This design comes from an exercise in tuning for small area on the open sky130 flow, not from production work.
Where RTL was checked, it was by simulation tests only, not by an equivalence proof against the original.
Some runs may be left out. An edit can pass the tests and still lose a function that they never use.
Only the layout flow was run in run 2; the RTL was not checked for function there.

## flow/design.v

```verilog
module unum_adder(
	input clk,
	input[31:0] unum1,
	input[31:0] unum2,
	output[31:0] unum_o
);
reg[1:0] isZero_1;    
reg[1:0] isInf_1;	  
reg[31:0] temp1,temp2;   
reg[4:0] unum1_shift,unum2_shift;  
wire[4:0] n1,n2; 
wire[30:0] unum1_2s,unum2_2s;
assign unum1_2s=~unum1[30:0]+31'b1;
assign unum2_2s=~unum2[30:0]+31'b1;
always@(posedge clk)begin   
	if(unum1[30:0]==31'b0)begin isZero_1[1]<=unum1[31]; isInf_1[1]<=unum1[31]; end
	else begin isZero_1[1]<=1'b1; isInf_1[1]<=1'b0;end 
	if(unum2[30:0]==31'b0)begin isZero_1[0]<=unum2[31]; isInf_1[0]<=unum2[31]; end
	else begin isZero_1[0]<=1'b1; isInf_1[0]<=1'b0; end
	if(unum1[31])begin temp1<=unum1_2s; end   
	else begin temp1<=unum1[31:0]; end
	if(unum2[31])begin temp2<=unum2_2s; end
	else begin temp2<=unum2[31:0]; end
	unum1_shift<=n1;
	unum2_shift<=n2;
	temp1[31]<=unum1[31];
	temp2[31]<=unum2[31];
end
LZC lzc1(.x1(unum1[31]?unum1_2s:unum1[31:0]),.n(n1));
LZC lzc2(.x1(unum2[31]?unum2_2s:unum2[31:0]),.n(n2));
reg isInf_2;   
reg[8:0] expo_num1, expo_num2;  
reg[31:0] temp1_2,temp2_2;   
reg[1:0] isZero_2;    
reg compare_abs_2;              
always@(posedge clk)begin         
	temp1_2[30:0]<=temp1[30:0]<<unum1_shift;
	temp2_2[30:0]<=temp2[30:0]<<unum2_shift;
	temp1_2[31]<=temp1[31];
	temp2_2[31]<=temp2[31];
	if(temp1[30]) begin  expo_num1[7:3]<=unum1_shift; end
	else begin  expo_num1[7:3]<=~unum1_shift; end
	expo_num1[8]<=~temp1[30];
	if(temp2[30]) begin expo_num2[7:3]<=unum2_shift; end
	else begin expo_num2[7:3]<=~unum2_shift; end
	expo_num2[8]<=~temp2[30];
	isInf_2<=isInf_1[1]|isInf_1[0];
	compare_abs_2<=(temp1[30:0]>temp2[30:0]);
	isZero_2<=isZero_1;
end
reg[55:27] frac_num1_3,frac_num2_3;  
reg[8:0] expo_numo_3;
reg compare_abs_3;
reg[8:0] diff_expo; 
reg isInf_3;
always@(posedge clk)begin          
	frac_num1_3[55]<=temp1_2[31];
	frac_num2_3[55]<=temp2_2[31];
	frac_num1_3[53]<=isZero_2[1];
	frac_num2_3[53]<=isZero_2[0];
	frac_num1_3[52:27]<=temp1_2[25:0];
	frac_num2_3[52:27]<=temp2_2[25:0];
	compare_abs_3<=compare_abs_2;
	if(compare_abs_2)begin expo_numo_3<={expo_num1[8:3],temp1_2[28:26]}; diff_expo<={expo_num1[8:3],temp1_2[28:26]}-{expo_num2[8:3],temp2_2[28:26]}; end
	else begin expo_numo_3<={expo_num2[8:3],temp2_2[28:26]};	diff_expo<={expo_num2[8:3],temp2_2[28:26]}-{expo_num1[8:3],temp1_2[28:26]};end
	compare_abs_3<=compare_abs_2;
	isInf_3<=isInf_2;
end
reg[55:0] frac_num1_4,frac_num2_4;
reg[8:0] expo_numo_4;
reg isInf_4;
reg compare_abs_4;
always@(posedge clk)begin			 
	if(compare_abs_3)begin
		frac_num2_4[53:0]<={frac_num2_3[53:27],27'b0}>>diff_expo;
		frac_num1_4[53:0]<={frac_num1_3[53:27],27'b0};
	end
	else begin
		frac_num1_4[53:0]<={frac_num1_3[53:27],27'b0}>>diff_expo;
		frac_num2_4[53:0]<={frac_num2_3[53:27],27'b0};
	end
	expo_numo_4<=expo_numo_3;
	isInf_4<=isInf_3;
	frac_num2_4[55:54]<={frac_num2_3[55],1'b0};
	frac_num1_4[55:54]<={frac_num1_3[55],1'b0};
	compare_abs_4<=compare_abs_3;
end
reg[55:0] frac_numo_5;   
reg[8:0] expo_numo_5;
reg isInf_5;
wire[54:0] frac_add;
reg[4:0] frac_shift_5;
wire[4:0] frac_shift;
always@(posedge clk)begin   
	if(frac_num1_4[55]==frac_num2_4[55]) begin frac_numo_5[55]<=frac_num1_4[55]; frac_numo_5[54:25]<=frac_num1_4[53:25]+frac_num2_4[53:25]; end
	else if(compare_abs_4) begin frac_numo_5[55]<=frac_num1_4[55]; frac_numo_5[54:25]<=frac_num1_4[53:25]-frac_num2_4[53:25]; end
	else begin frac_numo_5[55]<=frac_num2_4[55]; frac_numo_5[54:25]<=frac_num2_4[53:25]-frac_num1_4[53:25]; end
	isInf_5<=isInf_4;
	expo_numo_5<=expo_numo_4;
	frac_shift_5<=frac_shift;
end
LZA_fraction lza_fraction1(.num1({frac_num1_4[55],(frac_num1_4[55]?~frac_num1_4[54:25]:frac_num1_4[54:25])}),.num2({frac_num2_4[55],(frac_num2_4[55]?~frac_num2_4[54:25]:frac_num2_4[54:25])}),.n(frac_shift));
reg[55:0] frac_numo_6;
reg[8:0] expo_numo_6;
reg isZero_6;
reg isInf_6;
wire[29:0] shift_result;
assign shift_result=frac_numo_5[54:25]<<frac_shift_5;
always@(posedge clk)begin     
	if(shift_result[29])begin frac_numo_6[53:25]<=shift_result[29:1]; end
	else begin frac_numo_6[53:25]<=shift_result[28:0];  end 
	expo_numo_6<=expo_numo_5+9'd1-{4'b0,frac_shift_5}-{4'b0,~shift_result[29]};
	isZero_6<=(frac_shift_5!=5'd30);
	isInf_6<=isInf_5;
	frac_numo_6[55]<=frac_numo_5[55];	
end
reg[31:0] runum_o_7;
wire signed[31:0] shift;
assign shift={~expo_numo_6[8]&isZero_6,expo_numo_6[8]&isZero_6,expo_numo_6[2:0]&{isZero_6,isZero_6,isZero_6},frac_numo_6[52:26]};
reg round;   
reg isInf_7;
always@(posedge clk)begin 
		{runum_o_7[30:0],round}<=shift>>>(expo_numo_6[8]?(~expo_numo_6[7:3]):expo_numo_6[7:3]);
		runum_o_7[31]<=frac_numo_6[55]&isZero_6;
		isInf_7<=isInf_6;	
end
reg[31:0] runum_o_8;
always@(posedge clk)begin 
	if(isInf_7) begin runum_o_8[31:0]<=32'h8000_0000; end
	else if(runum_o_7[31])begin runum_o_8[30:0]<=~runum_o_7[30:0]+32'd1+{31'd0,round}; runum_o_8[31]<=runum_o_7[31]; end
	else begin runum_o_8[30:0]<=runum_o_7[30:0]+{31'd0,round};	runum_o_8[31]<=runum_o_7[31];end
end
assign unum_o=runum_o_8;
endmodule
module LZC(
			input[30:0] x1,
			output[4:0] n
			);
wire[7:0] a;
wire[15:0] z;
reg[31:0] x;
reg [1:0] n1;
wire[2:0] y;
assign n[1:0]=n1[1:0];
assign n[4:2]=y;
always@(*)begin
	if(x1[30]) begin x[31:2]=~x1[29:0]; end			 
	else begin x[31:2]=x1[29:0]; end
	x[1:0]=2'b10;
	case(y)
	3'b000: n1[1:0]=z[1:0];
	3'b001: n1[1:0]=z[3:2];
	3'b010: n1[1:0]=z[5:4];
	3'b011: n1[1:0]=z[7:6];
	3'b100: n1[1:0]=z[9:8];
	3'b101: n1[1:0]=z[11:10];
	3'b110: n1[1:0]=z[13:12];
	3'b111: n1[1:0]=z[15:14];
	endcase
end
BNE BNE1(.a(a), .y(y));			
NLC NLC7(.x(x[3:0]),		.a(a[7]), 	.z(z[15:14]) );
NLC NLC6(.x(x[7:4]),		.a(a[6]), 	.z(z[13:12]) );
NLC NLC5(.x(x[11:8]),	.a(a[5]),	.z(z[11:10]) );
NLC NLC4(.x(x[15:12]),	.a(a[4]), 	.z(z[9:8])  );
NLC NLC3(.x(x[19:16]),	.a(a[3]), 	.z(z[7:6])  );
NLC NLC2(.x(x[23:20]),	.a(a[2]), 	.z(z[5:4])  );
NLC NLC1(.x(x[27:24]),	.a(a[1]), 	.z(z[3:2])  );
NLC NLC0(.x(x[31:28]),	.a(a[0]), 	.z(z[1:0])  );
endmodule
module LZA_fraction(
			input[30:0] num1,
			input[30:0] num2,
			output[4:0] n
			);
wire[7:0] a;
wire[15:0] z;
wire[31:0] x;
reg [1:0] n1;
wire[2:0] y;
wire [30:0] LOP_T, LOP_G, LOP_Z; 
wire[30:0] LOP;
assign n[1:0]=n1[1:0];
assign n[4:2]=y;
assign LOP_T[30:0] = num1[30:0] ^ num2[30:0]; 
assign LOP_G[30:0] = num1[30:0] & num2[30:0]; 
assign LOP_Z[30:0] = ~(num1[30:0] | num2[30:0]);
assign LOP[30:0] = {(LOP_T[30:2] & LOP_G[29:1] & ~LOP_Z[28:0] ) |
					(~LOP_T[30:2] & LOP_Z[29:1] & ~LOP_Z[28:0] ) |
					(LOP_T[30:2] & LOP_Z[29:1] & ~LOP_G[28:0] ) |
					(~LOP_T[30:2] & LOP_G[29:1] & ~LOP_G[28:0] ), ~LOP_T[0], 1'b1};
assign x={LOP,1'b0};
always@(*)begin
	case(y)
	3'b000: n1[1:0]=z[1:0];
	3'b001: n1[1:0]=z[3:2];
	3'b010: n1[1:0]=z[5:4];
	3'b011: n1[1:0]=z[7:6];
	3'b100: n1[1:0]=z[9:8];
	3'b101: n1[1:0]=z[11:10];
	3'b110: n1[1:0]=z[13:12];
	3'b111: n1[1:0]=z[15:14];
	endcase
end
BNE BNE1(.a(a), .y(y));			
NLC NLC7(.x(x[3:0]),		.a(a[7]), 	.z(z[15:14]) );
NLC NLC6(.x(x[7:4]),		.a(a[6]), 	.z(z[13:12]) );
NLC NLC5(.x(x[11:8]),	.a(a[5]),	.z(z[11:10]) );
NLC NLC4(.x(x[15:12]),	.a(a[4]), 	.z(z[9:8])  );
NLC NLC3(.x(x[19:16]),	.a(a[3]), 	.z(z[7:6])  );
NLC NLC2(.x(x[23:20]),	.a(a[2]), 	.z(z[5:4])  );
NLC NLC1(.x(x[27:24]),	.a(a[1]), 	.z(z[3:2])  );
NLC NLC0(.x(x[31:28]),	.a(a[0]), 	.z(z[1:0])  );
endmodule
module LZC_fraction(
			input[31:0] x,
			output[4:0] n
			);
wire[7:0] a;
wire[15:0] z;
reg [1:0] n1;
wire[2:0] y;
assign n[1:0]=n1[1:0];
assign n[4:2]=y;
always@(*)begin
	case(y)
	3'b000: n1[1:0]=z[1:0];
	3'b001: n1[1:0]=z[3:2];
	3'b010: n1[1:0]=z[5:4];
	3'b011: n1[1:0]=z[7:6];
	3'b100: n1[1:0]=z[9:8];
	3'b101: n1[1:0]=z[11:10];
	3'b110: n1[1:0]=z[13:12];
	3'b111: n1[1:0]=z[15:14];
	endcase
end
BNE BNE1(.a(a), .y(y));			
NLC NLC7(.x(x[3:0]),		.a(a[7]), 	.z(z[15:14]) );
NLC NLC6(.x(x[7:4]),		.a(a[6]), 	.z(z[13:12]) );
NLC NLC5(.x(x[11:8]),	.a(a[5]),	.z(z[11:10]) );
NLC NLC4(.x(x[15:12]),	.a(a[4]), 	.z(z[9:8])  );
NLC NLC3(.x(x[19:16]),	.a(a[3]), 	.z(z[7:6])  );
NLC NLC2(.x(x[23:20]),	.a(a[2]), 	.z(z[5:4])  );
NLC NLC1(.x(x[27:24]),	.a(a[1]), 	.z(z[3:2])  );
NLC NLC0(.x(x[31:28]),	.a(a[0]), 	.z(z[1:0])  );
endmodule
module BNE(
			input[7:0] a,
			output[2:0] y 
			);
assign y[2]=a[0]&a[1]&a[2]&a[3];
assign y[1]=a[0]&a[1]&(~a[2]|~a[3]|(a[4]&a[5]));
assign y[0]=a[0]&(~a[1]|(a[2]&~a[3]))|(a[0]&a[2]&a[4]&(~a[5]|a[6]));
endmodule
module NLC(
			input[3:0] x,
			output a,
			output[1:0] z
			);
assign z[1]=~(x[3]|x[2]);
assign z[0]=~(((~x[2])&x[1])|x[3]);
assign a=~(x[0]|x[1]|x[2]|x[3]);
endmodule 
```

## flow/run.sh

```bash
#!/bin/bash
# synth_recipe.tcl (not shown) runs the flow's synth.tcl, then flattens the netlist and writes it again
# the make line also repeats each setting of config.mk as NAME=value (left out here)
make -C /OpenROAD-flow-scripts/flow DESIGN_CONFIG=/design/flow/config.mk WORK_HOME=/design/flow/orfs CLKGATE_MAP_FILE= SYNTH_SCRIPT=/design/flow/synth_recipe.tcl finish
```

## flow/config.mk

```make
export PLATFORM = sky130hd
export DESIGN_NAME = unum_adder
export DESIGN_NICKNAME = unum_adder
export VERILOG_FILES = /design/flow/design.v
export SDC_FILE = /design/flow/constraint.sdc
export NUM_CORES = 4
export LEC_CHECK = 0
export CAP_MARGIN = 20
export CORE_MARGIN = 2
export CORE_UTILIZATION = 40
export SLEW_MARGIN = 20
```

## flow/constraint.sdc

```tcl
create_clock -name core_clock -period 4.5 [get_ports {clk}]
set_input_delay 0.9000 -clock core_clock [delete_from_list [all_inputs] [get_ports {clk}]]
set_output_delay 0.9000 -clock core_clock [all_outputs]
set_load 0.01 [all_outputs]
```

Figure 1. Layout detail (run 1).
Bar = 10 µm. Window x 123 to 163, y 66 to 106 µm. Cells in gray, sequential cells in the stronger gray; small squares are vias.
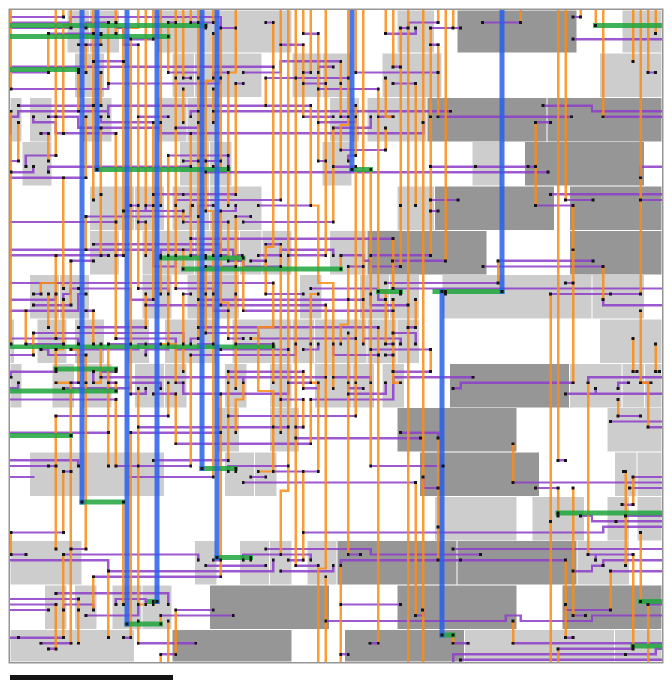
[metal 4] blue
[metal 1] purple
[metal 2] orange
[metal 3] green
most frequent: nand2_1 (19), dfxtp_1 (18), o21ai_0 (17)
cells with their middle in the window: 107
sequential cells in the window: 18
netlist names of flops here include: `frac_num1_4` (12), `frac_num2_4` (6)

Figure 2. Nets reached from selected ports (run 1).
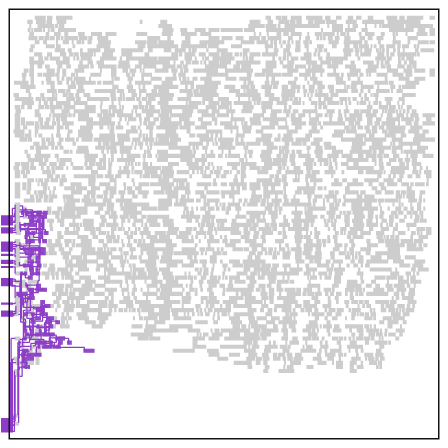
[`unum1`] purple | direction: input | edge: west | end cells: 120 | buffers: 47 | wire: 1740 µm

Figure 3. Logic cells by family (run 1).
Bar = 100 µm.
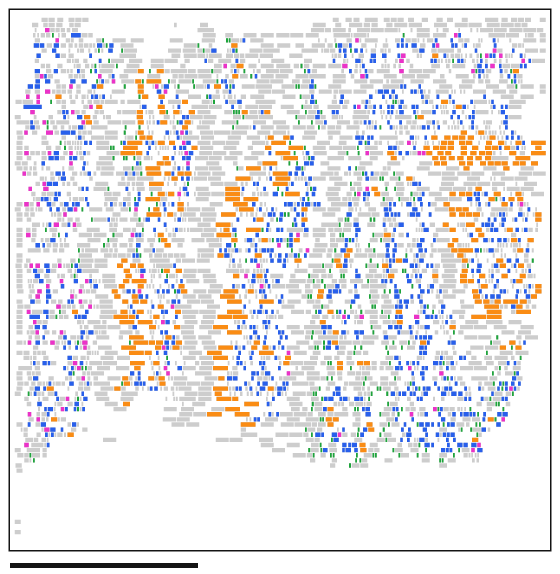
[and/or cells] magenta | cells: 121
[inv cells] green | cells: 325 | where: widely spread
[aoi and oai cells] blue | cells: 933
[mux cells] orange | cells: 350

==> flow_metrics.py, run 1 <==
metrics = {
    "outcome": {
        "outcome": "complete, no violations",
    },
    "global_route": {
        "grt_pass1_wl_um": 142300,
        "top_usage_layer": "met2",
        "grtUsageMet3_pct": 1.865,
    },
    "cts": {
        "cts_root_buf": "clkbuf_16",
        "cts_made_buffers": 48,
        "clk_path_buf_depth": 3,
        "clock_sinks": 452,
    },
    "synthesis": {
        "yosysUniqueCellTypes": 87,
        "synth_adder_area_share_pct": 8.693,
        "synth.avg_cell_area_um2": 8.079,
        "yosysMostFrequentCell": "dfxtp_1",
        "synthSimpleGateAreaFrac_pct": 16.49,
    },
    "final_layout": {
        "inv_count": 325,
        "final_cell_mix": "dfxtp_1, nand2_1, inv_1",
        "multi_input_area_mm2": 0.02080,
        "sh_seq_area_pct": 24.87,
        "nets": 4326,
        "final-clk-cell-share_pct": 4.511,
        "drive_gt1_share_pct": 11.00,
    },
    "min_path": {
        "hold_path_end": "expo_numo_5[3]",
        "holdCritStartpoint": "expo_numo_4[3]",
    },
    "detailed_routing": {
        "route.layer.met1.wl_um": 39530,
        "top_layer": "met4",
    },
    "floorplanning": {
        "fp.coreArea_mm2": 0.07913,
        "die-area_mm2": 0.08224,
        "start_util_pct": 40.42,
    },
    "critical_path": {
        "critPathMaxStageDelay_ns": 0.55,
        "cp.arrival_ns": 4.77,
    },
    "timing": {
        "worst_pin_slew_ns": 1.001,
        "hold_slack_ns": 0.3113,
        "clock.fmax_mhz": 235.4,
        "grt_setup_unrepaired": "false",
        "period_share_pct": 94.41,
    },
    "job": {
        "maxCapViolations": 0,
    },
    "placed_design": {
        "io_buffers": 96,
        "postPlaceCellArea_mm2": 0.03480,
    },
}
==> run 2: a larger rewrite; changed files in full <==
==> flow/design.v <==
module unum_adder(
	input clk,
	input[31:0] unum1,
	input[31:0] unum2,
	output[31:0] unum_o
);
wire [30:0] m1, m2;
neg31 ng1(.x(unum1[30:0]), .s(unum1[31]), .m(m1));
neg31 ng2(.x(unum2[30:0]), .s(unum2[31]), .m(m2));
wire cmp;
gt31 gt(.a(m1), .b(m2), .gt(cmp));
reg sL_1, sS_1;
reg [30:0] mL_1, mS_1;
always @(posedge clk) begin
	sL_1 <= cmp ? unum1[31] : unum2[31];
	sS_1 <= cmp ? unum2[31] : unum1[31];
	mL_1 <= cmp ? m1 : m2;
	mS_1 <= cmp ? m2 : m1;
end
wire rL = mL_1[30], rS = mS_1[30];
wire [4:0] nL, nS;
lzc32 lzL(.v({mL_1[29:0] ^ {30{rL}}, 2'b10}), .n(nL));
lzc32 lzS(.v({mS_1[29:0] ^ {30{rS}}, 2'b10}), .n(nS));
wire [28:0] tL, tS;
shl29 shL(.d(mL_1[28:0]), .n(nL), .q(tL));
shl29 shS(.d(mS_1[28:0]), .n(nS), .q(tS));
wire [8:0] scL = {~rL, rL ? nL : ~nL, tL[28:26]};
wire [8:0] scS = {~rS, rS ? nS : ~nS, tS[28:26]};
wire zL = ~rL & (nL == 5'd30);   
wire zS = ~rS & (nS == 5'd30);
wire [8:0] diff = scL - scS;
reg sL_2, sS_2, inf_2;
reg [8:0] sc_2;
reg [4:0] d_2;
reg [25:0] fL_2;
reg [26:0] fS_2;
always @(posedge clk) begin
	sL_2 <= sL_1;
	sS_2 <= sS_1;
	inf_2 <= (sL_1 & zL) | (sS_1 & zS);
	sc_2 <= zL ? 9'd232 : scL;
	d_2 <= (diff[8:5] != 4'd0) ? 5'd31 : diff[4:0];
	fL_2 <= tL[25:0];
	fS_2 <= {~zS | sS_1, tS[25:0]};
end
wire [28:0] A = {1'b1, fL_2, 2'b00};
wire [28:0] B;
shr29 shB(.d({fS_2, 2'b00}), .n(d_2), .q(B));
wire sub = sL_2 ^ sS_2;
wire [29:0] sum;
addsub29 as(.a(A), .b(B), .sub(sub), .y(sum));
reg sg_3, inf_3;
reg [8:0] sc_3;
reg [29:0] sum_3;
always @(posedge clk) begin
	sg_3 <= sL_2;
	inf_3 <= inf_2;
	sc_3 <= sc_2;
	sum_3 <= sum;
end
wire [4:0] lz;
lzc32 lzN(.v({sum_3, 2'b01}), .n(lz));      
wire nz = ~&lz;
wire [28:0] sh;
shl29 shN(.d(sum_3[28:0]), .n(lz), .q(sh));    
wire [8:0] e6 = sc_3 + 9'd1 - {4'd0, lz};
wire [31:0] shv = {~e6[8] & nz, e6[8] & nz, e6[2:0] & {3{nz}}, sh[28:2]};
wire [4:0] amt = e6[8] ? ~e6[7:3] : e6[7:3];
wire [31:0] pk;
sra32 shP(.d(shv), .n(amt), .q(pk));
reg sg_4, rnd_4;
reg [30:0] r_4;
always @(posedge clk) begin
	sg_4 <= (sg_3 & nz) | inf_3;
	r_4 <= inf_3 ? 31'd0 : pk[31:1];
	rnd_4 <= ~inf_3 & pk[0];
end
wire [30:0] o;
rnd31 rn(.r(r_4), .sg(sg_4), .rnd(rnd_4), .y(o));
reg [31:0] o_5, o_6, o_7, o_8;
always @(posedge clk) begin
	o_5 <= {sg_4, o};
	o_6 <= o_5;
	o_7 <= o_6;
	o_8 <= o_7;
end
assign unum_o = o_8;
endmodule
module neg31(input [30:0] x, input s, output [30:0] m);
wire [7:0] go;   
wire [7:0] gp;   
genvar i;
generate for (i = 0; i < 8; i = i + 1) begin: g
	if (i < 7) assign go[i] = |x[4*i+3:4*i];
	else assign go[i] = |x[30:28];
	if (i == 0) assign gp[i] = 1'b0;
	else assign gp[i] = gp[i-1] | go[i-1];
end endgenerate
wire [30:0] p;
generate for (i = 0; i < 31; i = i + 1) begin: b
	if (i % 4 == 0) assign p[i] = gp[i/4];
	else assign p[i] = p[i-1] | x[i-1];
end endgenerate
assign m = x ^ (p & {31{s}});
endmodule
module gt31(input [30:0] a, input [30:0] b, output gt);
wire [7:0] g, e;
genvar i;
generate for (i = 0; i < 8; i = i + 1) begin: grp
	wire [3:0] aa = (i < 7) ? a[4*i+3:4*i] : {1'b0, a[30:28]};
	wire [3:0] bb = (i < 7) ? b[4*i+3:4*i] : {1'b0, b[30:28]};
	assign g[i] = aa > bb;
	assign e[i] = aa == bb;
end endgenerate
wire [8:0] c;
assign c[0] = 1'b0;
generate for (i = 0; i < 8; i = i + 1) begin: rip
	assign c[i+1] = g[i] | (e[i] & c[i]);
end endgenerate
assign gt = c[8];
endmodule
module lzc32(input [31:0] v, output [4:0] n);
wire [15:0] z1, c1;
genvar i;
generate for (i = 0; i < 16; i = i + 1) begin: l1
	assign z1[i] = ~(v[2*i+1] | v[2*i]);
	assign c1[i] = ~v[2*i+1];
end endgenerate
wire [7:0] z2; wire [15:0] c2;
generate for (i = 0; i < 8; i = i + 1) begin: l2
	assign z2[i] = z1[2*i+1] & z1[2*i];
	assign c2[2*i+1:2*i] = z1[2*i+1] ? {1'b1, c1[2*i]} : {1'b0, c1[2*i+1]};
end endgenerate
wire [3:0] z3; wire [11:0] c3;
generate for (i = 0; i < 4; i = i + 1) begin: l3
	assign z3[i] = z2[2*i+1] & z2[2*i];
	assign c3[3*i+2:3*i] = z2[2*i+1] ? {1'b1, c2[4*i+1:4*i]} : {1'b0, c2[4*i+3:4*i+2]};
end endgenerate
wire [1:0] z4; wire [7:0] c4;
generate for (i = 0; i < 2; i = i + 1) begin: l4
	assign z4[i] = z3[2*i+1] & z3[2*i];
	assign c4[4*i+3:4*i] = z3[2*i+1] ? {1'b1, c3[6*i+2:6*i]} : {1'b0, c3[6*i+5:6*i+3]};
end endgenerate
assign n = z4[1] ? {1'b1, c4[3:0]} : {1'b0, c4[7:4]};
endmodule
module shl29(input [28:0] d, input [4:0] n, output [28:0] q);
wire [28:0] l1 = n[0] ? {d[27:0], 1'b0} : d;
wire [28:0] l2 = n[1] ? {l1[26:0], 2'b0} : l1;
wire [28:0] l3 = n[2] ? {l2[24:0], 4'b0} : l2;
wire [28:0] l4 = n[3] ? {l3[20:0], 8'b0} : l3;
assign q = n[4] ? {l4[12:0], 16'b0} : l4;
endmodule
module shr29(input [28:0] d, input [4:0] n, output [28:0] q);
wire [28:0] l1 = n[4] ? {16'b0, d[28:16]} : d;
wire [28:0] l2 = n[3] ? {8'b0, l1[28:8]} : l1;
wire [28:0] l3 = n[2] ? {4'b0, l2[28:4]} : l2;
wire [28:0] l4 = n[1] ? {2'b0, l3[28:2]} : l3;
assign q = n[0] ? {1'b0, l4[28:1]} : l4;
endmodule
module sra32(input [31:0] d, input [4:0] n, output [31:0] q);
wire s = d[31];
wire [31:0] l1 = n[4] ? {{16{s}}, d[31:16]} : d;
wire [31:0] l2 = n[3] ? {{8{s}}, l1[31:8]} : l1;
wire [31:0] l3 = n[2] ? {{4{s}}, l2[31:4]} : l2;
wire [31:0] l4 = n[1] ? {{2{s}}, l3[31:2]} : l3;
assign q = n[0] ? {s, l4[31:1]} : l4;
endmodule
module addsub29(input [28:0] a, input [28:0] b, input sub, output [29:0] y);
wire [28:0] bb = b ^ {29{sub}};
wire [28:0] g0 = a & bb;
wire [28:0] p0 = a ^ bb;
wire [29:0] G, P;    
wire [28:0] gi = {g0[28:1], g0[0] | (p0[0] & sub)};
wire [28:0] pi = p0;
wire [28:0] G1, P1;
genvar i;
generate for (i = 0; i < 29; i = i + 1) begin: s1
	if (i % 2 == 1) begin
		assign G1[i] = gi[i] | (pi[i] & gi[i-1]);
		assign P1[i] = pi[i] & pi[i-1];
	end else begin
		assign G1[i] = gi[i];
		assign P1[i] = pi[i];
	end
end endgenerate
wire [28:0] G2, P2;
generate for (i = 0; i < 29; i = i + 1) begin: s2
	if (i % 4 == 3) begin
		assign G2[i] = G1[i] | (P1[i] & G1[i-2]);
		assign P2[i] = P1[i] & P1[i-2];
	end else begin
		assign G2[i] = G1[i];
		assign P2[i] = P1[i];
	end
end endgenerate
wire [28:0] G3, P3;
generate for (i = 0; i < 29; i = i + 1) begin: s3
	if (i % 8 == 7) begin
		assign G3[i] = G2[i] | (P2[i] & G2[i-4]);
		assign P3[i] = P2[i] & P2[i-4];
	end else begin
		assign G3[i] = G2[i];
		assign P3[i] = P2[i];
	end
end endgenerate
wire [28:0] G4, P4;
generate for (i = 0; i < 29; i = i + 1) begin: s4
	if (i % 16 == 15) begin
		assign G4[i] = G3[i] | (P3[i] & G3[i-8]);
		assign P4[i] = P3[i] & P3[i-8];
	end else begin
		assign G4[i] = G3[i];
		assign P4[i] = P3[i];
	end
end endgenerate
wire [28:0] C;
assign C[15] = G4[15];
assign C[7] = G4[7];
assign C[23] = G4[23] | (P4[23] & C[15]);
assign C[3] = G4[3];
assign C[11] = G4[11] | (P4[11] & C[7]);
assign C[19] = G4[19] | (P4[19] & C[15]);
assign C[27] = G4[27] | (P4[27] & C[23]);
generate for (i = 0; i < 29; i = i + 1) begin: dn
	if (i % 4 == 1 && i > 1) assign C[i] = G4[i] | (P4[i] & C[i-2]);
	else if (i == 1) assign C[i] = G4[1];
	else if (i % 2 == 0 && i > 0) assign C[i] = gi[i] | (pi[i] & C[i-1]);
	else if (i == 0) assign C[i] = gi[0];
end endgenerate
assign y[0] = p0[0] ^ sub;
assign y[28:1] = p0[28:1] ^ C[27:0];
assign y[29] = C[28] ^ sub;
endmodule
module rnd31(input [30:0] r, input sg, input rnd, output [30:0] y);
wire [30:0] v = r ^ {31{sg}};
wire a0 = sg ^ rnd;
wire c1 = (v[0] & a0) | (sg & rnd);
wire [29:0] w = v[30:1];
wire [5:0] ga;   
wire [5:0] gc;   
genvar i;
generate for (i = 0; i < 6; i = i + 1) begin: g
	assign ga[i] = &w[5*i+4:5*i];
	if (i == 0) assign gc[i] = c1;
	else assign gc[i] = gc[i-1] & ga[i-1];
end endgenerate
wire [29:0] c;
generate for (i = 0; i < 30; i = i + 1) begin: b
	if (i % 5 == 0) assign c[i] = gc[i/5];
	else assign c[i] = c[i-1] & w[i-1];
end endgenerate
assign y = {w ^ c, v[0] ^ a0};
endmodule
==> flow/config.mk <==
export PLATFORM = sky130hd
export DESIGN_NAME = unum_adder
export DESIGN_NICKNAME = unum_adder
export VERILOG_FILES = /design/flow/design.v
export SDC_FILE = /design/flow/constraint.sdc
export NUM_CORES = 4
export LEC_CHECK = 0
export ABC_AREA = 1
export CAP_MARGIN = 20
export CORE_MARGIN = 2
export CORE_UTILIZATION = 40
export SLEW_MARGIN = 20
Figure 4. Layout detail (run 2).
Bar = 10 µm. Window x 99 to 139, y 51 to 91 µm. Cells in gray, sequential cells in the stronger gray; small squares are vias.
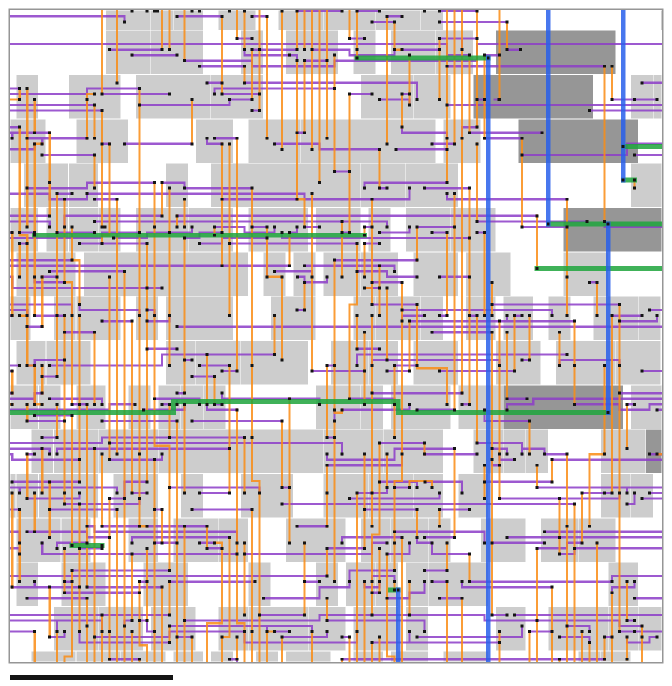
[metal 3] green
[metal 4] blue
[metal 2] orange
[metal 1] purple
most frequent: buf_4 (32), nand2_1 (27), nand3_1 (18)
netlist names of flops here include: `d_2` (3), `fS_2` (2)
sequential cells in the window: 5
cells with their middle in the window: 143

Figure 5. M3 wires (run 2).
Bar = 50 µm.
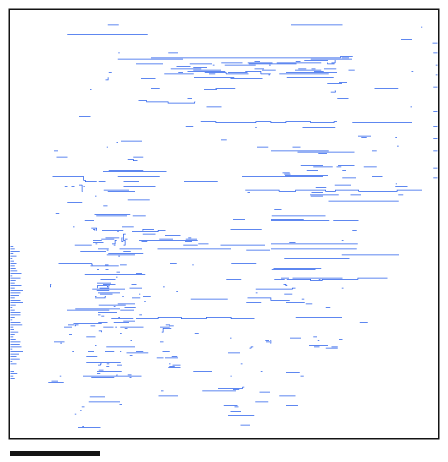
wire length on this layer: 3670 µm
share of all routed wire: 4.8%
nets with wire on the layer: 297

Figure 6. Logic cells by family (run 2).
Bar = 50 µm.
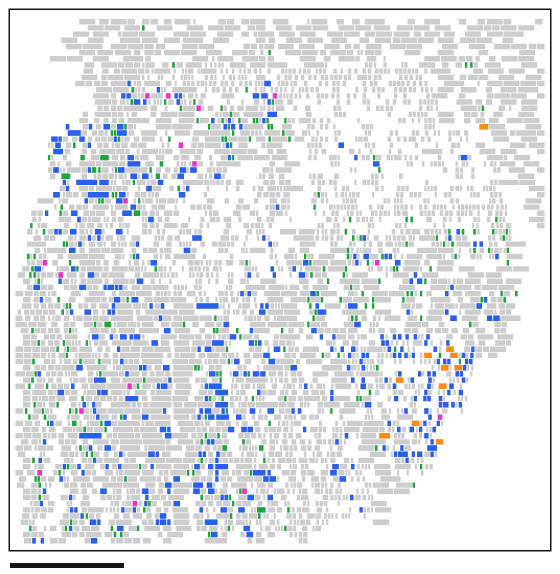
[and/or cells] magenta | cells: 16
[inv cells] green | cells: 264 | where: widely spread
[mux cells] orange | cells: 11
[aoi and oai cells] blue | cells: 396 | where: widely spread

==> run 2 against run 1 <==
Now fails the layout checks on negative setup slack. Critical path type is now flip-flop to flip-flop. Register-to-register slack lost 0.57 ns. Design area shrank 15%. Clock skew grew 0.0087 ns. Largest cell class unchanged. Core utilization increased by 11 points. Critical path depth grew 19. Clock-buffer cell count fell by 12. Area after synthesis down 32%.
==> flow_metrics.py, run 2 <==
metrics = {
    "global_route": {
        "top_usage_layer": "met2",
        "grtUsageMet3_pct": 3.043,
        "grt_pass1_wl_um": 114600,
        "grt_pass1_vias": 21913,
        "grt_use_met1_pct": 34.14,
    },
    "final_layout": {
        "final-clk-cell-share_pct": 4.277,
        "inv_count": 264,
        "sh_seq_area_pct": 21.73,
        "drive_gt1_share_pct": 28.97,
        "multi_input_area_mm2": 0.01495,
        "layout_commonest_cell": "nand2_1",
        "final_core_utilization_pct": 57.56,
        "final_cell_mix": "nand2_1, nand3_1, buf_4",
    },
    "critical_path": {
        "critPathMaxStageDelay_ns": 0.37,
        "crit_path_start": "mS_1[30]",
        "cp.arrival_ns": 5.14,
    },
    "timing": {
        "worst_pin_slew_ns": 0.7460,
        "setup_viol": 6,
        "grt_setup_unrepaired": "true",
        "fin_ws_ns": -0.2040,
        "hold_slack_ns": 0.3143,
        "clock.fmax_mhz": 212.6,
        "period_share_pct": 104.5,
        "final.setup.tns_ns": -1.082,
    },
    "synthesis": {
        "yosysUniqueCellTypes": 70,
        "synth.avg_cell_area_um2": 6.847,
        "synthTopCellsByCount": "nand2_1, nand3_1, dfxtp_1, inv_1, o21ai_0",
        "ys_dominant_reg_cell": "dfxtp_1",
        "synth-compound-area-share_pct": 10.66,
        "yosysMostFrequentCell": "nand2_1",
        "synthTopCellsByArea": "dfxtp_1, nand2_1, nand3_1, xor2_1, ha_1",
        "syn_nets": 3374,
        "synth_edf_count": 0,
        "seq_area_frac_synth_pct": 30.79,
        "synth_adder_area_share_pct": 7.273,
        "ys_seq_elements": 336,
        "synthSimpleGateAreaFrac_pct": 34.54,
    },
    "floorplanning": {
        "tapCellCount": 696,
        "fp.coreArea_mm2": 0.05392,
        "start_util_pct": 40.52,
        "die-area_mm2": 0.05651,
    },
    "cts": {
        "clock_sinks": 336,
        "cts_root_buf": "clkbuf_16",
        "cts_made_buffers": 38,
        "clk_path_buf_depth": 3,
    },
    "outcome": {
        "outcome": "finished with violations",
        "so_faults": "negative setup slack",
    },
    "placed_design": {
        "place_ws_ns": -0.8546,
        "place_inst": 4228,
        "io_buffers": 96,
        "postPlaceCellArea_mm2": 0.02604,
    },
    "detailed_routing": {
        "route.layer.met1.wl_um": 34460,
        "drc": 0,
        "firstDrtPassIters": 5,
        "top_layer": "met4",
    },
    "min_path": {
        "hold_path_end": "o_7[16]",
        "holdCritStartpoint": "o_6[16]",
    },
}
## Run 3: files that changed since run 2, shown whole
==> flow/design.v <==
module unum_adder(
	input clk,
	input[31:0] unum1,
	input[31:0] unum2,
	output[31:0] unum_o
);
wire [30:0] m1, m2;
neg31 ng1(.x(unum1[30:0]), .s(unum1[31]), .m(m1));
neg31 ng2(.x(unum2[30:0]), .s(unum2[31]), .m(m2));
wire cmp;
gt31 gt(.a(m1), .b(m2), .gt(cmp));
reg s1_1, s2_1, cmp_1;
reg [30:0] m1_1, m2_1;
always @(posedge clk) begin
	s1_1 <= unum1[31];
	s2_1 <= unum2[31];
	m1_1 <= m1;
	m2_1 <= m2;
	cmp_1 <= cmp;
end
wire r1 = m1_1[30], r2 = m2_1[30];
wire [4:0] n1, n2;
lzc32 lz1(.v({m1_1[29:0] ^ {30{r1}}, 2'b10}), .n(n1));
lzc32 lz2(.v({m2_1[29:0] ^ {30{r2}}, 2'b10}), .n(n2));
wire [28:0] t1, t2;
shl29 sh1(.d(m1_1[28:0]), .n(n1), .q(t1));
shl29 sh2(.d(m2_1[28:0]), .n(n2), .q(t2));
wire z1 = ~r1 & (n1 == 5'd30);   
wire z2 = ~r2 & (n2 == 5'd30);
wire [8:0] sc1 = {~r1, r1 ? n1 : ~n1, t1[28:26]};
wire [8:0] sc2 = {~r2, r2 ? n2 : ~n2, t2[28:26]};
wire sL = cmp_1 ? s1_1 : s2_1;
wire sS = cmp_1 ? s2_1 : s1_1;
wire zL = cmp_1 ? z1 : z2;
wire zS = cmp_1 ? z2 : z1;
reg sL_2, sS_2, inf_2;
reg [8:0] scL_2, scS_2;
reg [25:0] fL_2;
reg [26:0] fS_2;
always @(posedge clk) begin
	sL_2 <= sL;
	sS_2 <= sS;
	inf_2 <= (s1_1 & z1) | (s2_1 & z2);
	scL_2 <= zL ? 9'd232 : (cmp_1 ? sc1 : sc2);
	scS_2 <= cmp_1 ? sc2 : sc1;
	fL_2 <= cmp_1 ? t1[25:0] : t2[25:0];
	fS_2 <= {~zS | sS, cmp_1 ? t2[25:0] : t1[25:0]};
end
wire [8:0] diff = scL_2 - scS_2;
wire [4:0] d = (diff[8:5] != 4'd0) ? 5'd31 : diff[4:0];
wire [28:0] B;
shr29 shB(.d({fS_2, 2'b00}), .n(d), .q(B));
reg sg_3, sub_3, inf_3;
reg [8:0] sc_3;
reg [25:0] fL_3;
reg [28:0] B_3;
always @(posedge clk) begin
	sg_3 <= sL_2;
	sub_3 <= sL_2 ^ sS_2;
	inf_3 <= inf_2;
	sc_3 <= scL_2;
	fL_3 <= fL_2;
	B_3 <= B;
end
wire [29:0] sum;
addsub29 as(.a({1'b1, fL_3, 2'b00}), .b(B_3), .sub(sub_3), .y(sum));
reg sg_4, inf_4;
reg [8:0] sc_4;
reg [29:0] sum_4;
always @(posedge clk) begin
	sg_4 <= sg_3;
	inf_4 <= inf_3;
	sc_4 <= sc_3;
	sum_4 <= sum;
end
wire [4:0] lz;
lzc32 lzN(.v({sum_4, 2'b01}), .n(lz));      
wire nz = ~&lz;
wire [28:0] sh;
shl29 shN(.d(sum_4[28:0]), .n(lz), .q(sh));    
reg sg_5, inf_5, nz_5;
reg [8:0] e_5;
reg [26:0] f_5;
always @(posedge clk) begin
	sg_5 <= sg_4;
	inf_5 <= inf_4;
	nz_5 <= nz;
	e_5 <= sc_4 + 9'd1 - {4'd0, lz};
	f_5 <= sh[28:2];
end
wire [31:0] shv = {~e_5[8] & nz_5, e_5[8] & nz_5, e_5[2:0] & {3{nz_5}}, f_5};
wire [4:0] amt = e_5[8] ? ~e_5[7:3] : e_5[7:3];
wire [31:0] pk;
sra32 shP(.d(shv), .n(amt), .q(pk));
wire sg = (sg_5 & nz_5) | inf_5;
wire [30:0] o;
rnd31 rn(.r(inf_5 ? 31'd0 : pk[31:1]), .sg(sg), .rnd(~inf_5 & pk[0]), .y(o));
reg [31:0] o_6, o_7, o_8;
always @(posedge clk) begin
	o_6 <= {sg, o};
	o_7 <= o_6;
	o_8 <= o_7;
end
assign unum_o = o_8;
endmodule
module neg31(input [30:0] x, input s, output [30:0] m);
wire [31:0] o0 = {x, 1'b0};
wire [31:0] o1, o2, o3, o4, o5;
genvar i;
generate for (i = 0; i < 32; i = i + 1) begin: pf
	assign o1[i] = (i % 2 >= 1) ? (o0[i] | o0[i - i % 2 + 0]) : o0[i];
end endgenerate
generate for (i = 0; i < 32; i = i + 1) begin: pf2
	assign o2[i] = (i % 4 >= 2) ? (o1[i] | o1[i - i % 4 + 1]) : o1[i];
end endgenerate
generate for (i = 0; i < 32; i = i + 1) begin: pf3
	assign o3[i] = (i % 8 >= 4) ? (o2[i] | o2[i - i % 8 + 3]) : o2[i];
end endgenerate
generate for (i = 0; i < 32; i = i + 1) begin: pf4
	assign o4[i] = (i % 16 >= 8) ? (o3[i] | o3[i - i % 16 + 7]) : o3[i];
end endgenerate
generate for (i = 0; i < 32; i = i + 1) begin: pf5
	assign o5[i] = (i >= 16) ? (o4[i] | o4[15]) : o4[i];
end endgenerate
assign m = x ^ (o5[30:0] & {31{s}});
endmodule
module gt31(input [30:0] a, input [30:0] b, output gt);
wire [7:0] g, e;
genvar i;
generate for (i = 0; i < 8; i = i + 1) begin: grp
	wire [3:0] aa = (i < 7) ? a[4*i+3:4*i] : {1'b0, a[30:28]};
	wire [3:0] bb = (i < 7) ? b[4*i+3:4*i] : {1'b0, b[30:28]};
	assign g[i] = aa > bb;
	assign e[i] = aa == bb;
end endgenerate
wire [3:0] g2, e2;
generate for (i = 0; i < 4; i = i + 1) begin: t1
	assign g2[i] = g[2*i+1] | (e[2*i+1] & g[2*i]);
	assign e2[i] = e[2*i+1] & e[2*i];
end endgenerate
wire [1:0] g3, e3;
generate for (i = 0; i < 2; i = i + 1) begin: t2
	assign g3[i] = g2[2*i+1] | (e2[2*i+1] & g2[2*i]);
	assign e3[i] = e2[2*i+1] & e2[2*i];
end endgenerate
assign gt = g3[1] | (e3[1] & g3[0]);
endmodule
module lzc32(input [31:0] v, output [4:0] n);
wire [15:0] z1, c1;
genvar i;
generate for (i = 0; i < 16; i = i + 1) begin: l1
	assign z1[i] = ~(v[2*i+1] | v[2*i]);
	assign c1[i] = ~v[2*i+1];
end endgenerate
wire [7:0] z2; wire [15:0] c2;
generate for (i = 0; i < 8; i = i + 1) begin: l2
	assign z2[i] = z1[2*i+1] & z1[2*i];
	assign c2[2*i+1:2*i] = z1[2*i+1] ? {1'b1, c1[2*i]} : {1'b0, c1[2*i+1]};
end endgenerate
wire [3:0] z3; wire [11:0] c3;
generate for (i = 0; i < 4; i = i + 1) begin: l3
	assign z3[i] = z2[2*i+1] & z2[2*i];
	assign c3[3*i+2:3*i] = z2[2*i+1] ? {1'b1, c2[4*i+1:4*i]} : {1'b0, c2[4*i+3:4*i+2]};
end endgenerate
wire [1:0] z4; wire [7:0] c4;
generate for (i = 0; i < 2; i = i + 1) begin: l4
	assign z4[i] = z3[2*i+1] & z3[2*i];
	assign c4[4*i+3:4*i] = z3[2*i+1] ? {1'b1, c3[6*i+2:6*i]} : {1'b0, c3[6*i+5:6*i+3]};
end endgenerate
assign n = z4[1] ? {1'b1, c4[3:0]} : {1'b0, c4[7:4]};
endmodule
module shl29(input [28:0] d, input [4:0] n, output [28:0] q);
wire [28:0] l1 = n[0] ? {d[27:0], 1'b0} : d;
wire [28:0] l2 = n[1] ? {l1[26:0], 2'b0} : l1;
wire [28:0] l3 = n[2] ? {l2[24:0], 4'b0} : l2;
wire [28:0] l4 = n[3] ? {l3[20:0], 8'b0} : l3;
assign q = n[4] ? {l4[12:0], 16'b0} : l4;
endmodule
module shr29(input [28:0] d, input [4:0] n, output [28:0] q);
wire [28:0] l1 = n[4] ? {16'b0, d[28:16]} : d;
wire [28:0] l2 = n[3] ? {8'b0, l1[28:8]} : l1;
wire [28:0] l3 = n[2] ? {4'b0, l2[28:4]} : l2;
wire [28:0] l4 = n[1] ? {2'b0, l3[28:2]} : l3;
assign q = n[0] ? {1'b0, l4[28:1]} : l4;
endmodule
module sra32(input [31:0] d, input [4:0] n, output [31:0] q);
wire s = d[31];
wire [31:0] l1 = n[4] ? {{16{s}}, d[31:16]} : d;
wire [31:0] l2 = n[3] ? {{8{s}}, l1[31:8]} : l1;
wire [31:0] l3 = n[2] ? {{4{s}}, l2[31:4]} : l2;
wire [31:0] l4 = n[1] ? {{2{s}}, l3[31:2]} : l3;
assign q = n[0] ? {s, l4[31:1]} : l4;
endmodule
module addsub29(input [28:0] a, input [28:0] b, input sub, output [29:0] y);
wire [28:0] bb = b ^ {29{sub}};
wire [28:0] g0 = a & bb;
wire [28:0] p0 = a ^ bb;
wire [29:0] G, P;    
wire [28:0] gi = {g0[28:1], g0[0] | (p0[0] & sub)};
wire [28:0] pi = p0;
wire [28:0] G1, P1;
genvar i;
generate for (i = 0; i < 29; i = i + 1) begin: s1
	if (i % 2 == 1) begin
		assign G1[i] = gi[i] | (pi[i] & gi[i-1]);
		assign P1[i] = pi[i] & pi[i-1];
	end else begin
		assign G1[i] = gi[i];
		assign P1[i] = pi[i];
	end
end endgenerate
wire [28:0] G2, P2;
generate for (i = 0; i < 29; i = i + 1) begin: s2
	if (i % 4 == 3) begin
		assign G2[i] = G1[i] | (P1[i] & G1[i-2]);
		assign P2[i] = P1[i] & P1[i-2];
	end else begin
		assign G2[i] = G1[i];
		assign P2[i] = P1[i];
	end
end endgenerate
wire [28:0] G3, P3;
generate for (i = 0; i < 29; i = i + 1) begin: s3
	if (i % 8 == 7) begin
		assign G3[i] = G2[i] | (P2[i] & G2[i-4]);
		assign P3[i] = P2[i] & P2[i-4];
	end else begin
		assign G3[i] = G2[i];
		assign P3[i] = P2[i];
	end
end endgenerate
wire [28:0] G4, P4;
generate for (i = 0; i < 29; i = i + 1) begin: s4
	if (i % 16 == 15) begin
		assign G4[i] = G3[i] | (P3[i] & G3[i-8]);
		assign P4[i] = P3[i] & P3[i-8];
	end else begin
		assign G4[i] = G3[i];
		assign P4[i] = P3[i];
	end
end endgenerate
wire [28:0] C;
assign C[15] = G4[15];
assign C[7] = G4[7];
assign C[23] = G4[23] | (P4[23] & C[15]);
assign C[3] = G4[3];
assign C[11] = G4[11] | (P4[11] & C[7]);
assign C[19] = G4[19] | (P4[19] & C[15]);
assign C[27] = G4[27] | (P4[27] & C[23]);
generate for (i = 0; i < 29; i = i + 1) begin: dn
	if (i % 4 == 1 && i > 1) assign C[i] = G4[i] | (P4[i] & C[i-2]);
	else if (i == 1) assign C[i] = G4[1];
	else if (i % 2 == 0 && i > 0) assign C[i] = gi[i] | (pi[i] & C[i-1]);
	else if (i == 0) assign C[i] = gi[0];
end endgenerate
assign y[0] = p0[0] ^ sub;
assign y[28:1] = p0[28:1] ^ C[27:0];
assign y[29] = C[28] ^ sub;
endmodule
module rnd31(input [30:0] r, input sg, input rnd, output [30:0] y);
wire [30:0] v = r ^ {31{sg}};
wire a0 = sg ^ rnd;
wire c1 = (v[0] & a0) | (sg & rnd);
wire [29:0] w = v[30:1];
wire [5:0] ga;   
wire [5:0] gc;   
genvar i;
generate for (i = 0; i < 6; i = i + 1) begin: g
	assign ga[i] = &w[5*i+4:5*i];
	if (i == 0) assign gc[i] = c1;
	else assign gc[i] = gc[i-1] & ga[i-1];
end endgenerate
wire [29:0] c;
generate for (i = 0; i < 30; i = i + 1) begin: b
	if (i % 5 == 0) assign c[i] = gc[i/5];
	else assign c[i] = c[i-1] & w[i-1];
end endgenerate
assign y = {w ^ c, v[0] ^ a0};
endmodule
Figure 7. Logic cells by family (run 3).
Bar = 50 µm.
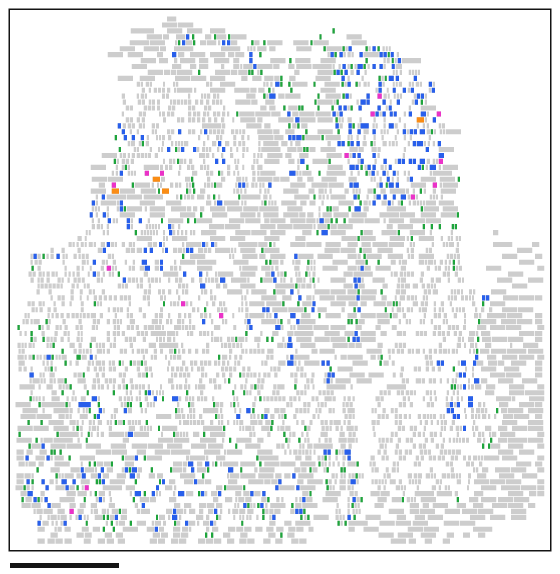
[aoi and oai cells] blue | cells: 314
[mux cells] orange | cells: 4
[inv cells] green | cells: 337
[and/or cells] magenta | cells: 15

Figure 8. Nets reached from selected ports (run 3).
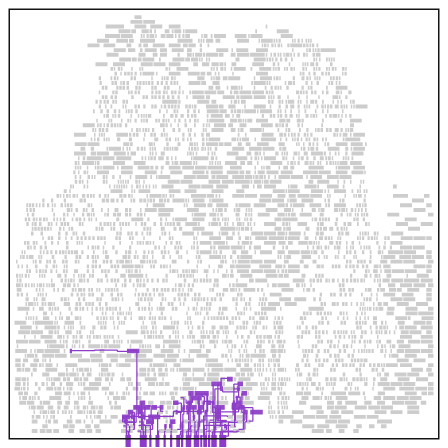
[`unum1`] purple | direction: input | edge: south | end cells: 70 | buffers: 34 | wire: 1070 µm

Figure 9. M3 wires (run 3).
Bar = 50 µm.
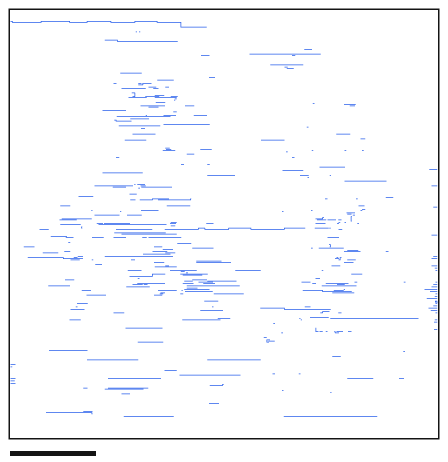
wire length on this layer: 2610 µm
main direction: horizontal
nets with wire on the layer: 205
longest straight run: 53.8 µm

==> run 3 against run 2 <==
The run now finishes clean. Clock skew shrank 0.0041 ns. Synthesized cell count rose by 10%. First-iteration DRC count fell by 1.0%. Design area fell by 14%. Global-route usage decreased by 2.7 points. Die area up 8.5%. Core utilization decreased by 12 points. Area after synthesis grew 8.6%. Largest cell class unchanged.
==> flow_metrics.py, run 3 <==
metrics = {
    "synthesis": {
        "seq_area_frac_synth_pct": 32.22,
        "synth.avg_cell_area_um2": 6.762,
        "yosysMostFrequentCell": "nand2_1",
        "syn_nets": 3693,
        "synthTopCellsByArea": "dfxtp_1, nand3_1, nand2_1, ha_1, inv_1",
        "ys.warnings.count": 1,
        "synth_adder_area_share_pct": 6.695,
        "synth_edf_count": 0,
        "synth-compound-area-share_pct": 7.607,
        "synthSimpleGateAreaFrac_pct": 38.08,
        "ys_dominant_reg_cell": "dfxtp_1",
        "ys_seq_elements": 382,
        "yosysUniqueCellTypes": 54,
        "synthTopCellsByCount": "nand2_1, nand3_1, dfxtp_1, inv_1, o21ai_0",
    },
    "placed_design": {
        "postPlaceCellArea_mm2": 0.02524,
        "io_buffers": 96,
        "place_ws_ns": 0.05798,
        "place_inst": 4271,
    },
    "final_layout": {
        "buffers": 163,
        "final_area_mm2": 0.02659,
        "multi_input_area_mm2": 0.01389,
        "inv_count": 337,
        "final_core_utilization_pct": 45.22,
        "largest_class": "multi-input gates",
        "final_cell_mix": "nand2_1, nand3_1, dfxtp_1",
        "sh_seq_area_pct": 28.77,
        "syn2layout_area_growth_pct": 12.04,
        "drive_gt1_share_pct": 6.156,
        "layout_commonest_cell": "nand2_1",
        "final-clk-cell-share_pct": 5.063,
    },
    "cts": {
        "ctsHtreeMaxLevel": 2,
        "cts_made_buffers": 41,
        "clock_sinks": 382,
        "clk_path_buf_depth": 3,
        "cts_root_buf": "clkbuf_16",
        "tritoncts": "done",
    },
    "timing": {
        "clock.fmax_mhz": 258.6,
        "worst_pin_slew_ns": 0.9100,
        "period_share_pct": 85.93,
        "grt_setup_unrepaired": "false",
        "hold_slack_ns": 0.3177,
        "final.setup.tns_ns": 0,
        "fin_ws_ns": 0.6334,
        "setup_viol": 0,
    },
    "detailed_routing": {
        "firstDrtPassIters": 7,
        "top_layer": "met4",
        "route.layer.met1.wl_um": 30450,
        "wl_per_cell_um": 15.63,
        "drc": 0,
    },
    "global_route": {
        "top_usage_layer": "met2",
        "grt_use_met1_pct": 28.76,
        "grt_pass1_wl_um": 109100,
        "grtUsageMet2_pct": 38.41,
        "grt_pass1_vias": 20776,
        "grtUsageMet3_pct": 2.292,
    },
    "critical_path": {
        "start_kind": "input port",
        "cp_common_cell": "nand2_1",
        "crit_path_start": "unum2[1]",
        "cp.arrival_ns": 4.38,
        "critPathMaxStageDelay_ns": 0.46,
    },
    "floorplanning": {
        "start_util_pct": 40.37,
        "fp.coreArea_mm2": 0.05880,
        "die_w_um": 247.6,
        "die-area_mm2": 0.06130,
        "core.rowCount": 89,
        "tapCellCount": 773,
    },
    "min_path": {
        "holdCritStartpoint": "fL_2[24]",
        "hold_path_end": "fL_3[24]",
    },
    "outcome": {
        "outcome": "complete, no violations",
    },
}
==> run 4, diff against run 3 <==
==> flow/flow/run.sh (new file) <==
#!/bin/bash
# Own layout flow: the standard synthesis, then the combinational logic between the
# standard synthesis's registers is mapped again with an area-oriented ABC script
# (the registers, their names and cells are kept), then the standard layout steps.
# Ports are buffered with the smallest buffer.
set -euo pipefail
W=$(pwd)
R=$W/orfs/results/$FLOW_PLATFORM/unum_adder/base
LIB=$FLOW_HOME/platforms/$FLOW_PLATFORM/lib/sky130_fd_sc_hd__tt_025C_1v80.lib
YOSYS=$(dirname $(command -v yosys 2>/dev/null || echo /OpenROAD-flow-scripts/tools/install/yosys/bin/yosys))/yosys
[ -x "$YOSYS" ] || YOSYS=/OpenROAD-flow-scripts/tools/install/yosys/bin/yosys

bash standard.sh synth > $W/log_synth.txt 2>&1

python3 $W/flow/genmodels.py $LIB > $W/cell_models.v 2> $W/log_genmodels.txt
cp $R/1_2_yosys.v $W/standard_synth.v
ABC_SCRIPT=${ABC_SCRIPT:-"strash;dch;amap -m"}
echo "$ABC_SCRIPT" | tr ';' '\n' > $W/remap.abc
DU=""
for c in $(grep -o "sky130_fd_sc_hd__probe\S*\|sky130_fd_sc_hd__lpflow\S*" $FLOW_HOME/platforms/$FLOW_PLATFORM/config.mk | sort -u); do DU="$DU -dont_use $c"; done
cat > $W/remap.ys <<EOT
read_verilog $W/cell_models.v
read_verilog $W/standard_synth.v
hierarchy -top $FLOW_TOP
flatten
opt_clean -purge
simplemap
opt -fast
abc -liberty $LIB $DU -script $W/remap.abc
opt_clean -purge
setundef -zero
splitnets
opt_clean -purge
hilomap -singleton -hicell sky130_fd_sc_hd__conb_1 HI -locell sky130_fd_sc_hd__conb_1 LO
opt_clean -purge
tee -o $W/remap_stat.txt stat -liberty $LIB
write_verilog -noattr -noexpr -nohex -nodec $R/1_2_yosys.v
EOT
$YOSYS -q -l $W/log_remap.txt -s $W/remap.ys > /dev/null 2>&1
rm -f $R/1_synth.odb
export BUFFER_PORTS_ARGS="-buffer_cell sky130_fd_sc_hd__buf_1"
bash standard.sh finish > $W/log_finish.txt 2>&1
==> flow/flow/genmodels.py (new file) <==
# Generate Verilog models of the sky130hd combinational cells (from liberty functions)
# and blackbox stubs of the sequential ones.
import re, sys
lib = open(sys.argv[1]).read()
out = []
# split into cell blocks
idx = [m.start() for m in re.finditer(r'\n\s*cell\s*\(', lib)]
idx.append(len(lib))
def conv(f):
    f = f.strip().strip('"')
    # liberty: ! prefix not, ' postfix not, & * and, | + or, ^ xor, space = and
    f = re.sub(r"(\w+)'", r"(!\1)", f)
    f = re.sub(r"\(([^()]*)\)'", r"(!(\1))", f)
    f = f.replace('*', '&').replace('+', '|')
    # implicit AND (space between operands)
    f = re.sub(r'(?<=[\w)])\s+(?=[\w(!])', ' & ', f)
    f = f.replace('!', '~')
    return f
for a, b in zip(idx, idx[1:]):
    blk = lib[a:b]
    name = re.search(r'cell\s*\(\s*"?(\w+)"?\s*\)', blk).group(1)
    pins = re.findall(r'\n\s*pin\s*\(\s*"?(\w+)"?\s*\)\s*\{(.*?)\n\s{8}\}', blk, re.S)
    if not pins:
        pins = re.findall(r'pin\s*\(\s*"?(\w+)"?\s*\)\s*\{((?:[^{}]|\{[^{}]*\})*)\}', blk, re.S)
    seq = re.search(r'\b(ff|latch|statetable)\s*\(', blk) is not None
    ins, outs = [], []
    for pn, body in pins:
        d = re.search(r'direction\s*:\s*"?(\w+)"?', body)
        if not d: continue
        if d.group(1) == 'input': ins.append(pn)
        elif d.group(1) == 'output':
            fn = re.search(r'\bfunction\s*:\s*"([^"]*)"', body)
            outs.append((pn, fn.group(1) if fn else None))
    if not outs and not ins: continue
    ins = list(dict.fromkeys(ins)); outs = [o for o in dict((o[0], o) for o in outs).values() if o[0] not in ins]
    ports = ins + [o for o, _ in outs]
    if seq or any(f is None for _, f in outs):
        out.append('(* blackbox *)\nmodule %s(%s);\n%s\nendmodule\n' % (name, ', '.join(ports),
            '\n'.join(['input %s;' % i for i in ins] + ['output %s;' % o for o, _ in outs])))
    else:
        body = ['input %s;' % i for i in ins] + ['output %s;' % o for o, _ in outs]
        body += ['assign %s = %s;' % (o, conv(f)) for o, f in outs]
        out.append('module %s(%s);\n%s\nendmodule\n' % (name, ', '.join(ports), '\n'.join(body)))
print('\n'.join(out))
==> flow/standard.sh (new file) <==
#!/bin/bash
# synth_recipe.tcl (not shown) runs the flow's synth.tcl, then flattens the netlist and writes it again
# the make line also repeats each setting of config.mk as NAME=value (left out here)
make -C /OpenROAD-flow-scripts/flow DESIGN_CONFIG=/design/flow/config.mk WORK_HOME=/design/flow/orfs CLKGATE_MAP_FILE= SYNTH_SCRIPT=/design/flow/synth_recipe.tcl "${@:-finish}"
removed: flow/run.sh
Figure 10. Nets reached from selected ports (run 4).
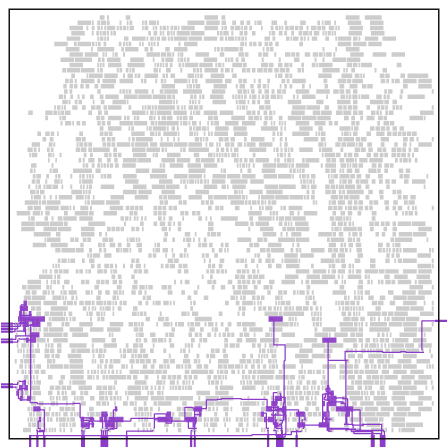
[`unum1`] purple | direction: input | edge: 23 south, 8 west, 1 east | end cells: 86 | buffers: 43 | wire: 1410 µm

Figure 11. Layout detail (run 4).
Bar = 10 µm. Window x 90 to 130, y 46 to 86 µm. Cells in gray, sequential cells in the stronger gray; small squares are vias.
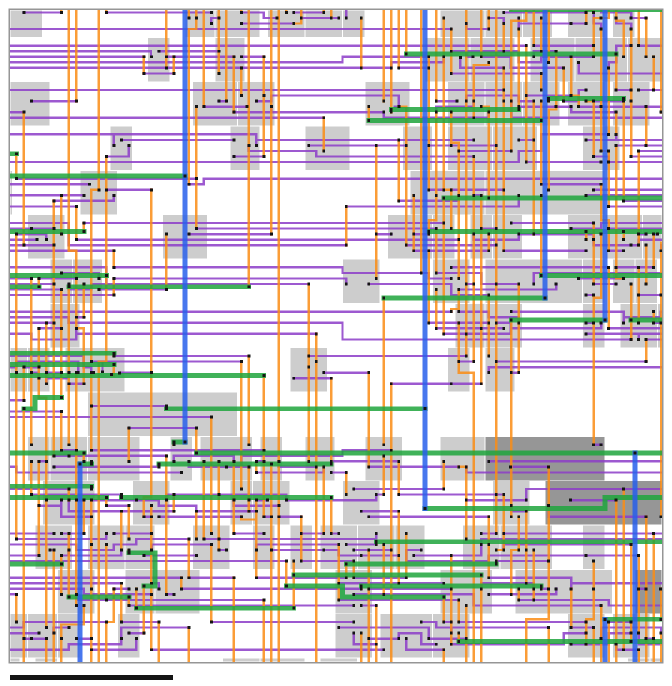
[metal 3] green
[metal 4] blue
[metal 1] purple
[metal 2] orange
netlist names of flops here include: `m1_1` (2)
most frequent: o22ai_1 (35), buf_4 (14), nor2_1 (11)
cells with their middle in the window: 109
sequential cells in the window: 2

Figure 12. Logic cells by family (run 4).
Bar = 50 µm.
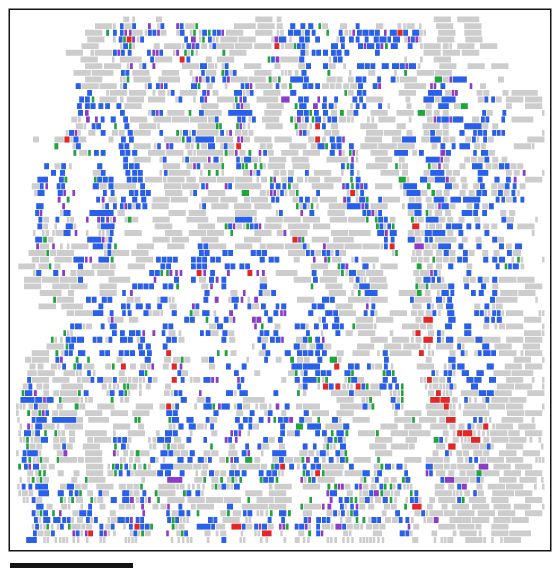
[nand cells] purple | cells: 203 | where: widely spread
[inv cells] green | cells: 248 | where: widely spread
[and/or cells] red | cells: 45
[aoi and oai cells] blue | cells: 985 | where: widely spread

==> run 4 against run 3 <==
Now fails the layout checks on negative setup slack. Design area is 6.0% lower. Area after synthesis is 21% lower. Fmax is 28% lower. Worst setup slack worse by 1.5 ns. Critical path type is now flip-flop to flip-flop. Largest cell class unchanged.
==> flow_metrics.py, run 4 <==
metrics = {
    "outcome": {
        "outcome": "finished with violations",
        "so_faults": "negative setup slack",
    },
    "timing": {
        "clock.fmax_mhz": 185.9,
        "fin_ws_ns": -0.8792,
        "hold_slack_ns": 0.3171,
        "setup_viol": 9,
        "final.setup.tns_ns": -6.100,
        "period_share_pct": 119.5,
        "slew_viol_final": 0,
        "worst_pin_slew_ns": 0.9301,
        "grt_setup_unrepaired": "true",
    },
    "final_layout": {
        "final-clk-cell-share_pct": 5.544,
        "layout_commonest_cell": "nor2_1",
        "final_area_mm2": 0.02501,
        "final_core_utilization_pct": 53.94,
        "inv_count": 248,
        "buffers": 462,
        "final_cell_mix": "nor2_1, o22ai_1, dfxtp_1",
        "fillers": 4357,
        "multi_input_area_share_pct": 44.19,
        "syn2layout_area_growth_pct": 33.89,
        "drive_gt1_share_pct": 20.25,
        "largest_class": "multi-input gates",
        "multi_input_area_mm2": 0.01105,
        "sh_seq_area_pct": 30.63,
    },
    "global_route": {
        "top_usage_layer": "met2",
        "grtUsageMet3_pct": 3.382,
        "grt_use_met1_pct": 35.44,
        "grtUsageMet2_pct": 43.97,
        "grt_pass1_vias": 18759,
        "grt_max_degree": 63,
        "grt_pass1_wl_um": 101100,
    },
    "detailed_routing": {
        "drc": 0,
        "wl_per_cell_um": 18.06,
        "firstDrtPassIters": 6,
        "route.layer.met1.wl_um": 29780,
        "top_layer": "met4",
        "drt-total-wl_um": 65710,
        "wl_met3_um": 3446,
    },
    "floorplanning": {
        "fp.coreArea_mm2": 0.04636,
        "start_util_pct": 40.29,
        "die-area_mm2": 0.04844,
        "tapCellCount": 607,
        "core.rowCount": 79,
        "die_w_um": 220.1,
    },
    "critical_path": {
        "crit_path_start": "e_5[8]",
        "timing.rr.start": "e_5[8]",
        "cp_slowest_cell": "dfxtp_2",
        "cp.arrival_ns": 5.85,
        "cp_common_cell": "nor2_4",
        "critPathMaxStageDelay_ns": 0.33,
        "rrSetupSlack_ns": -0.88,
        "start_kind": "flip-flop",
    },
    "cts": {
        "tritoncts": "done",
        "clock_sinks": 382,
        "ctsHtreeMaxLevel": 2,
        "cts_made_buffers": 41,
        "clk_path_buf_depth": 3,
        "cts_root_buf": "clkbuf_16",
    },
    "synthesis": {
        "synth.avg_cell_area_um2": 7.471,
        "ys.warnings.count": 1,
        "syn_inst": 2500,
        "syn_nets": 2565,
    },
    "placed_design": {
        "postPlaceCellArea_mm2": 0.02264,
        "place_ws_ns": -1.235,
        "io_buffers": 96,
        "place_inst": 3531,
    },
    "min_path": {
        "hold_path_end": "sg_4",
        "holdCritStartpoint": "sg_3",
    },
}
==> run 5, diff against run 4 <==
--- a/flow/flow/run.sh
+++ b/flow/flow/run.sh
@@ -15,5 +15,5 @@
 python3 $W/flow/genmodels.py $LIB > $W/cell_models.v 2> $W/log_genmodels.txt
 cp $R/1_2_yosys.v $W/standard_synth.v
-ABC_SCRIPT=${ABC_SCRIPT:-"strash;dch;amap -m"}
+ABC_SCRIPT=${ABC_SCRIPT:-"strash;dch;map -D 2000;topo;stime -c;buffer -c;upsize -c;dnsize -c"}
 echo "$ABC_SCRIPT" | tr ';' '\n' > $W/remap.abc
 DU=""
Figure 13. Logic cells by family (run 5).
Bar = 50 µm.
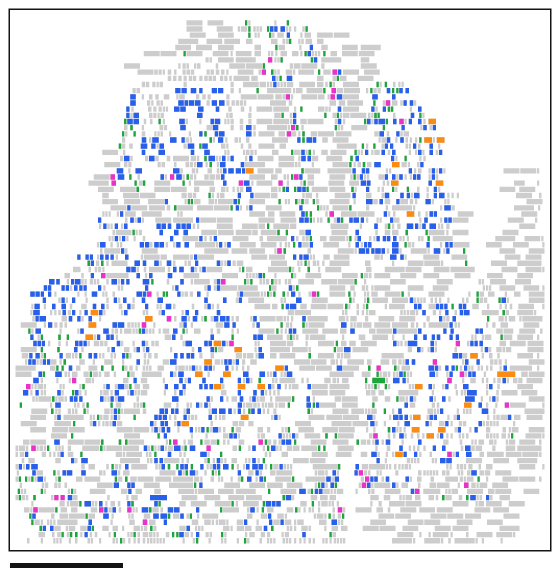
[and/or cells] magenta | cells: 51 | where: widely spread
[inv cells] green | cells: 310
[mux cells] orange | cells: 32
[aoi and oai cells] blue | cells: 736 | where: widely spread

Figure 14. Nets reached from selected ports (run 5).
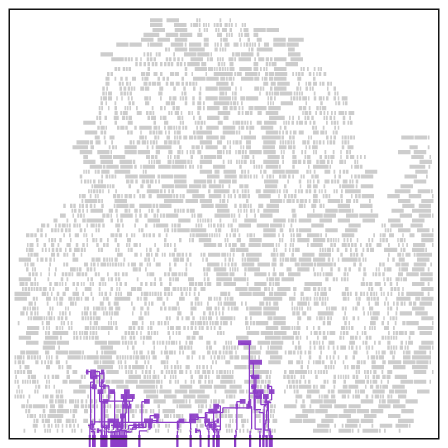
[`unum1`] purple | direction: input | edge: south | end cells: 70 | buffers: 33 | wire: 983 µm

Figure 15. Top view of the die (run 5).
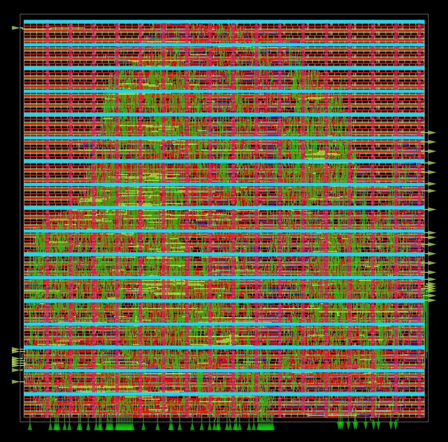
FP Rows: 85
DIE AREA: 0.05675 mm²
Core Util, Final: 45.79%
final WL: 63440 µm

==> run 5 against run 4 <==
Wire length down 3.5%. Fmax grew 29%. Area after synthesis is 17% higher. Highest routed layer unchanged. First-iteration DRC count shrank 1.4%. Largest cell class unchanged. Now clean on timing, DRC and antenna. Synthesized cell count grew 29%. Design area fell by 1.1%. Clock-buffer cell count is 1 higher. Cell count increased by 11%.
==> flow_metrics.py, run 5 <==
metrics = {
    "global_route": {
        "grt_max_degree": 65,
        "grtUsageMet2_pct": 39.12,
        "grt_pass1_vias": 19176,
        "top_usage_layer": "met2",
        "grt_use_met1_pct": 27.83,
        "grtUsageMet3_pct": 2.892,
        "grt_pass1_wl_um": 101300,
    },
    "cts": {
        "cts_root_buf": "clkbuf_16",
        "cts_made_buffers": 43,
        "clock_sinks": 382,
        "ctsHtreeMaxLevel": 2,
        "tritoncts": "done",
        "clk_path_buf_depth": 3,
    },
    "critical_path": {
        "required_ns": 5.01,
        "rrSetupSlack_ns": 0.34,
        "critPathMaxStageDelay_ns": 0.67,
        "start_kind": "flip-flop",
        "crit_path_start": "m1_1[30]",
        "cp_slowest_cell": "dfxtp_1",
    },
    "final_layout": {
        "sh_seq_area_pct": 30.92,
        "insertedDiodeCount": 0,
        "syn2layout_area_growth_pct": 12.74,
        "fillers": 5624,
        "nets": 3381,
        "final_cell_mix": "nand2_1, dfxtp_1, o21ai_0",
        "multi_input_area_share_pct": 50.84,
        "final_area_mm2": 0.02474,
        "final-clk-cell-share_pct": 6.241,
        "inv_count": 310,
        "layout_commonest_cell": "nand2_1",
        "largest_class": "multi-input gates",
    },
    "synthesis": {
        "syn_inst": 3225,
        "ys.warnings.count": 1,
        "synth.avg_cell_area_um2": 6.805,
        "syn_nets": 3290,
    },
    "timing": {
        "slew_viol_final": 0,
        "hold_slack_ns": 0.3244,
        "worst_pin_slew_ns": 0.9607,
        "grt_setup_unrepaired": "false",
        "period_share_pct": 92.49,
        "final.setup.tns_ns": 0,
        "fin_skew_ns": 0.02112,
        "fin_ws_ns": 0.3381,
        "clock.fmax_mhz": 240.3,
        "setup_viol": 0,
    },
    "floorplanning": {
        "die_w_um": 238.2,
        "fp.coreArea_mm2": 0.05403,
        "start_util_pct": 40.62,
        "tapCellCount": 696,
        "die_y_um": 238.2,
        "num_io_pins": 97,
    },
    "placed_design": {
        "postPlaceCellArea_mm2": 0.02319,
        "place_inst": 3967,
        "place_ws_ns": 0.3419,
        "io_buffers": 96,
    },
    "detailed_routing": {
        "route.layer.met1.wl_um": 27900,
        "wl_per_cell_um": 15.69,
        "drc": 0,
        "firstDrtPassIters": 6,
    },
    "min_path": {
        "hold_path_end": "fL_3[14]",
        "holdCritStartpoint": "fL_2[14]",
    },
    "outcome": {
        "outcome": "complete, no violations",
    },
}
==> run 6, diff against run 5 <==
--- a/flow/config.mk
+++ b/flow/config.mk
@@ -9,4 +9,6 @@
 export CAP_MARGIN = 20
 export CORE_MARGIN = 2
-export CORE_UTILIZATION = 40
+export CORE_UTILIZATION = 60
+export CTS_BUF_LIST = sky130_fd_sc_hd__clkbuf_4 sky130_fd_sc_hd__clkbuf_8
+export CTS_CLUSTER_SIZE = 30
 export SLEW_MARGIN = 20
Figure 16. Nets reached from selected ports (run 6).
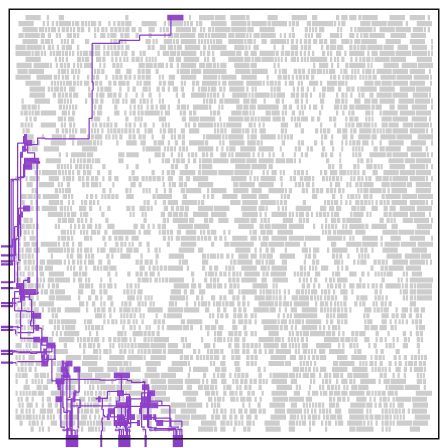
[`unum1`] purple | direction: input | edge: 19 south, 13 west | end cells: 70 | buffers: 33 | wire: 1450 µm

Figure 17. Logic cells by family (run 6).
Bar = 50 µm.
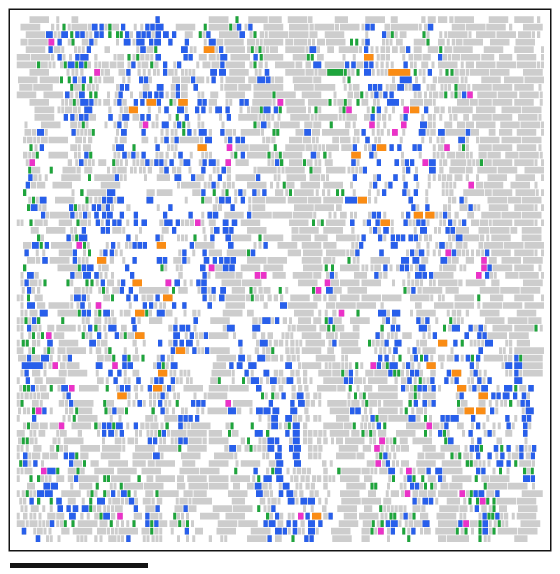
[inv cells] green | cells: 310 | where: widely spread
[mux cells] orange | cells: 32
[and/or cells] magenta | cells: 51 | where: widely spread
[aoi and oai cells] blue | cells: 736 | where: widely spread

Figure 18. Layout detail (run 6).
Bar = 10 µm. Window x 78 to 118, y 39 to 79 µm. Cells in gray, sequential cells in the stronger gray; small squares are vias.
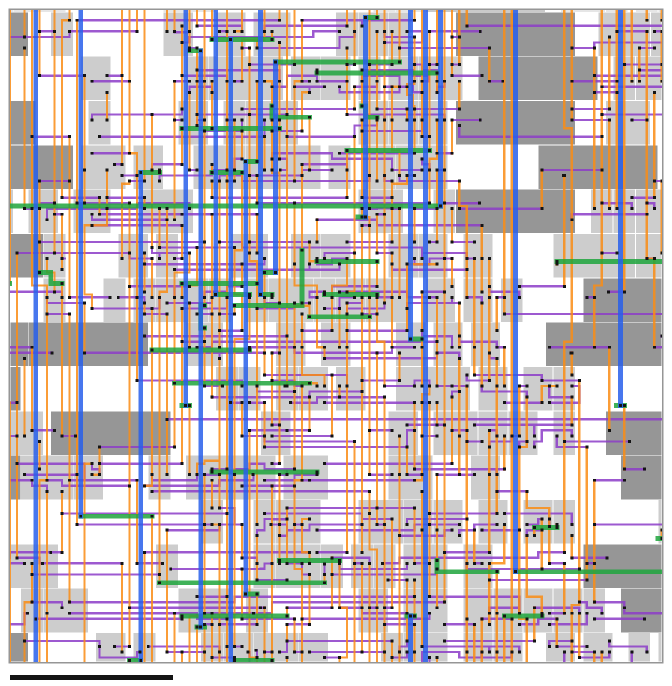
[metal 4] blue
[metal 3] green
[metal 2] orange
[metal 1] purple
cells with their middle in the window: 156
most frequent: nand3_1 (52), nand2_1 (32), o211ai_1 (17)
sequential cells in the window: 11
netlist names of flops here include: `B_3` (7), `fL_3` (2)

==> run 6 against run 5 <==
Cell count shrank 5.0%. First-iteration DRC count grew 4.2%. Global-route usage rose by 13 points. Core utilization is 21 points higher. Synthesized cell count unchanged. Register-to-register slack gained 0.098 ns. Wire length is 5.2% higher. Sequential share of layout area increased by 0.69 points. Critical path type unchanged.
==> flow_metrics.py, run 6 <==
metrics = {
    "critical_path": {
        "start_kind": "flip-flop",
        "timing.rr.start": "m2_1[30]",
        "cp_slowest_cell": "dfxtp_1",
        "required_ns": 5.01,
        "rrSetupSlack_ns": 0.44,
        "critPathMaxStageDelay_ns": 0.70,
        "crit_path_start": "m2_1[30]",
        "crit_family": "compound AO/OA/AOI/OAI gates",
    },
    "floorplanning": {
        "die-area_mm2": 0.03812,
        "die_y_um": 195.2,
        "tapCellCount": 468,
        "core.rowCount": 70,
        "start_util_pct": 60.38,
        "fp.coreArea_mm2": 0.03635,
        "die_w_um": 195.2,
        "num_io_pins": 97,
    },
    "detailed_routing": {
        "vias_per_cell": 5.762,
        "drc": 0,
        "firstDrtPassIters": 7,
        "top_layer": "met4",
        "wl_met2_um": 32390,
        "route.layer.met1.wl_um": 24860,
        "drtAntennaViolNets": 0,
        "wl_per_cell_um": 17.37,
        "drt-total-wl_um": 66750,
    },
    "timing": {
        "grt_setup_unrepaired": "false",
        "setup_viol": 0,
        "hold_slack_ns": 0.2954,
        "period_share_pct": 90.30,
        "final.setup.tns_ns": 0,
        "fin_skew_ns": 0.04053,
        "slew_viol_final": 0,
        "timing.slew.headroom_pct": 36.61,
        "fin_ws_ns": 0.4364,
        "clock.fmax_mhz": 246.1,
        "worst_pin_slew_ns": 0.9498,
    },
    "cts": {
        "clk_path_buf_depth": 3,
        "cts_root_buf": "clkbuf_8",
        "ctsHtreeMaxLevel": 2,
        "clock_sinks": 382,
        "clk_pin_slew_ns": 0.06,
        "tritoncts": "done",
        "cts_made_buffers": 57,
    },
    "final_layout": {
        "inv_count": 310,
        "final_core_utilization_pct": 66.59,
        "drive_gt1_share_pct": 8.242,
        "layout_commonest_cell": "nand2_1",
        "final_cell_mix": "nand2_1, dfxtp_1, o21ai_0",
        "bufAreaShareNonClock_pct": 3.867,
        "multi_input_gates": 2411,
        "largest_class": "multi-input gates",
        "insertedDiodeCount": 1,
        "final-clk-cell-share_pct": 5.294,
        "fillers": 3277,
        "seq_cells": 382,
        "final_area_mm2": 0.02420,
        "multi_input_area_share_pct": 51.94,
        "syn2layout_area_growth_pct": 10.29,
        "multi_input_area_mm2": 0.01257,
        "nets": 3398,
        "sh_seq_area_pct": 31.61,
    },
    "synthesis": {
        "synth.avg_cell_area_um2": 6.805,
        "syn_inst": 3225,
        "ys.warnings.count": 1,
        "syn_area_mm2": 0.02194,
        "syn_nets": 3290,
    },
    "min_path": {
        "whs_path_depth": 0,
        "hold_path_end": "fL_3[6]",
        "holdCritStartpoint": "fL_2[6]",
    },
    "global_route": {
        "grt_pass1_wl_um": 105500,
        "track_usage_pct": 34.77,
        "top_usage_layer": "met2",
        "grt_use_met1_pct": 36.70,
        "grt_max_degree": 66,
        "grtUsageMet2_pct": 62.59,
        "grtUsageMet3_pct": 4.629,
        "grt_pass1_vias": 20921,
    },
    "outcome": {
        "outcome": "complete, no violations",
    },
    "placed_design": {
        "place_inst": 3742,
        "io_buffers": 96,
        "place_ws_ns": 0.2617,
        "postPlaceCellArea_mm2": 0.02292,
    },
}
==> run 7, diff against run 6 <==
--- a/flow/design.v
+++ b/flow/design.v
@@ -10,28 +10,21 @@
 wire cmp;
 gt31 gt(.a(m1), .b(m2), .gt(cmp));
-reg s1_1, s2_1, cmp_1;
-reg [30:0] m1_1, m2_1;
-always @(posedge clk) begin
-	s1_1 <= unum1[31];
-	s2_1 <= unum2[31];
-	m1_1 <= m1;
-	m2_1 <= m2;
-	cmp_1 <= cmp;
-end
-wire r1 = m1_1[30], r2 = m2_1[30];
-wire [4:0] n1, n2;
-lzc32 lz1(.v({m1_1[29:0] ^ {30{r1}}, 2'b10}), .n(n1));
-lzc32 lz2(.v({m2_1[29:0] ^ {30{r2}}, 2'b10}), .n(n2));
-wire [28:0] t1, t2;
-shl29 sh1(.d(m1_1[28:0]), .n(n1), .q(t1));
-shl29 sh2(.d(m2_1[28:0]), .n(n2), .q(t2));
-wire z1 = ~r1 & (n1 == 5'd30);   
-wire z2 = ~r2 & (n2 == 5'd30);
-wire [8:0] sc1 = {~r1, r1 ? n1 : ~n1, t1[28:26]};
-wire [8:0] sc2 = {~r2, r2 ? n2 : ~n2, t2[28:26]};
-wire sL = cmp_1 ? s1_1 : s2_1;
-wire sS = cmp_1 ? s2_1 : s1_1;
-wire zL = cmp_1 ? z1 : z2;
-wire zS = cmp_1 ? z2 : z1;
+reg sL_1, sS_1;
+reg [30:0] mL_1, mS_1;
+always @(posedge clk) begin
+	sL_1 <= cmp ? unum1[31] : unum2[31];
+	sS_1 <= cmp ? unum2[31] : unum1[31];
+	mL_1 <= cmp ? m1 : m2;
+	mS_1 <= cmp ? m2 : m1;
+end
+wire rL = mL_1[30], rS = mS_1[30];
+wire [4:0] nL, nS;
+lzc32 lzL(.v({mL_1[29:0] ^ {30{rL}}, 2'b10}), .n(nL));
+lzc32 lzS(.v({mS_1[29:0] ^ {30{rS}}, 2'b10}), .n(nS));
+wire [28:0] tL, tS;
+shl29 shL(.d(mL_1[28:0]), .n(nL), .q(tL));
+shl29 shS(.d(mS_1[28:0]), .n(nS), .q(tS));
+wire zL = ~rL & (nL == 5'd30);   
+wire zS = ~rS & (nS == 5'd30);
 reg sL_2, sS_2, inf_2;
 reg [8:0] scL_2, scS_2;
@@ -39,11 +32,11 @@
 reg [26:0] fS_2;
 always @(posedge clk) begin
-	sL_2 <= sL;
-	sS_2 <= sS;
-	inf_2 <= (s1_1 & z1) | (s2_1 & z2);
-	scL_2 <= zL ? 9'd232 : (cmp_1 ? sc1 : sc2);
-	scS_2 <= cmp_1 ? sc2 : sc1;
-	fL_2 <= cmp_1 ? t1[25:0] : t2[25:0];
-	fS_2 <= {~zS | sS, cmp_1 ? t2[25:0] : t1[25:0]};
+	sL_2 <= sL_1;
+	sS_2 <= sS_1;
+	inf_2 <= (sL_1 & zL) | (sS_1 & zS);
+	scL_2 <= zL ? 9'd232 : {~rL, rL ? nL : ~nL, tL[28:26]};
+	scS_2 <= {~rS, rS ? nS : ~nS, tS[28:26]};
+	fL_2 <= tL[25:0];
+	fS_2 <= {~zS | sS_1, tS[25:0]};
 end
 wire [8:0] diff = scL_2 - scS_2;
--- a/flow/config.mk
+++ b/flow/config.mk
@@ -9,6 +9,4 @@
 export CAP_MARGIN = 20
 export CORE_MARGIN = 2
-export CORE_UTILIZATION = 60
-export CTS_BUF_LIST = sky130_fd_sc_hd__clkbuf_4 sky130_fd_sc_hd__clkbuf_8
-export CTS_CLUSTER_SIZE = 30
+export CORE_UTILIZATION = 40
 export SLEW_MARGIN = 20
Figure 19. M3 wires (run 7).
Bar = 50 µm.
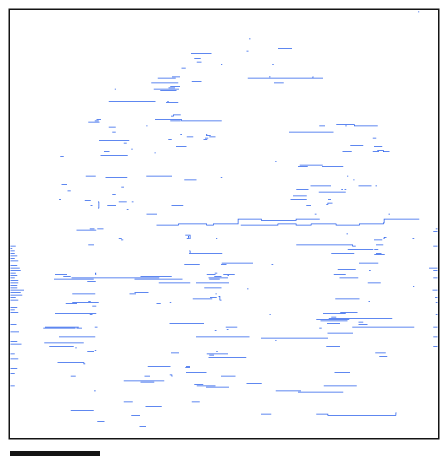
longest straight run: 48.3 µm
wire length on this layer: 2080 µm
share of all routed wire: 3.5%
main direction: horizontal

Figure 20. Logic cells by family (run 7).
Bar = 50 µm.
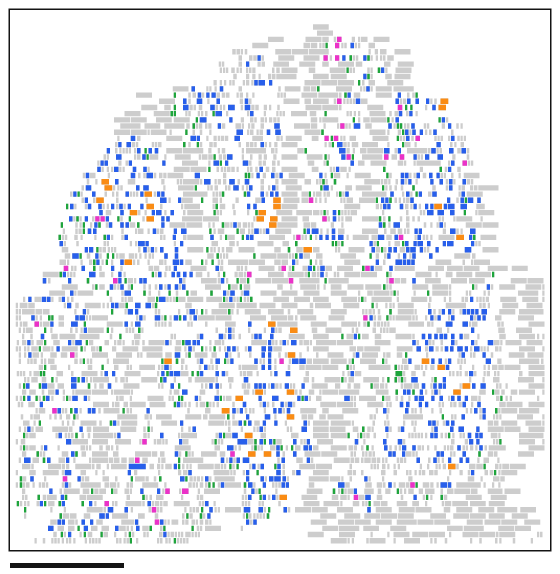
[aoi and oai cells] blue | cells: 667
[and/or cells] magenta | cells: 43
[mux cells] orange | cells: 37
[inv cells] green | cells: 307 | where: widely spread

Figure 21. Layout detail (run 7).
Bar = 10 µm. Window x 99 to 139, y 51 to 91 µm. Cells in gray, sequential cells in the stronger gray; small squares are vias.
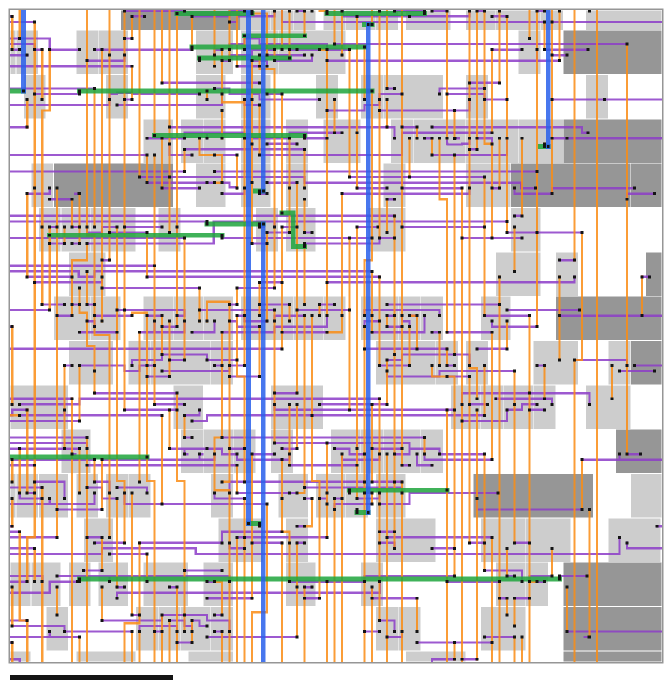
[metal 1] purple
[metal 3] green
[metal 2] orange
[metal 4] blue
most frequent: nand2_1 (30), o21ai_0 (26), nor2_1 (19)
sequential cells in the window: 8
cells with their middle in the window: 125
netlist names of flops here include: `fL_2` (3), `sc_3` (2)

==> run 7 against run 6 <==
Global-route usage fell by 14 points. Critical path depth rose by 4. Non-clock buffer count fell by 6. Clock-buffer cell count fell by 33. Critical path type unchanged. Synthesized cell count rose by 2.2%. Die area rose by 48%. Core utilization fell by 21 points. Cell count rose by 6.8%.
==> flow_metrics.py, run 7 <==
metrics = {
    "timing": {
        "clock.fmax_mhz": 256.1,
        "fin_skew_ns": 0.04135,
        "setup_viol": 0,
        "fin_ws_ns": 0.5958,
        "hold_slack_ns": 0.3103,
        "worst_pin_slew_ns": 0.8850,
        "slew_viol_final": 0,
    },
    "final_layout": {
        "layout_commonest_cell": "nand2_1",
        "drive_gt1_share_pct": 6.633,
        "fillers": 5684,
        "largest_class": "multi-input gates",
        "bufAreaShareNonClock_pct": 3.636,
        "sh_seq_area_pct": 31.14,
        "final_cell_mix": "nand2_1, o21ai_0, dfxtp_1",
        "multi_input_gates": 2476,
    },
    "cts": {
        "ctsHtreeMaxLevel": 2,
        "tritoncts": "done",
        "clk_pin_slew_ns": 0.06,
    },
    "detailed_routing": {
        "wl_met2_um": 28240,
        "drt-total-wl_um": 58760,
        "firstDrtPassIters": 5,
        "vias_per_cell": 5.056,
        "top_layer": "met4",
        "wl_per_cell_um": 14.32,
        "route.layer.met1.wl_um": 26210,
    },
    "placed_design": {
        "place_inst": 4025,
    },
    "synthesis": {
        "synth.avg_cell_area_um2": 6.608,
        "syn_nets": 3360,
        "syn_inst": 3295,
    },
    "min_path": {
        "hold_path_end": "fL_3[5]",
        "whs_path_depth": 0,
        "holdCritStartpoint": "fL_2[5]",
    },
    "critical_path": {
        "cp_slowest_cell": "dfxtp_1",
        "start_kind": "flip-flop",
    },
    "global_route": {
        "grtUsageMet3_pct": 2.102,
        "track_usage_pct": 20.61,
        "grt_max_degree": 76,
        "top_usage_layer": "met2",
        "grt_use_met1_pct": 25.48,
        "grtUsageMet2_pct": 36.43,
    },
    "floorplanning": {
        "fp.coreArea_mm2": 0.05381,
        "die_y_um": 237.3,
        "start_util_pct": 40.46,
        "die-area_mm2": 0.05631,
        "core.rowCount": 85,
    },
    "outcome": {
        "outcome": "complete, no violations",
    },
}
==> run 8, diff against run 7 <==
--- a/flow/config.mk
+++ b/flow/config.mk
@@ -9,4 +9,6 @@
 export CAP_MARGIN = 20
 export CORE_MARGIN = 2
-export CORE_UTILIZATION = 40
+export CORE_UTILIZATION = 60
+export CTS_BUF_LIST = sky130_fd_sc_hd__clkbuf_4 sky130_fd_sc_hd__clkbuf_8
+export CTS_CLUSTER_SIZE = 30
 export SLEW_MARGIN = 20
Figure 22. Top view of the die (run 8).
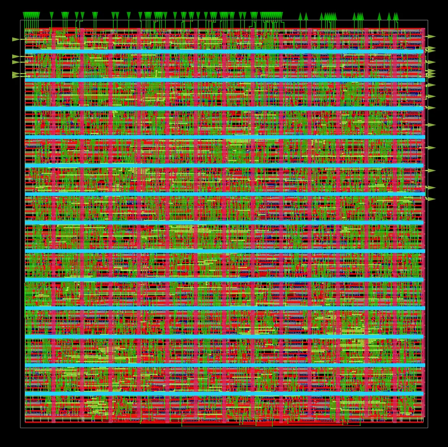
fin area: 0.02401 mm²
DIE AREA: 0.03783 mm²
FP Rows: 69

Figure 23. Nets reached from selected ports (run 8).
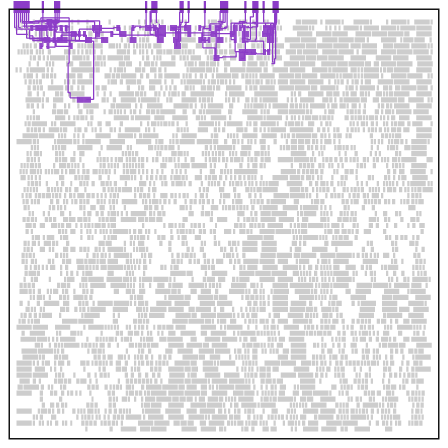
[`unum1`] purple | direction: input | edge: north | end cells: 76 | buffers: 33 | wire: 1170 µm

Figure 24. Logic cells by family (run 8).
Bar = 50 µm.
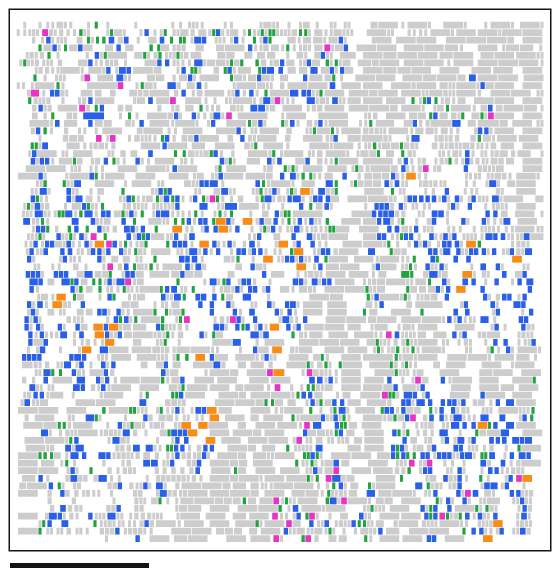
[inv cells] green | cells: 307 | where: widely spread
[aoi and oai cells] blue | cells: 667 | where: widely spread
[mux cells] orange | cells: 37
[and/or cells] magenta | cells: 43 | where: widely spread

==> run 8 against run 7 <==
Still clean on timing, DRC and antenna. Global-route usage grew 10 points. Sequential share of layout area grew 0.63 points. Wire length grew 1.3%. Largest cell class unchanged.
==> flow_metrics.py, run 8 <==
metrics = {
    "final_layout": {
        "final.clkbuf_count": 81,
        "layout_commonest_cell": "nand2_1",
        "multi_input_gates": 2476,
        "multi_input_area_share_pct": 51.93,
        "final-clk-cell-share_pct": 5.717,
        "fillers": 3225,
        "largest_class": "multi-input gates",
        "syn2layout_area_growth_pct": 10.26,
        "final_cell_mix": "nand2_1, o21ai_0, dfxtp_1",
        "bufAreaShareNonClock_pct": 3.356,
        "sh_seq_area_pct": 31.78,
        "drive_gt1_share_pct": 7.015,
        "seq_area_mm2": 0.007629,
        "seq_cells": 381,
    },
    "global_route": {
        "grtUsageMet2_pct": 54.49,
        "grt_max_degree": 100,
        "track_usage_pct": 30.60,
        "grtUsageMet3_pct": 4.668,
        "grt_pass1_wl_um": 95720,
        "grt_use_met1_pct": 37.89,
        "top_usage_layer": "met2",
    },
    "cts": {
        "clock_latency_ns": 0.68,
        "ctsHtreeMaxLevel": 2,
        "clk_pin_slew_ns": 0.06,
        "tritoncts": "done",
        "cts_hold_buf": 0,
    },
    "critical_path": {
        "start_kind": "flip-flop",
        "critPathMaxStageDelay_ns": 0.50,
        "endpoint": "o_6[29]",
        "cp_slowest_cell": "xnor2_4",
        "path_depth": 18,
    },
    "detailed_routing": {
        "firstDrtPassIters": 6,
        "wl_met2_um": 29560,
        "wl_per_cell_um": 15.34,
        "drtAntennaViolNets": 0,
        "vias_per_cell": 5.581,
        "drt-total-wl_um": 59530,
        "top_layer": "met4",
        "route.layer.met1.wl_um": 25400,
        "via_count": 21666,
    },
    "timing": {
        "hold_slack_ns": 0.2959,
        "fin_ws_ns": 0.4142,
        "fin_skew_ns": 0.03495,
        "setup_viol": 0,
        "slew_viol_final": 0,
        "period_share_pct": 90.80,
        "worst_pin_slew_ns": 0.7865,
        "hold_viol_final": 0,
        "clock.fmax_mhz": 244.8,
    },
    "placed_design": {
        "io_buffers": 96,
        "postPlaceCellArea_mm2": 0.02262,
        "place_inst": 3777,
    },
    "min_path": {
        "holdCritStartpoint": "fL_2[20]",
        "hold_path_end": "fL_3[20]",
        "whs_path_depth": 0,
    },
    "floorplanning": {
        "die_y_um": 194.5,
        "tapCellCount": 461,
        "start_util_pct": 61.06,
        "fp.coreArea_mm2": 0.03566,
    },
    "outcome": {
        "outcome": "complete, no violations",
    },
    "job": {
        "maxCapViolations": 0,
    },
    "synthesis": {
        "ys.warnings.count": 1,
        "synth.avg_cell_area_um2": 6.608,
        "syn_nets": 3360,
        "syn_inst": 3295,
    },
}
==> run 9, diff against run 8 <==
--- a/flow/design.v
+++ b/flow/design.v
@@ -86,11 +86,16 @@
 wire [31:0] pk;
 sra32 shP(.d(shv), .n(amt), .q(pk));
-wire sg = (sg_5 & nz_5) | inf_5;
+reg sg_6, rnd_6;
+reg [30:0] r_6;
+always @(posedge clk) begin
+	sg_6 <= (sg_5 & nz_5) | inf_5;
+	r_6 <= inf_5 ? 31'd0 : pk[31:1];
+	rnd_6 <= ~inf_5 & pk[0];
+end
 wire [30:0] o;
-rnd31 rn(.r(inf_5 ? 31'd0 : pk[31:1]), .sg(sg), .rnd(~inf_5 & pk[0]), .y(o));
-reg [31:0] o_6, o_7, o_8;
-always @(posedge clk) begin
-	o_6 <= {sg, o};
-	o_7 <= o_6;
+rnd31 rn(.r(r_6), .sg(sg_6), .rnd(rnd_6), .y(o));
+reg [31:0] o_7, o_8;
+always @(posedge clk) begin
+	o_7 <= {sg_6, o};
 	o_8 <= o_7;
 end
--- a/flow/flow/run.sh
+++ b/flow/flow/run.sh
@@ -1,6 +1,7 @@
 #!/bin/bash
 # Own layout flow: the standard synthesis, then the combinational logic between the
-# standard synthesis's registers is mapped again with an area-oriented ABC script
-# (the registers, their names and cells are kept), then the standard layout steps.
+# standard synthesis's registers is mapped again with ABC (the registers, their names
+# and cells are kept): the logic feeding the registers named in AREA_FLOPS with an
+# area-only mapper, the rest with a delay-bounded one. Then the standard layout steps.
 # Ports are buffered with the smallest buffer.
 set -euo pipefail
@@ -15,6 +16,12 @@
 python3 $W/flow/genmodels.py $LIB > $W/cell_models.v 2> $W/log_genmodels.txt
 cp $R/1_2_yosys.v $W/standard_synth.v
-ABC_SCRIPT=${ABC_SCRIPT:-"strash;dch;map -D 2000;topo;stime -c;buffer -c;upsize -c;dnsize -c"}
+FIX="topo;stime -c;buffer -c;upsize -c;dnsize -c"
+ABC_SCRIPT=${ABC_SCRIPT:-"strash;dch;map -D 2300;$FIX"}
+ABC_AREA_SCRIPT=${ABC_AREA_SCRIPT:-"strash;dch;amap -m;$FIX"}
+AREA_FLOPS=${AREA_FLOPS:-"sum_4* sg_4* inf_4* sc_4* e_5* f_5* nz_5* sg_5* inf_5* r_6* sg_6* rnd_6* o_7*"}
 echo "$ABC_SCRIPT" | tr ';' '\n' > $W/remap.abc
+echo "$ABC_AREA_SCRIPT" | tr ';' '\n' > $W/remap_area.abc
+SEL=""
+for p in $AREA_FLOPS; do if [ -z "$SEL" ]; then SEL="c:$p"; else SEL="$SEL c:$p %u"; fi; done
 DU=""
 for c in $(grep -o "sky130_fd_sc_hd__probe\S*\|sky130_fd_sc_hd__lpflow\S*" $FLOW_HOME/platforms/$FLOW_PLATFORM/config.mk | sort -u); do DU="$DU -dont_use $c"; done
@@ -27,5 +34,8 @@
 simplemap
 opt -fast
-abc -liberty $LIB $DU -script $W/remap.abc
+select -set late $SEL %ci*:-sky130_fd_sc_hd__dfxtp_1[Q,CLK] t:\$_* %i
+abc -liberty $LIB $DU -script $W/remap_area.abc @late
+select -clear
+abc -liberty $LIB $DU -script $W/remap.abc t:\$_*
 opt_clean -purge
 setundef -zero
Figure 25. Nets reached from selected ports (run 9).
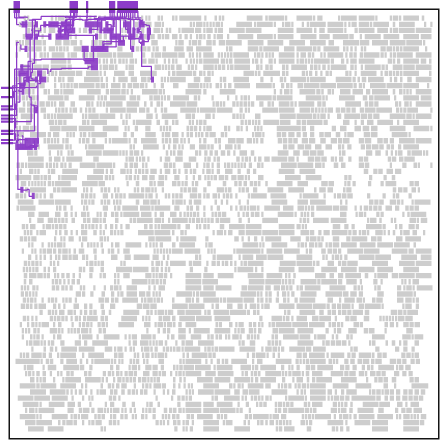
[`unum1`] purple | direction: input | edge: 21 north, 11 west | end cells: 64 | buffers: 34 | wire: 986 µm

Figure 26. Layout detail (run 9).
Bar = 10 µm. Window x 75 to 115, y 37 to 77 µm. Cells in gray, sequential cells in the stronger gray; small squares are vias.
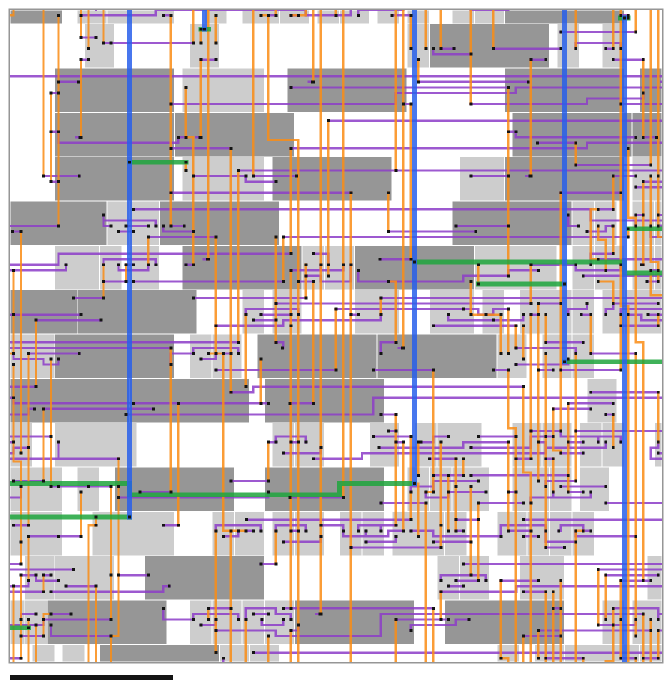
[metal 1] purple
[metal 2] orange
[metal 4] blue
[metal 3] green
netlist names of flops here include: `fL_2` (10), `B_3` (9), `fL_3` (7)
most frequent: dfxtp_1 (29), nor2_1 (21), a21oi_1 (14)
cells with their middle in the window: 113
sequential cells in the window: 29

Figure 27. M3 wires (run 9).
Bar = 50 µm.
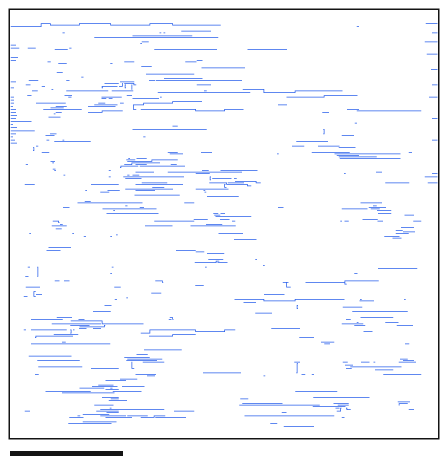
longest straight run: 54.7 µm
main direction: horizontal
share of all routed wire: 5.6%
wire length on this layer: 3190 µm

==> run 9 against run 8 <==
Still clean. Design area down 4.3%. Register-to-register slack barely moved. Cell count shrank 8.8%. Critical endpoint is now scL_2[1].
==> flow_metrics.py, run 9 <==
metrics = {
    "final_layout": {
        "final_area_mm2": 0.02297,
        "largest_class": "multi-input gates",
        "final.clkbuf_count": 91,
        "seq_cells": 382,
        "multi_input_area_share_pct": 49.89,
        "multi_input_gates": 2149,
        "bufAreaShareNonClock_pct": 3.540,
        "final_cell_mix": "nand2_1, nor2_1, dfxtp_1",
        "sh_seq_area_pct": 33.30,
        "final-clk-cell-share_pct": 5.871,
        "drive_gt1_share_pct": 8.649,
        "fillers": 2981,
        "layout_commonest_cell": "nand2_1",
        "syn2layout_area_growth_pct": 10.72,
    },
    "floorplanning": {
        "tapCellCount": 455,
        "die_y_um": 190.0,
        "die-area_mm2": 0.03608,
        "start_util_pct": 60.51,
        "core.rowCount": 68,
    },
    "timing": {
        "setup_viol": 0,
        "fin_ws_ns": 0.4188,
        "period_share_pct": 90.69,
        "worst_pin_slew_ns": 0.9903,
        "clock.fmax_mhz": 245.0,
        "hold_slack_ns": 0.3108,
        "slew_viol_final": 0,
        "fin_skew_ns": 0.02606,
        "hold_viol_final": 0,
    },
    "critical_path": {
        "start_kind": "flip-flop",
        "path_depth": 13,
        "cp_slowest_cell": "nor2_2",
        "endpoint": "scL_2[1]",
        "crit_buf_inv": 3,
    },
    "min_path": {
        "whs_path_depth": 0,
        "holdCritStartpoint": "fL_2[15]",
        "hold_path_end": "fL_3[15]",
    },
    "detailed_routing": {
        "wl_met2_um": 27700,
        "drt-total-wl_um": 57220,
        "route.layer.met1.wl_um": 24360,
        "top_layer": "met4",
        "first_iter_violations": 1684,
        "drtAntennaViolNets": 0,
        "vias_per_cell": 5.726,
        "firstDrtPassIters": 6,
        "wl_per_cell_um": 16.15,
    },
    "synthesis": {
        "syn_nets": 3020,
        "ys.warnings.count": 1,
        "syn_inst": 2955,
        "synth.avg_cell_area_um2": 7.022,
    },
    "global_route": {
        "grtUsageMet2_pct": 54.25,
        "grtUsageMet3_pct": 4.427,
        "grt_pass1_wl_um": 90780,
        "grt_max_degree": 69,
        "top_usage_layer": "met2",
        "track_usage_pct": 30.96,
        "grt_use_met1_pct": 38.45,
    },
    "cts": {
        "cts_hold_buf": 0,
        "clk_pin_slew_ns": 0.07,
        "tritoncts": "done",
        "clock_latency_ns": 0.66,
        "ctsHtreeMaxLevel": 2,
    },
    "outcome": {
        "outcome": "complete, no violations",
    },
    "placed_design": {
        "io_buffers": 96,
        "postPlaceCellArea_mm2": 0.02162,
        "place_inst": 3437,
    },
    "job": {
        "maxCapViolations": 0,
    },
}
==> run 10, diff against run 9 <==
--- a/flow/flow/run.sh
+++ b/flow/flow/run.sh
@@ -17,5 +17,5 @@
 cp $R/1_2_yosys.v $W/standard_synth.v
 FIX="topo;stime -c;buffer -c;upsize -c;dnsize -c"
-ABC_SCRIPT=${ABC_SCRIPT:-"strash;dch;map -D 2300;$FIX"}
+ABC_SCRIPT=${ABC_SCRIPT:-"strash;dch;map -D 2000;$FIX"}
 ABC_AREA_SCRIPT=${ABC_AREA_SCRIPT:-"strash;dch;amap -m;$FIX"}
 AREA_FLOPS=${AREA_FLOPS:-"sum_4* sg_4* inf_4* sc_4* e_5* f_5* nz_5* sg_5* inf_5* r_6* sg_6* rnd_6* o_7*"}
Figure 28. Layout detail (run 10).
Bar = 10 µm. Window x 75 to 115, y 37 to 77 µm. Cells in gray, sequential cells in the stronger gray; small squares are vias.
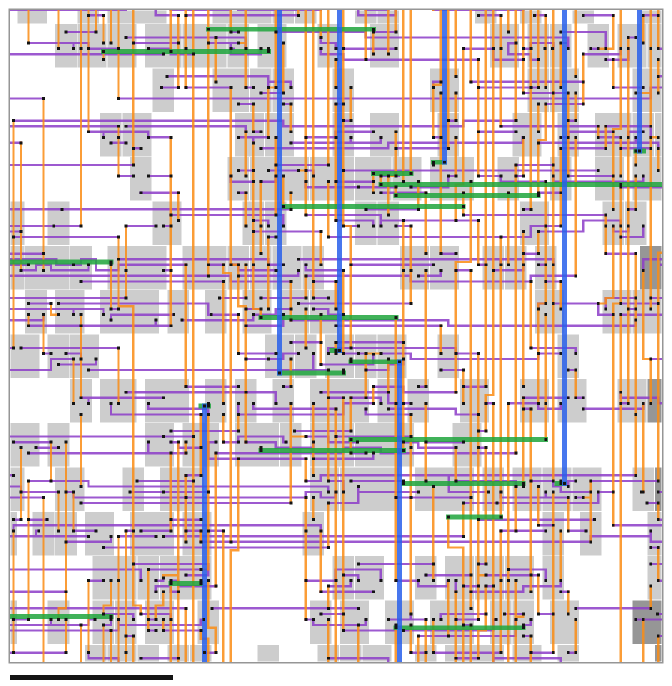
[metal 1] purple
[metal 2] orange
[metal 4] blue
[metal 3] green
sequential cells in the window: 0
cells with their middle in the window: 154
most frequent: nand2_1 (48), o21ai_0 (36), a21oi_1 (13)

Figure 29. Top view of the die (run 10).
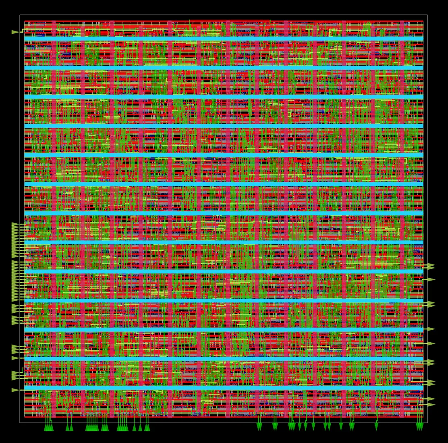
fin area: 0.02315 mm²
num ports: 97
FP Rows: 68

Figure 30. M3 wires (run 10).
Bar = 50 µm.
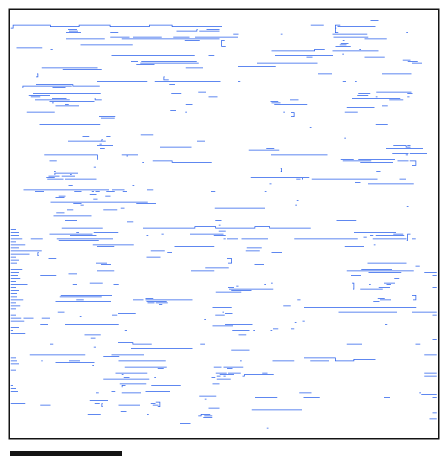
longest straight run: 49.7 µm
wire length on this layer: 3280 µm

==> run 10 against run 9 <==
Still clean on timing, DRC and antenna. Synthesized cell count rose by 1.8%. Core utilization is 0.18 points higher. Clock-buffer cell count shrank 4. Area after synthesis increased by 0.73%. Worst hold slack worse by 0.032 ns. Global-route usage up 0.39 points. Critical path type is now input port to flip-flop.
==> flow_metrics.py, run 10 <==
metrics = {
    "final_layout": {
        "final_cell_mix": "nand2_1, dfxtp_1, nor2_1",
        "final_core_utilization_pct": 67.18,
        "sh_seq_area_pct": 33.03,
        "final-clk-cell-share_pct": 5.875,
        "seq_cells": 382,
        "multi_input_gates": 2241,
        "bufAreaShareNonClock_pct": 3.643,
        "final.clkbuf_count": 87,
        "nets": 3163,
        "fillers": 3123,
        "syn2layout_area_growth_pct": 10.76,
        "drive_gt1_share_pct": 8.304,
        "layout_commonest_cell": "nand2_1",
        "multi_input_area_share_pct": 50.78,
    },
    "detailed_routing": {
        "vias_per_cell": 5.759,
        "first_iter_violations": 1495,
        "firstDrtPassIters": 6,
        "route.layer.met1.wl_um": 24670,
        "drt-total-wl_um": 57390,
        "wl_per_cell_um": 15.95,
        "wl_met2_um": 26870,
        "via_count": 20721,
        "drtAntennaViolNets": 0,
    },
    "global_route": {
        "grt_max_degree": 45,
        "track_usage_pct": 31.35,
        "grt_pass1_wl_um": 92710,
        "grt_use_met1_pct": 39.69,
        "top_usage_layer": "met2",
        "grtUsageMet2_pct": 53.10,
        "grtUsageMet3_pct": 3.662,
    },
    "placed_design": {
        "place_inst": 3491,
        "io_buffers": 96,
    },
    "timing": {
        "slew_viol_final": 0,
        "worst_pin_slew_ns": 1.010,
        "setup_viol": 0,
        "hold_viol_final": 0,
        "hold_slack_ns": 0.2790,
        "period_share_pct": 89.75,
        "clock.fmax_mhz": 247.6,
        "fin_skew_ns": 0.05758,
    },
    "cts": {
        "ctsHtreeMaxLevel": 2,
        "tritoncts": "done",
        "cts_hold_buf": 0,
        "clock_latency_ns": 0.66,
        "clk_pin_slew_ns": 0.06,
    },
    "synthesis": {
        "ys.warnings.count": 1,
        "syn_inst": 3008,
        "synth.avg_cell_area_um2": 6.948,
        "syn_nets": 3073,
    },
    "job": {
        "maxCapViolations": 0,
    },
    "critical_path": {
        "crit_path_start": "unum2[2]",
        "start_kind": "input port",
        "endpoint": "mL_1[1]",
        "required_ns": 4.99,
        "crit_buf_inv": 3,
        "cp_slowest_cell": "o311ai_0",
    },
    "floorplanning": {
        "die-area_mm2": 0.03634,
        "start_util_pct": 60.65,
        "die_y_um": 190.6,
        "tapCellCount": 455,
        "fp.coreArea_mm2": 0.03446,
    },
    "min_path": {
        "holdCritStartpoint": "o_7[25]",
        "hold_path_end": "o_8[25]",
    },
    "outcome": {
        "outcome": "complete, no violations",
    },
}
==> run 11, diff against run 10 <==
--- a/flow/config.mk
+++ b/flow/config.mk
@@ -10,5 +10,6 @@
 export CORE_MARGIN = 2
 export CORE_UTILIZATION = 60
-export CTS_BUF_LIST = sky130_fd_sc_hd__clkbuf_4 sky130_fd_sc_hd__clkbuf_8
+export CTS_BUF_LIST = sky130_fd_sc_hd__clkbuf_8 sky130_fd_sc_hd__clkbuf_16
+export CTS_CLUSTER_DIAMETER = 100
 export CTS_CLUSTER_SIZE = 30
 export SLEW_MARGIN = 20
Figure 31. Top view of the die (run 11).
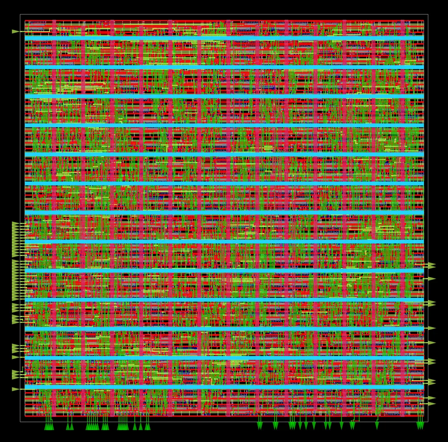
Layout Cells excl Fill: 3515
DIE AREA: 0.03634 mm²
Die H: 190.6 µm

Figure 32. Nets reached from selected ports (run 11).
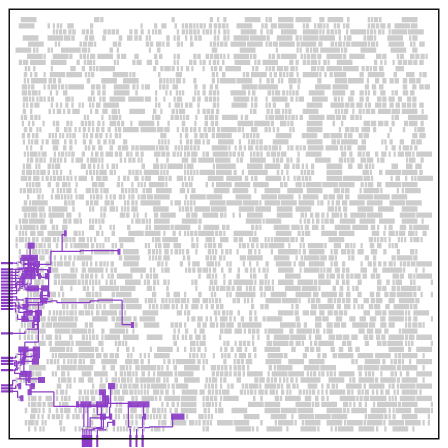
[`unum1`] purple | direction: input | edge: 23 west, 9 south | end cells: 66 | buffers: 34 | wire: 836 µm

Figure 33. M3 wires (run 11).
Bar = 50 µm.
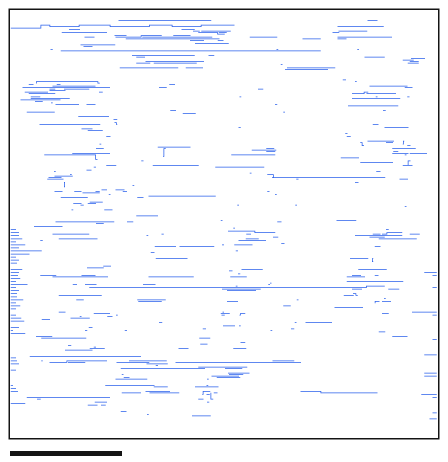
wire length on this layer: 3000 µm
longest straight run: 123 µm

==> run 11 against run 10 <==
Via count down 1.8%. Flip-flop and latch count unchanged. Design area down 3.4%. Cell count down 2.3%. First-iteration DRC count up 7.0%. Critical path type unchanged. Critical endpoint is now mS_1[7]. Highest routed layer unchanged.
==> flow_metrics.py, run 11 <==
metrics = {
    "synthesis": {
        "ys.warnings.count": 1,
        "syn_inst": 3008,
        "syn_nets": 3073,
        "synth.avg_cell_area_um2": 6.948,
    },
    "min_path": {
        "whs_path_depth": 0,
        "holdCritStartpoint": "o_7[25]",
        "hold_path_end": "o_8[25]",
    },
    "final_layout": {
        "multi_input_area_share_pct": 52.62,
        "final-clk-cell-share_pct": 2.491,
        "final_cell_mix": "nand2_1, dfxtp_1, nor2_1",
        "seq_cells": 382,
        "final_area_mm2": 0.02235,
        "drive_gt1_share_pct": 5.850,
        "sh_seq_area_pct": 34.21,
        "final_core_utilization_pct": 64.87,
        "layout_commonest_cell": "nand2_1",
        "bufAreaShareNonClock_pct": 3.773,
        "nets": 3121,
        "final.clkbuf_count": 19,
        "top_regs": "o_7: 32 flops, o_8: 32 flops",
        "syn2layout_area_growth_pct": 6.956,
        "multi_input_gates": 2241,
        "buffers": 157,
        "fillers": 3212,
    },
    "critical_path": {
        "required_ns": 4.91,
        "crit_path_start": "unum2[2]",
        "endpoint": "mS_1[7]",
        "critPathMaxStageDelay_ns": 0.34,
        "worstSetupPathType": "input port to flip-flop",
        "cp.arrival_ns": 4.53,
        "crit_buf_inv": 2,
        "cp_slowest_cell": "nand2_1",
        "start_kind": "input port",
        "r2r-end": "B_3[11]",
    },
    "outcome": {
        "outcome": "complete, no violations",
    },
    "global_route": {
        "grt_use_met1_pct": 39.78,
        "grt_pass1_vias": 18445,
        "grt_max_degree": 45,
        "grtUsageMet3_pct": 2.705,
        "grt_pass1_wl_um": 91050,
        "track_usage_pct": 30.57,
        "top_usage_layer": "met2",
        "grt_overflow": 0,
        "grtUsageMet2_pct": 52.59,
    },
    "floorplanning": {
        "die_w_um": 190.6,
        "core.rowCount": 68,
        "num_io_pins": 97,
        "start_util_pct": 60.65,
        "tapCellCount": 455,
        "fp.coreArea_mm2": 0.03446,
    },
    "cts": {
        "ctsHtreeMaxLevel": 1,
        "clk_path_buf_depth": 3,
        "tritoncts": "done",
        "clock_sinks": 382,
        "cts_hold_buf": 0,
        "clk_pin_slew_ns": 0.11,
        "clock_latency_ns": 0.54,
        "cts_made_buffers": 18,
        "cts_setup_buffers": 0,
        "cts_root_buf": "clkbuf_16",
    },
    "timing": {
        "clock.fmax_mhz": 242.6,
        "fin_skew_ns": 0.02562,
        "setup_viol": 0,
        "hold_slack_ns": 0.3228,
        "slew_viol_final": 0,
        "post-route-min-period_ns": 4.123,
        "hold_viol_final": 0,
        "period_share_pct": 91.61,
        "worst_pin_slew_ns": 1.025,
    },
    "detailed_routing": {
        "vias_per_cell": 5.787,
        "drtAntennaViolNets": 0,
        "wl_met2_um": 26770,
        "route.layer.met1.wl_um": 24740,
        "wl_met3_um": 2996,
        "first_iter_violations": 1599,
        "via_count": 20341,
        "drt-total-wl_um": 56630,
        "top_layer": "met4",
        "firstDrtPassIters": 6,
        "wl_per_cell_um": 16.11,
    },
    "placed_design": {
        "io_buffers": 96,
        "place_inst": 3491,
    },
    "job": {
        "maxCapViolations": 0,
    },
}
==> run 12, diff against run 11 <==
--- a/flow/flow/run.sh
+++ b/flow/flow/run.sh
@@ -17,5 +17,5 @@
 cp $R/1_2_yosys.v $W/standard_synth.v
 FIX="topo;stime -c;buffer -c;upsize -c;dnsize -c"
-ABC_SCRIPT=${ABC_SCRIPT:-"strash;dch;map -D 2000;$FIX"}
+ABC_SCRIPT=${ABC_SCRIPT:-"strash;dch;map -D 2300;$FIX"}
 ABC_AREA_SCRIPT=${ABC_AREA_SCRIPT:-"strash;dch;amap -m;$FIX"}
 AREA_FLOPS=${AREA_FLOPS:-"sum_4* sg_4* inf_4* sc_4* e_5* f_5* nz_5* sg_5* inf_5* r_6* sg_6* rnd_6* o_7*"}
--- a/flow/config.mk
+++ b/flow/config.mk
@@ -9,5 +9,5 @@
 export CAP_MARGIN = 20
 export CORE_MARGIN = 2
-export CORE_UTILIZATION = 60
+export CORE_UTILIZATION = 75
 export CTS_BUF_LIST = sky130_fd_sc_hd__clkbuf_8 sky130_fd_sc_hd__clkbuf_16
 export CTS_CLUSTER_DIAMETER = 100
Figure 34. Nets reached from selected ports (run 12).
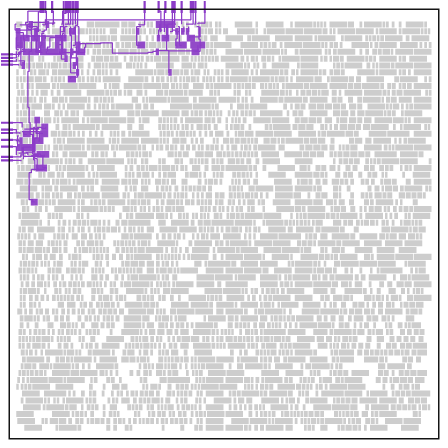
[`unum1`] purple | direction: input | edge: 21 north, 11 west | end cells: 64 | buffers: 35 | wire: 875 µm

Figure 35. Top view of the die (run 12).
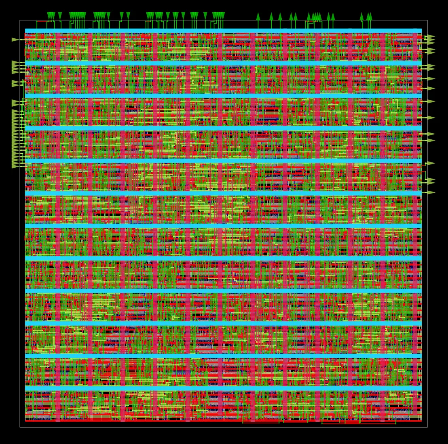
Core Util, Final: 81.34%
FP Rows: 60
die span in x: 170.3 µm

Figure 36. Logic cells by family (run 12).
Bar = 50 µm.
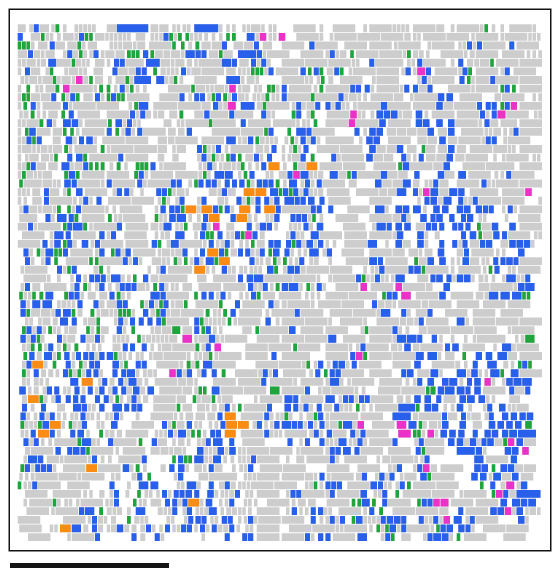
[inv cells] green | cells: 298 | where: widely spread
[mux cells] orange | cells: 25
[and/or cells] magenta | cells: 37
[aoi and oai cells] blue | cells: 881 | where: widely spread

==> run 12 against run 11 <==
Synthesized cell count down 1.8%. Wire length decreased by 0.90%. Die area shrank 20%. Clock skew about the same. Flip-flop and latch count is the same. Design area fell by 1.7%. Via count up 3.4%. Still clean. Cell count decreased by 4.8%.
==> flow_metrics.py, run 12 <==
metrics = {
    "cts": {
        "clk_pin_slew_ns": 0.11,
        "cts_root_buf": "clkbuf_16",
        "ctsHtreeMaxLevel": 1,
        "clk_path_buf_depth": 3,
        "clock_latency_ns": 0.53,
        "cts_setup_buffers": 0,
        "cts_made_buffers": 17,
        "cts_hold_buf": 0,
        "tritoncts": "done",
    },
    "global_route": {
        "grtUsageMet3_pct": 4.744,
        "top_usage_layer": "met2",
        "grt_max_degree": 51,
        "grt_pass1_wl_um": 90130,
        "track_usage_pct": 37.61,
        "grt_pass1_vias": 18994,
        "grt_use_met1_pct": 46.65,
    },
    "floorplanning": {
        "start_util_pct": 76.77,
        "fp.coreArea_mm2": 0.02703,
        "die-area_mm2": 0.02901,
        "tapCellCount": 341,
        "num_io_pins": 97,
    },
    "final_layout": {
        "final_cells": 3345,
        "final_area_mm2": 0.02198,
        "nets": 3066,
        "multi_input_area_share_pct": 52.11,
        "buffers": 153,
        "top_regs": "o_7: 32 flops, o_8: 32 flops",
        "sh_seq_area_pct": 34.79,
        "multi_input_gates": 2149,
        "final.clkbuf_count": 17,
        "bufAreaShareNonClock_pct": 3.813,
        "final-clk-cell-share_pct": 2.174,
    },
    "detailed_routing": {
        "firstDrtPassIters": 7,
        "wl_met2_um": 26670,
        "route.layer.met1.wl_um": 22030,
        "via_count": 21029,
        "wl_met3_um": 4392,
        "vias_per_cell": 6.287,
        "drt-total-wl_um": 56110,
        "first_iter_violations": 2409,
        "wl_per_cell_um": 16.78,
    },
    "timing": {
        "slew_viol_final": 0,
        "worst_pin_slew_ns": 1.025,
        "hold_slack_ns": 0.3353,
        "setup_viol": 0,
        "period_share_pct": 93.37,
        "fin_skew_ns": 0.02583,
        "clock.fmax_mhz": 238.0,
        "post-route-min-period_ns": 4.202,
    },
    "synthesis": {
        "syn_inst": 2955,
        "ys.warnings.count": 1,
    },
    "critical_path": {
        "start_kind": "input port",
        "r2r-end": "fL_2[23]",
        "crit_path_start": "unum1[0]",
        "endpoint": "mL_1[22]",
        "worstSetupPathType": "input port to flip-flop",
        "crit_buf_inv": 2,
        "cp.arrival_ns": 4.59,
        "critPathMaxStageDelay_ns": 0.30,
        "cp_slowest_cell": "nor4_2",
        "required_ns": 4.89,
    },
    "min_path": {
        "whs_path_depth": 0,
        "hold_path_end": "o_8[2]",
    },
    "outcome": {
        "outcome": "complete, no violations",
    },
    "placed_design": {
        "place_inst": 3320,
    },
}
==> run 13, diff against run 12 <==
--- a/flow/flow/run.sh
+++ b/flow/flow/run.sh
@@ -16,5 +16,5 @@
 python3 $W/flow/genmodels.py $LIB > $W/cell_models.v 2> $W/log_genmodels.txt
 cp $R/1_2_yosys.v $W/standard_synth.v
-FIX="topo;stime -c;buffer -c;upsize -c;dnsize -c"
+FIX="topo;stime -c;buffer -c"
 ABC_SCRIPT=${ABC_SCRIPT:-"strash;dch;map -D 2300;$FIX"}
 ABC_AREA_SCRIPT=${ABC_AREA_SCRIPT:-"strash;dch;amap -m;$FIX"}
--- a/flow/config.mk
+++ b/flow/config.mk
@@ -9,5 +9,5 @@
 export CAP_MARGIN = 20
 export CORE_MARGIN = 2
-export CORE_UTILIZATION = 75
+export CORE_UTILIZATION = 60
 export CTS_BUF_LIST = sky130_fd_sc_hd__clkbuf_8 sky130_fd_sc_hd__clkbuf_16
 export CTS_CLUSTER_DIAMETER = 100
Figure 37. Logic cells by family (run 13).
Bar = 50 µm.
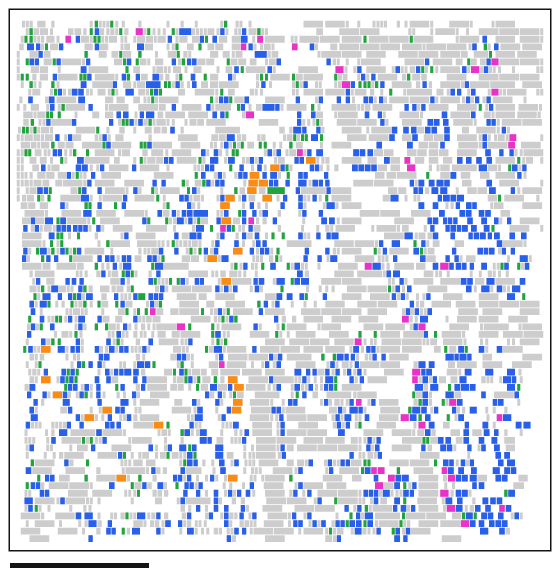
[inv cells] green | cells: 298 | where: widely spread
[mux cells] orange | cells: 25
[and/or cells] magenta | cells: 43
[aoi and oai cells] blue | cells: 881 | where: widely spread

Figure 38. M3 wires (run 13).
Bar = 50 µm.
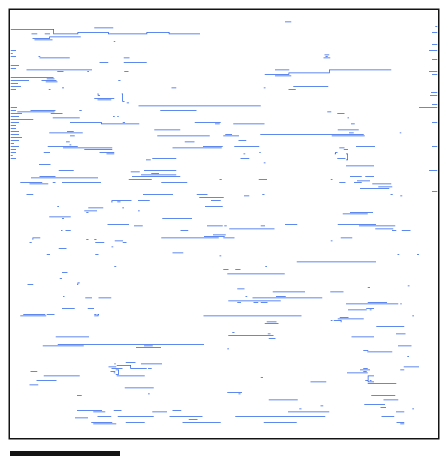
wire length on this layer: 2400 µm
main direction: horizontal
share of all routed wire: 4.3%

Figure 39. Nets reached from selected ports (run 13).
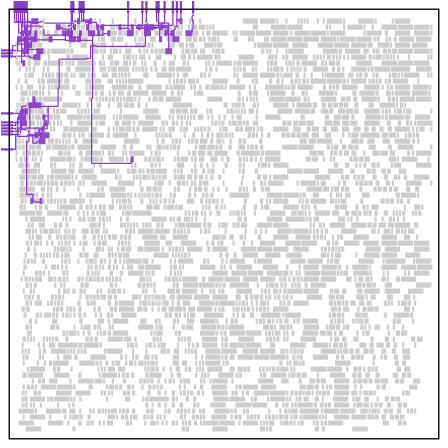
[`unum1`] purple | direction: input | edge: 22 north, 10 west | end cells: 64 | buffers: 35 | wire: 881 µm

==> run 13 against run 12 <==
Still clean on timing, DRC and antenna. Global-route usage shrank 9.0 points. Cell count up 4.8%. Register-to-register slack lost 0.09 ns. Fmax up 1.7%. Design area grew 0.97%. Area after synthesis up 4.5%. Non-clock buffer count grew 42. Critical endpoint is now fL_2[25]. Highest routed layer unchanged.
==> flow_metrics.py, run 13 <==
metrics = {
    "detailed_routing": {
        "wl_met3_um": 2396,
        "firstDrtPassIters": 6,
        "top_layer": "met4",
        "first_iter_violations": 1481,
        "via_count": 20019,
        "vias_per_cell": 5.708,
        "drc": 0,
        "wl_met2_um": 27150,
        "drt-total-wl_um": 56010,
        "route.layer.met1.wl_um": 24480,
        "wl_per_cell_um": 15.97,
    },
    "timing": {
        "fin_ws_ns": 0.3684,
        "hold_viol_final": 0,
        "clock.fmax_mhz": 242.0,
        "period_share_pct": 91.81,
        "worst_pin_slew_ns": 0.8328,
        "setup_viol": 0,
        "slew_viol_final": 0,
        "fin_skew_ns": 0.01615,
        "post-route-min-period_ns": 4.132,
        "timing.slew.headroom_pct": 44.42,
        "hold_slack_ns": 0.3255,
        "final.setup.tns_ns": 0,
    },
    "critical_path": {
        "crit_chain": "buf_4 -> nand2_1 -> nand2_1 -> o21ai_0 -> nor2_1 -> inv_1 -> nor2_1 -> inv_1 -> o311ai_1 -> nand3_1 -> buf_4 -> o21ai_0 -> or2_2 -> o21ai_0 -> o21ai_0 -> nor2_1 -> a31oi_1 -> o22ai_1",
        "start_kind": "flip-flop",
        "critPathMaxStageDelay_ns": 0.54,
        "cp_slowest_cell": "dfxtp_1",
        "worstSetupPathType": "flip-flop to flip-flop",
        "end_kind": "flip-flop",
        "path_depth": 18,
        "required_ns": 4.89,
        "r2r-end": "fL_2[25]",
        "crit_buf_inv": 4,
        "cp_common_cell": "o21ai_0",
        "endpoint": "fL_2[25]",
        "rrSetupSlack_ns": 0.37,
        "crit_path_start": "mL_1[30]",
        "cp.arrival_ns": 4.53,
    },
    "global_route": {
        "track_usage_pct": 28.59,
        "grt_max_degree": 65,
        "top_usage_layer": "met2",
        "grtUsageMet3_pct": 2.174,
        "grt_use_met1_pct": 36.36,
        "grt_pass1_wl_um": 90170,
        "grt_overflow": 0,
        "grt_pass1_vias": 18298,
        "grtUsageMet2_pct": 51.01,
    },
    "final_layout": {
        "buffers": 195,
        "seq_cells": 382,
        "final.clkbuf_count": 17,
        "multi_input_area_share_pct": 50.65,
        "final_cells": 3507,
        "final_core_utilization_pct": 62.41,
        "largest_class": "multi-input gates",
        "fillers": 3278,
        "sh_seq_area_pct": 34.46,
        "nets": 3108,
        "bufAreaShareNonClock_pct": 5.028,
        "final_area_mm2": 0.02220,
        "insertedDiodeCount": 0,
        "syn2layout_area_growth_pct": 2.360,
        "top_regs": "o_7: 32 flops, o_8: 32 flops",
        "final-clk-cell-share_pct": 2.148,
        "multi_input_gates": 2149,
        "inv_count": 298,
    },
    "placed_design": {
        "place_ws_ns": -0.2675,
        "place_congestion": 0.9292,
        "io_buffers": 96,
        "place_inst": 3482,
        "dpl.hpwl_um": 44420,
    },
    "cts": {
        "clock_sinks": 382,
        "clk_path_buf_depth": 3,
        "cts_hold_buf": 0,
        "cts_made_buffers": 17,
        "clk_pin_slew_ns": 0.11,
        "clock_latency_ns": 0.53,
        "cts_root_buf": "clkbuf_16",
        "ctsHtreeMaxLevel": 1,
        "cts_setup_buffers": 0,
        "tritoncts": "done",
        "ctsResizeCount": 0,
    },
    "min_path": {
        "hp-class": "flip-flop to flip-flop",
        "hold_path_end": "sg_4",
        "whs_path_depth": 0,
    },
    "synthesis": {
        "ys.warnings.count": 1,
        "syn_nets": 3020,
        "syn_inst": 2955,
    },
    "floorplanning": {
        "tapCellCount": 461,
        "die-area_mm2": 0.03768,
        "fp.coreArea_mm2": 0.03557,
        "die_y_um": 194.1,
        "core.rowCount": 69,
        "num_io_pins": 97,
        "die_w_um": 194.1,
        "start_util_pct": 60.97,
    },
    "outcome": {
        "outcome": "complete, no violations",
    },
}

==> what the ideal ports hide <==
No port has a modelled driver above. Below, the same layouts with a new extraction and two added sets of constraints. Step 1 (the two cells are an assumption about what drives the block):
set clk [get_ports {clk}]
set_driving_cell -lib_cell sky130_fd_sc_hd__clkbuf_16 $clk
set_driving_cell -lib_cell sky130_fd_sc_hd__buf_2 [delete_from_list [all_inputs] $clk]
Step 2 times the ports against the registers' clock, not the clock port: input delays grow and output delays shrink by t, the midpoint of the rising clock arrivals with the driver on. Three values: ideal ports, drivers, drivers and shift; two values: the first two.
run | t (ns) | setup slack, ns | worst setup path after step 2 | slew at the worst register clock pin (ns) | cell pins on the clock port's net
run 1 | 0.647 | 0.251 / 0.295 / -0.352 | input to register | 0.07 / 0.07 | 1
run 2 | 0.613 | -0.204 / -0.204 / -0.498 | input to register | 0.07 / 0.07 | 1
run 3 | 0.627 | 0.633 / 0.674 / 0.047 | input to register | 0.07 / 0.07 | 1
run 4 | 0.605 | -0.879 / -0.879 / -0.879 | register to register | 0.07 / 0.07 | 1
run 5 | 0.623 | 0.338 / 0.338 / 0.338 | register to register | 0.06 / 0.06 | 1
run 6 | 0.718 | 0.436 / 0.436 / 0.241 | input to register | 0.07 / 0.07 | 1
run 7 | 0.640 | 0.596 / 0.596 / 0.250 | input to register | 0.07 / 0.07 | 1
run 8 | 0.720 | 0.414 / 0.414 / 0.087 | input to register | 0.08 / 0.08 | 1
run 9 | 0.702 | 0.419 / 0.419 / -0.151 | input to register | 0.07 / 0.07 | 1
run 10 | 0.683 | 0.461 / 0.482 / -0.189 | input to register | 0.07 / 0.07 | 1
run 11 | 0.583 | 0.377 / 0.417 / -0.167 | input to register | 0.11 / 0.11 | 1
run 12 | 0.569 | 0.298 / 0.331 / -0.238 | input to register | 0.11 / 0.11 | 1
run 13 | 0.577 | 0.368 / 0.368 / -0.032 | input to register | 0.12 / 0.12 | 1
With both steps, setup timing fails in 6 of these runs, where it was met with ideal ports. For run 10, which loses most, drivers alone change the setup slack by +0.021 ns; drivers and shift together by -0.650 ns.
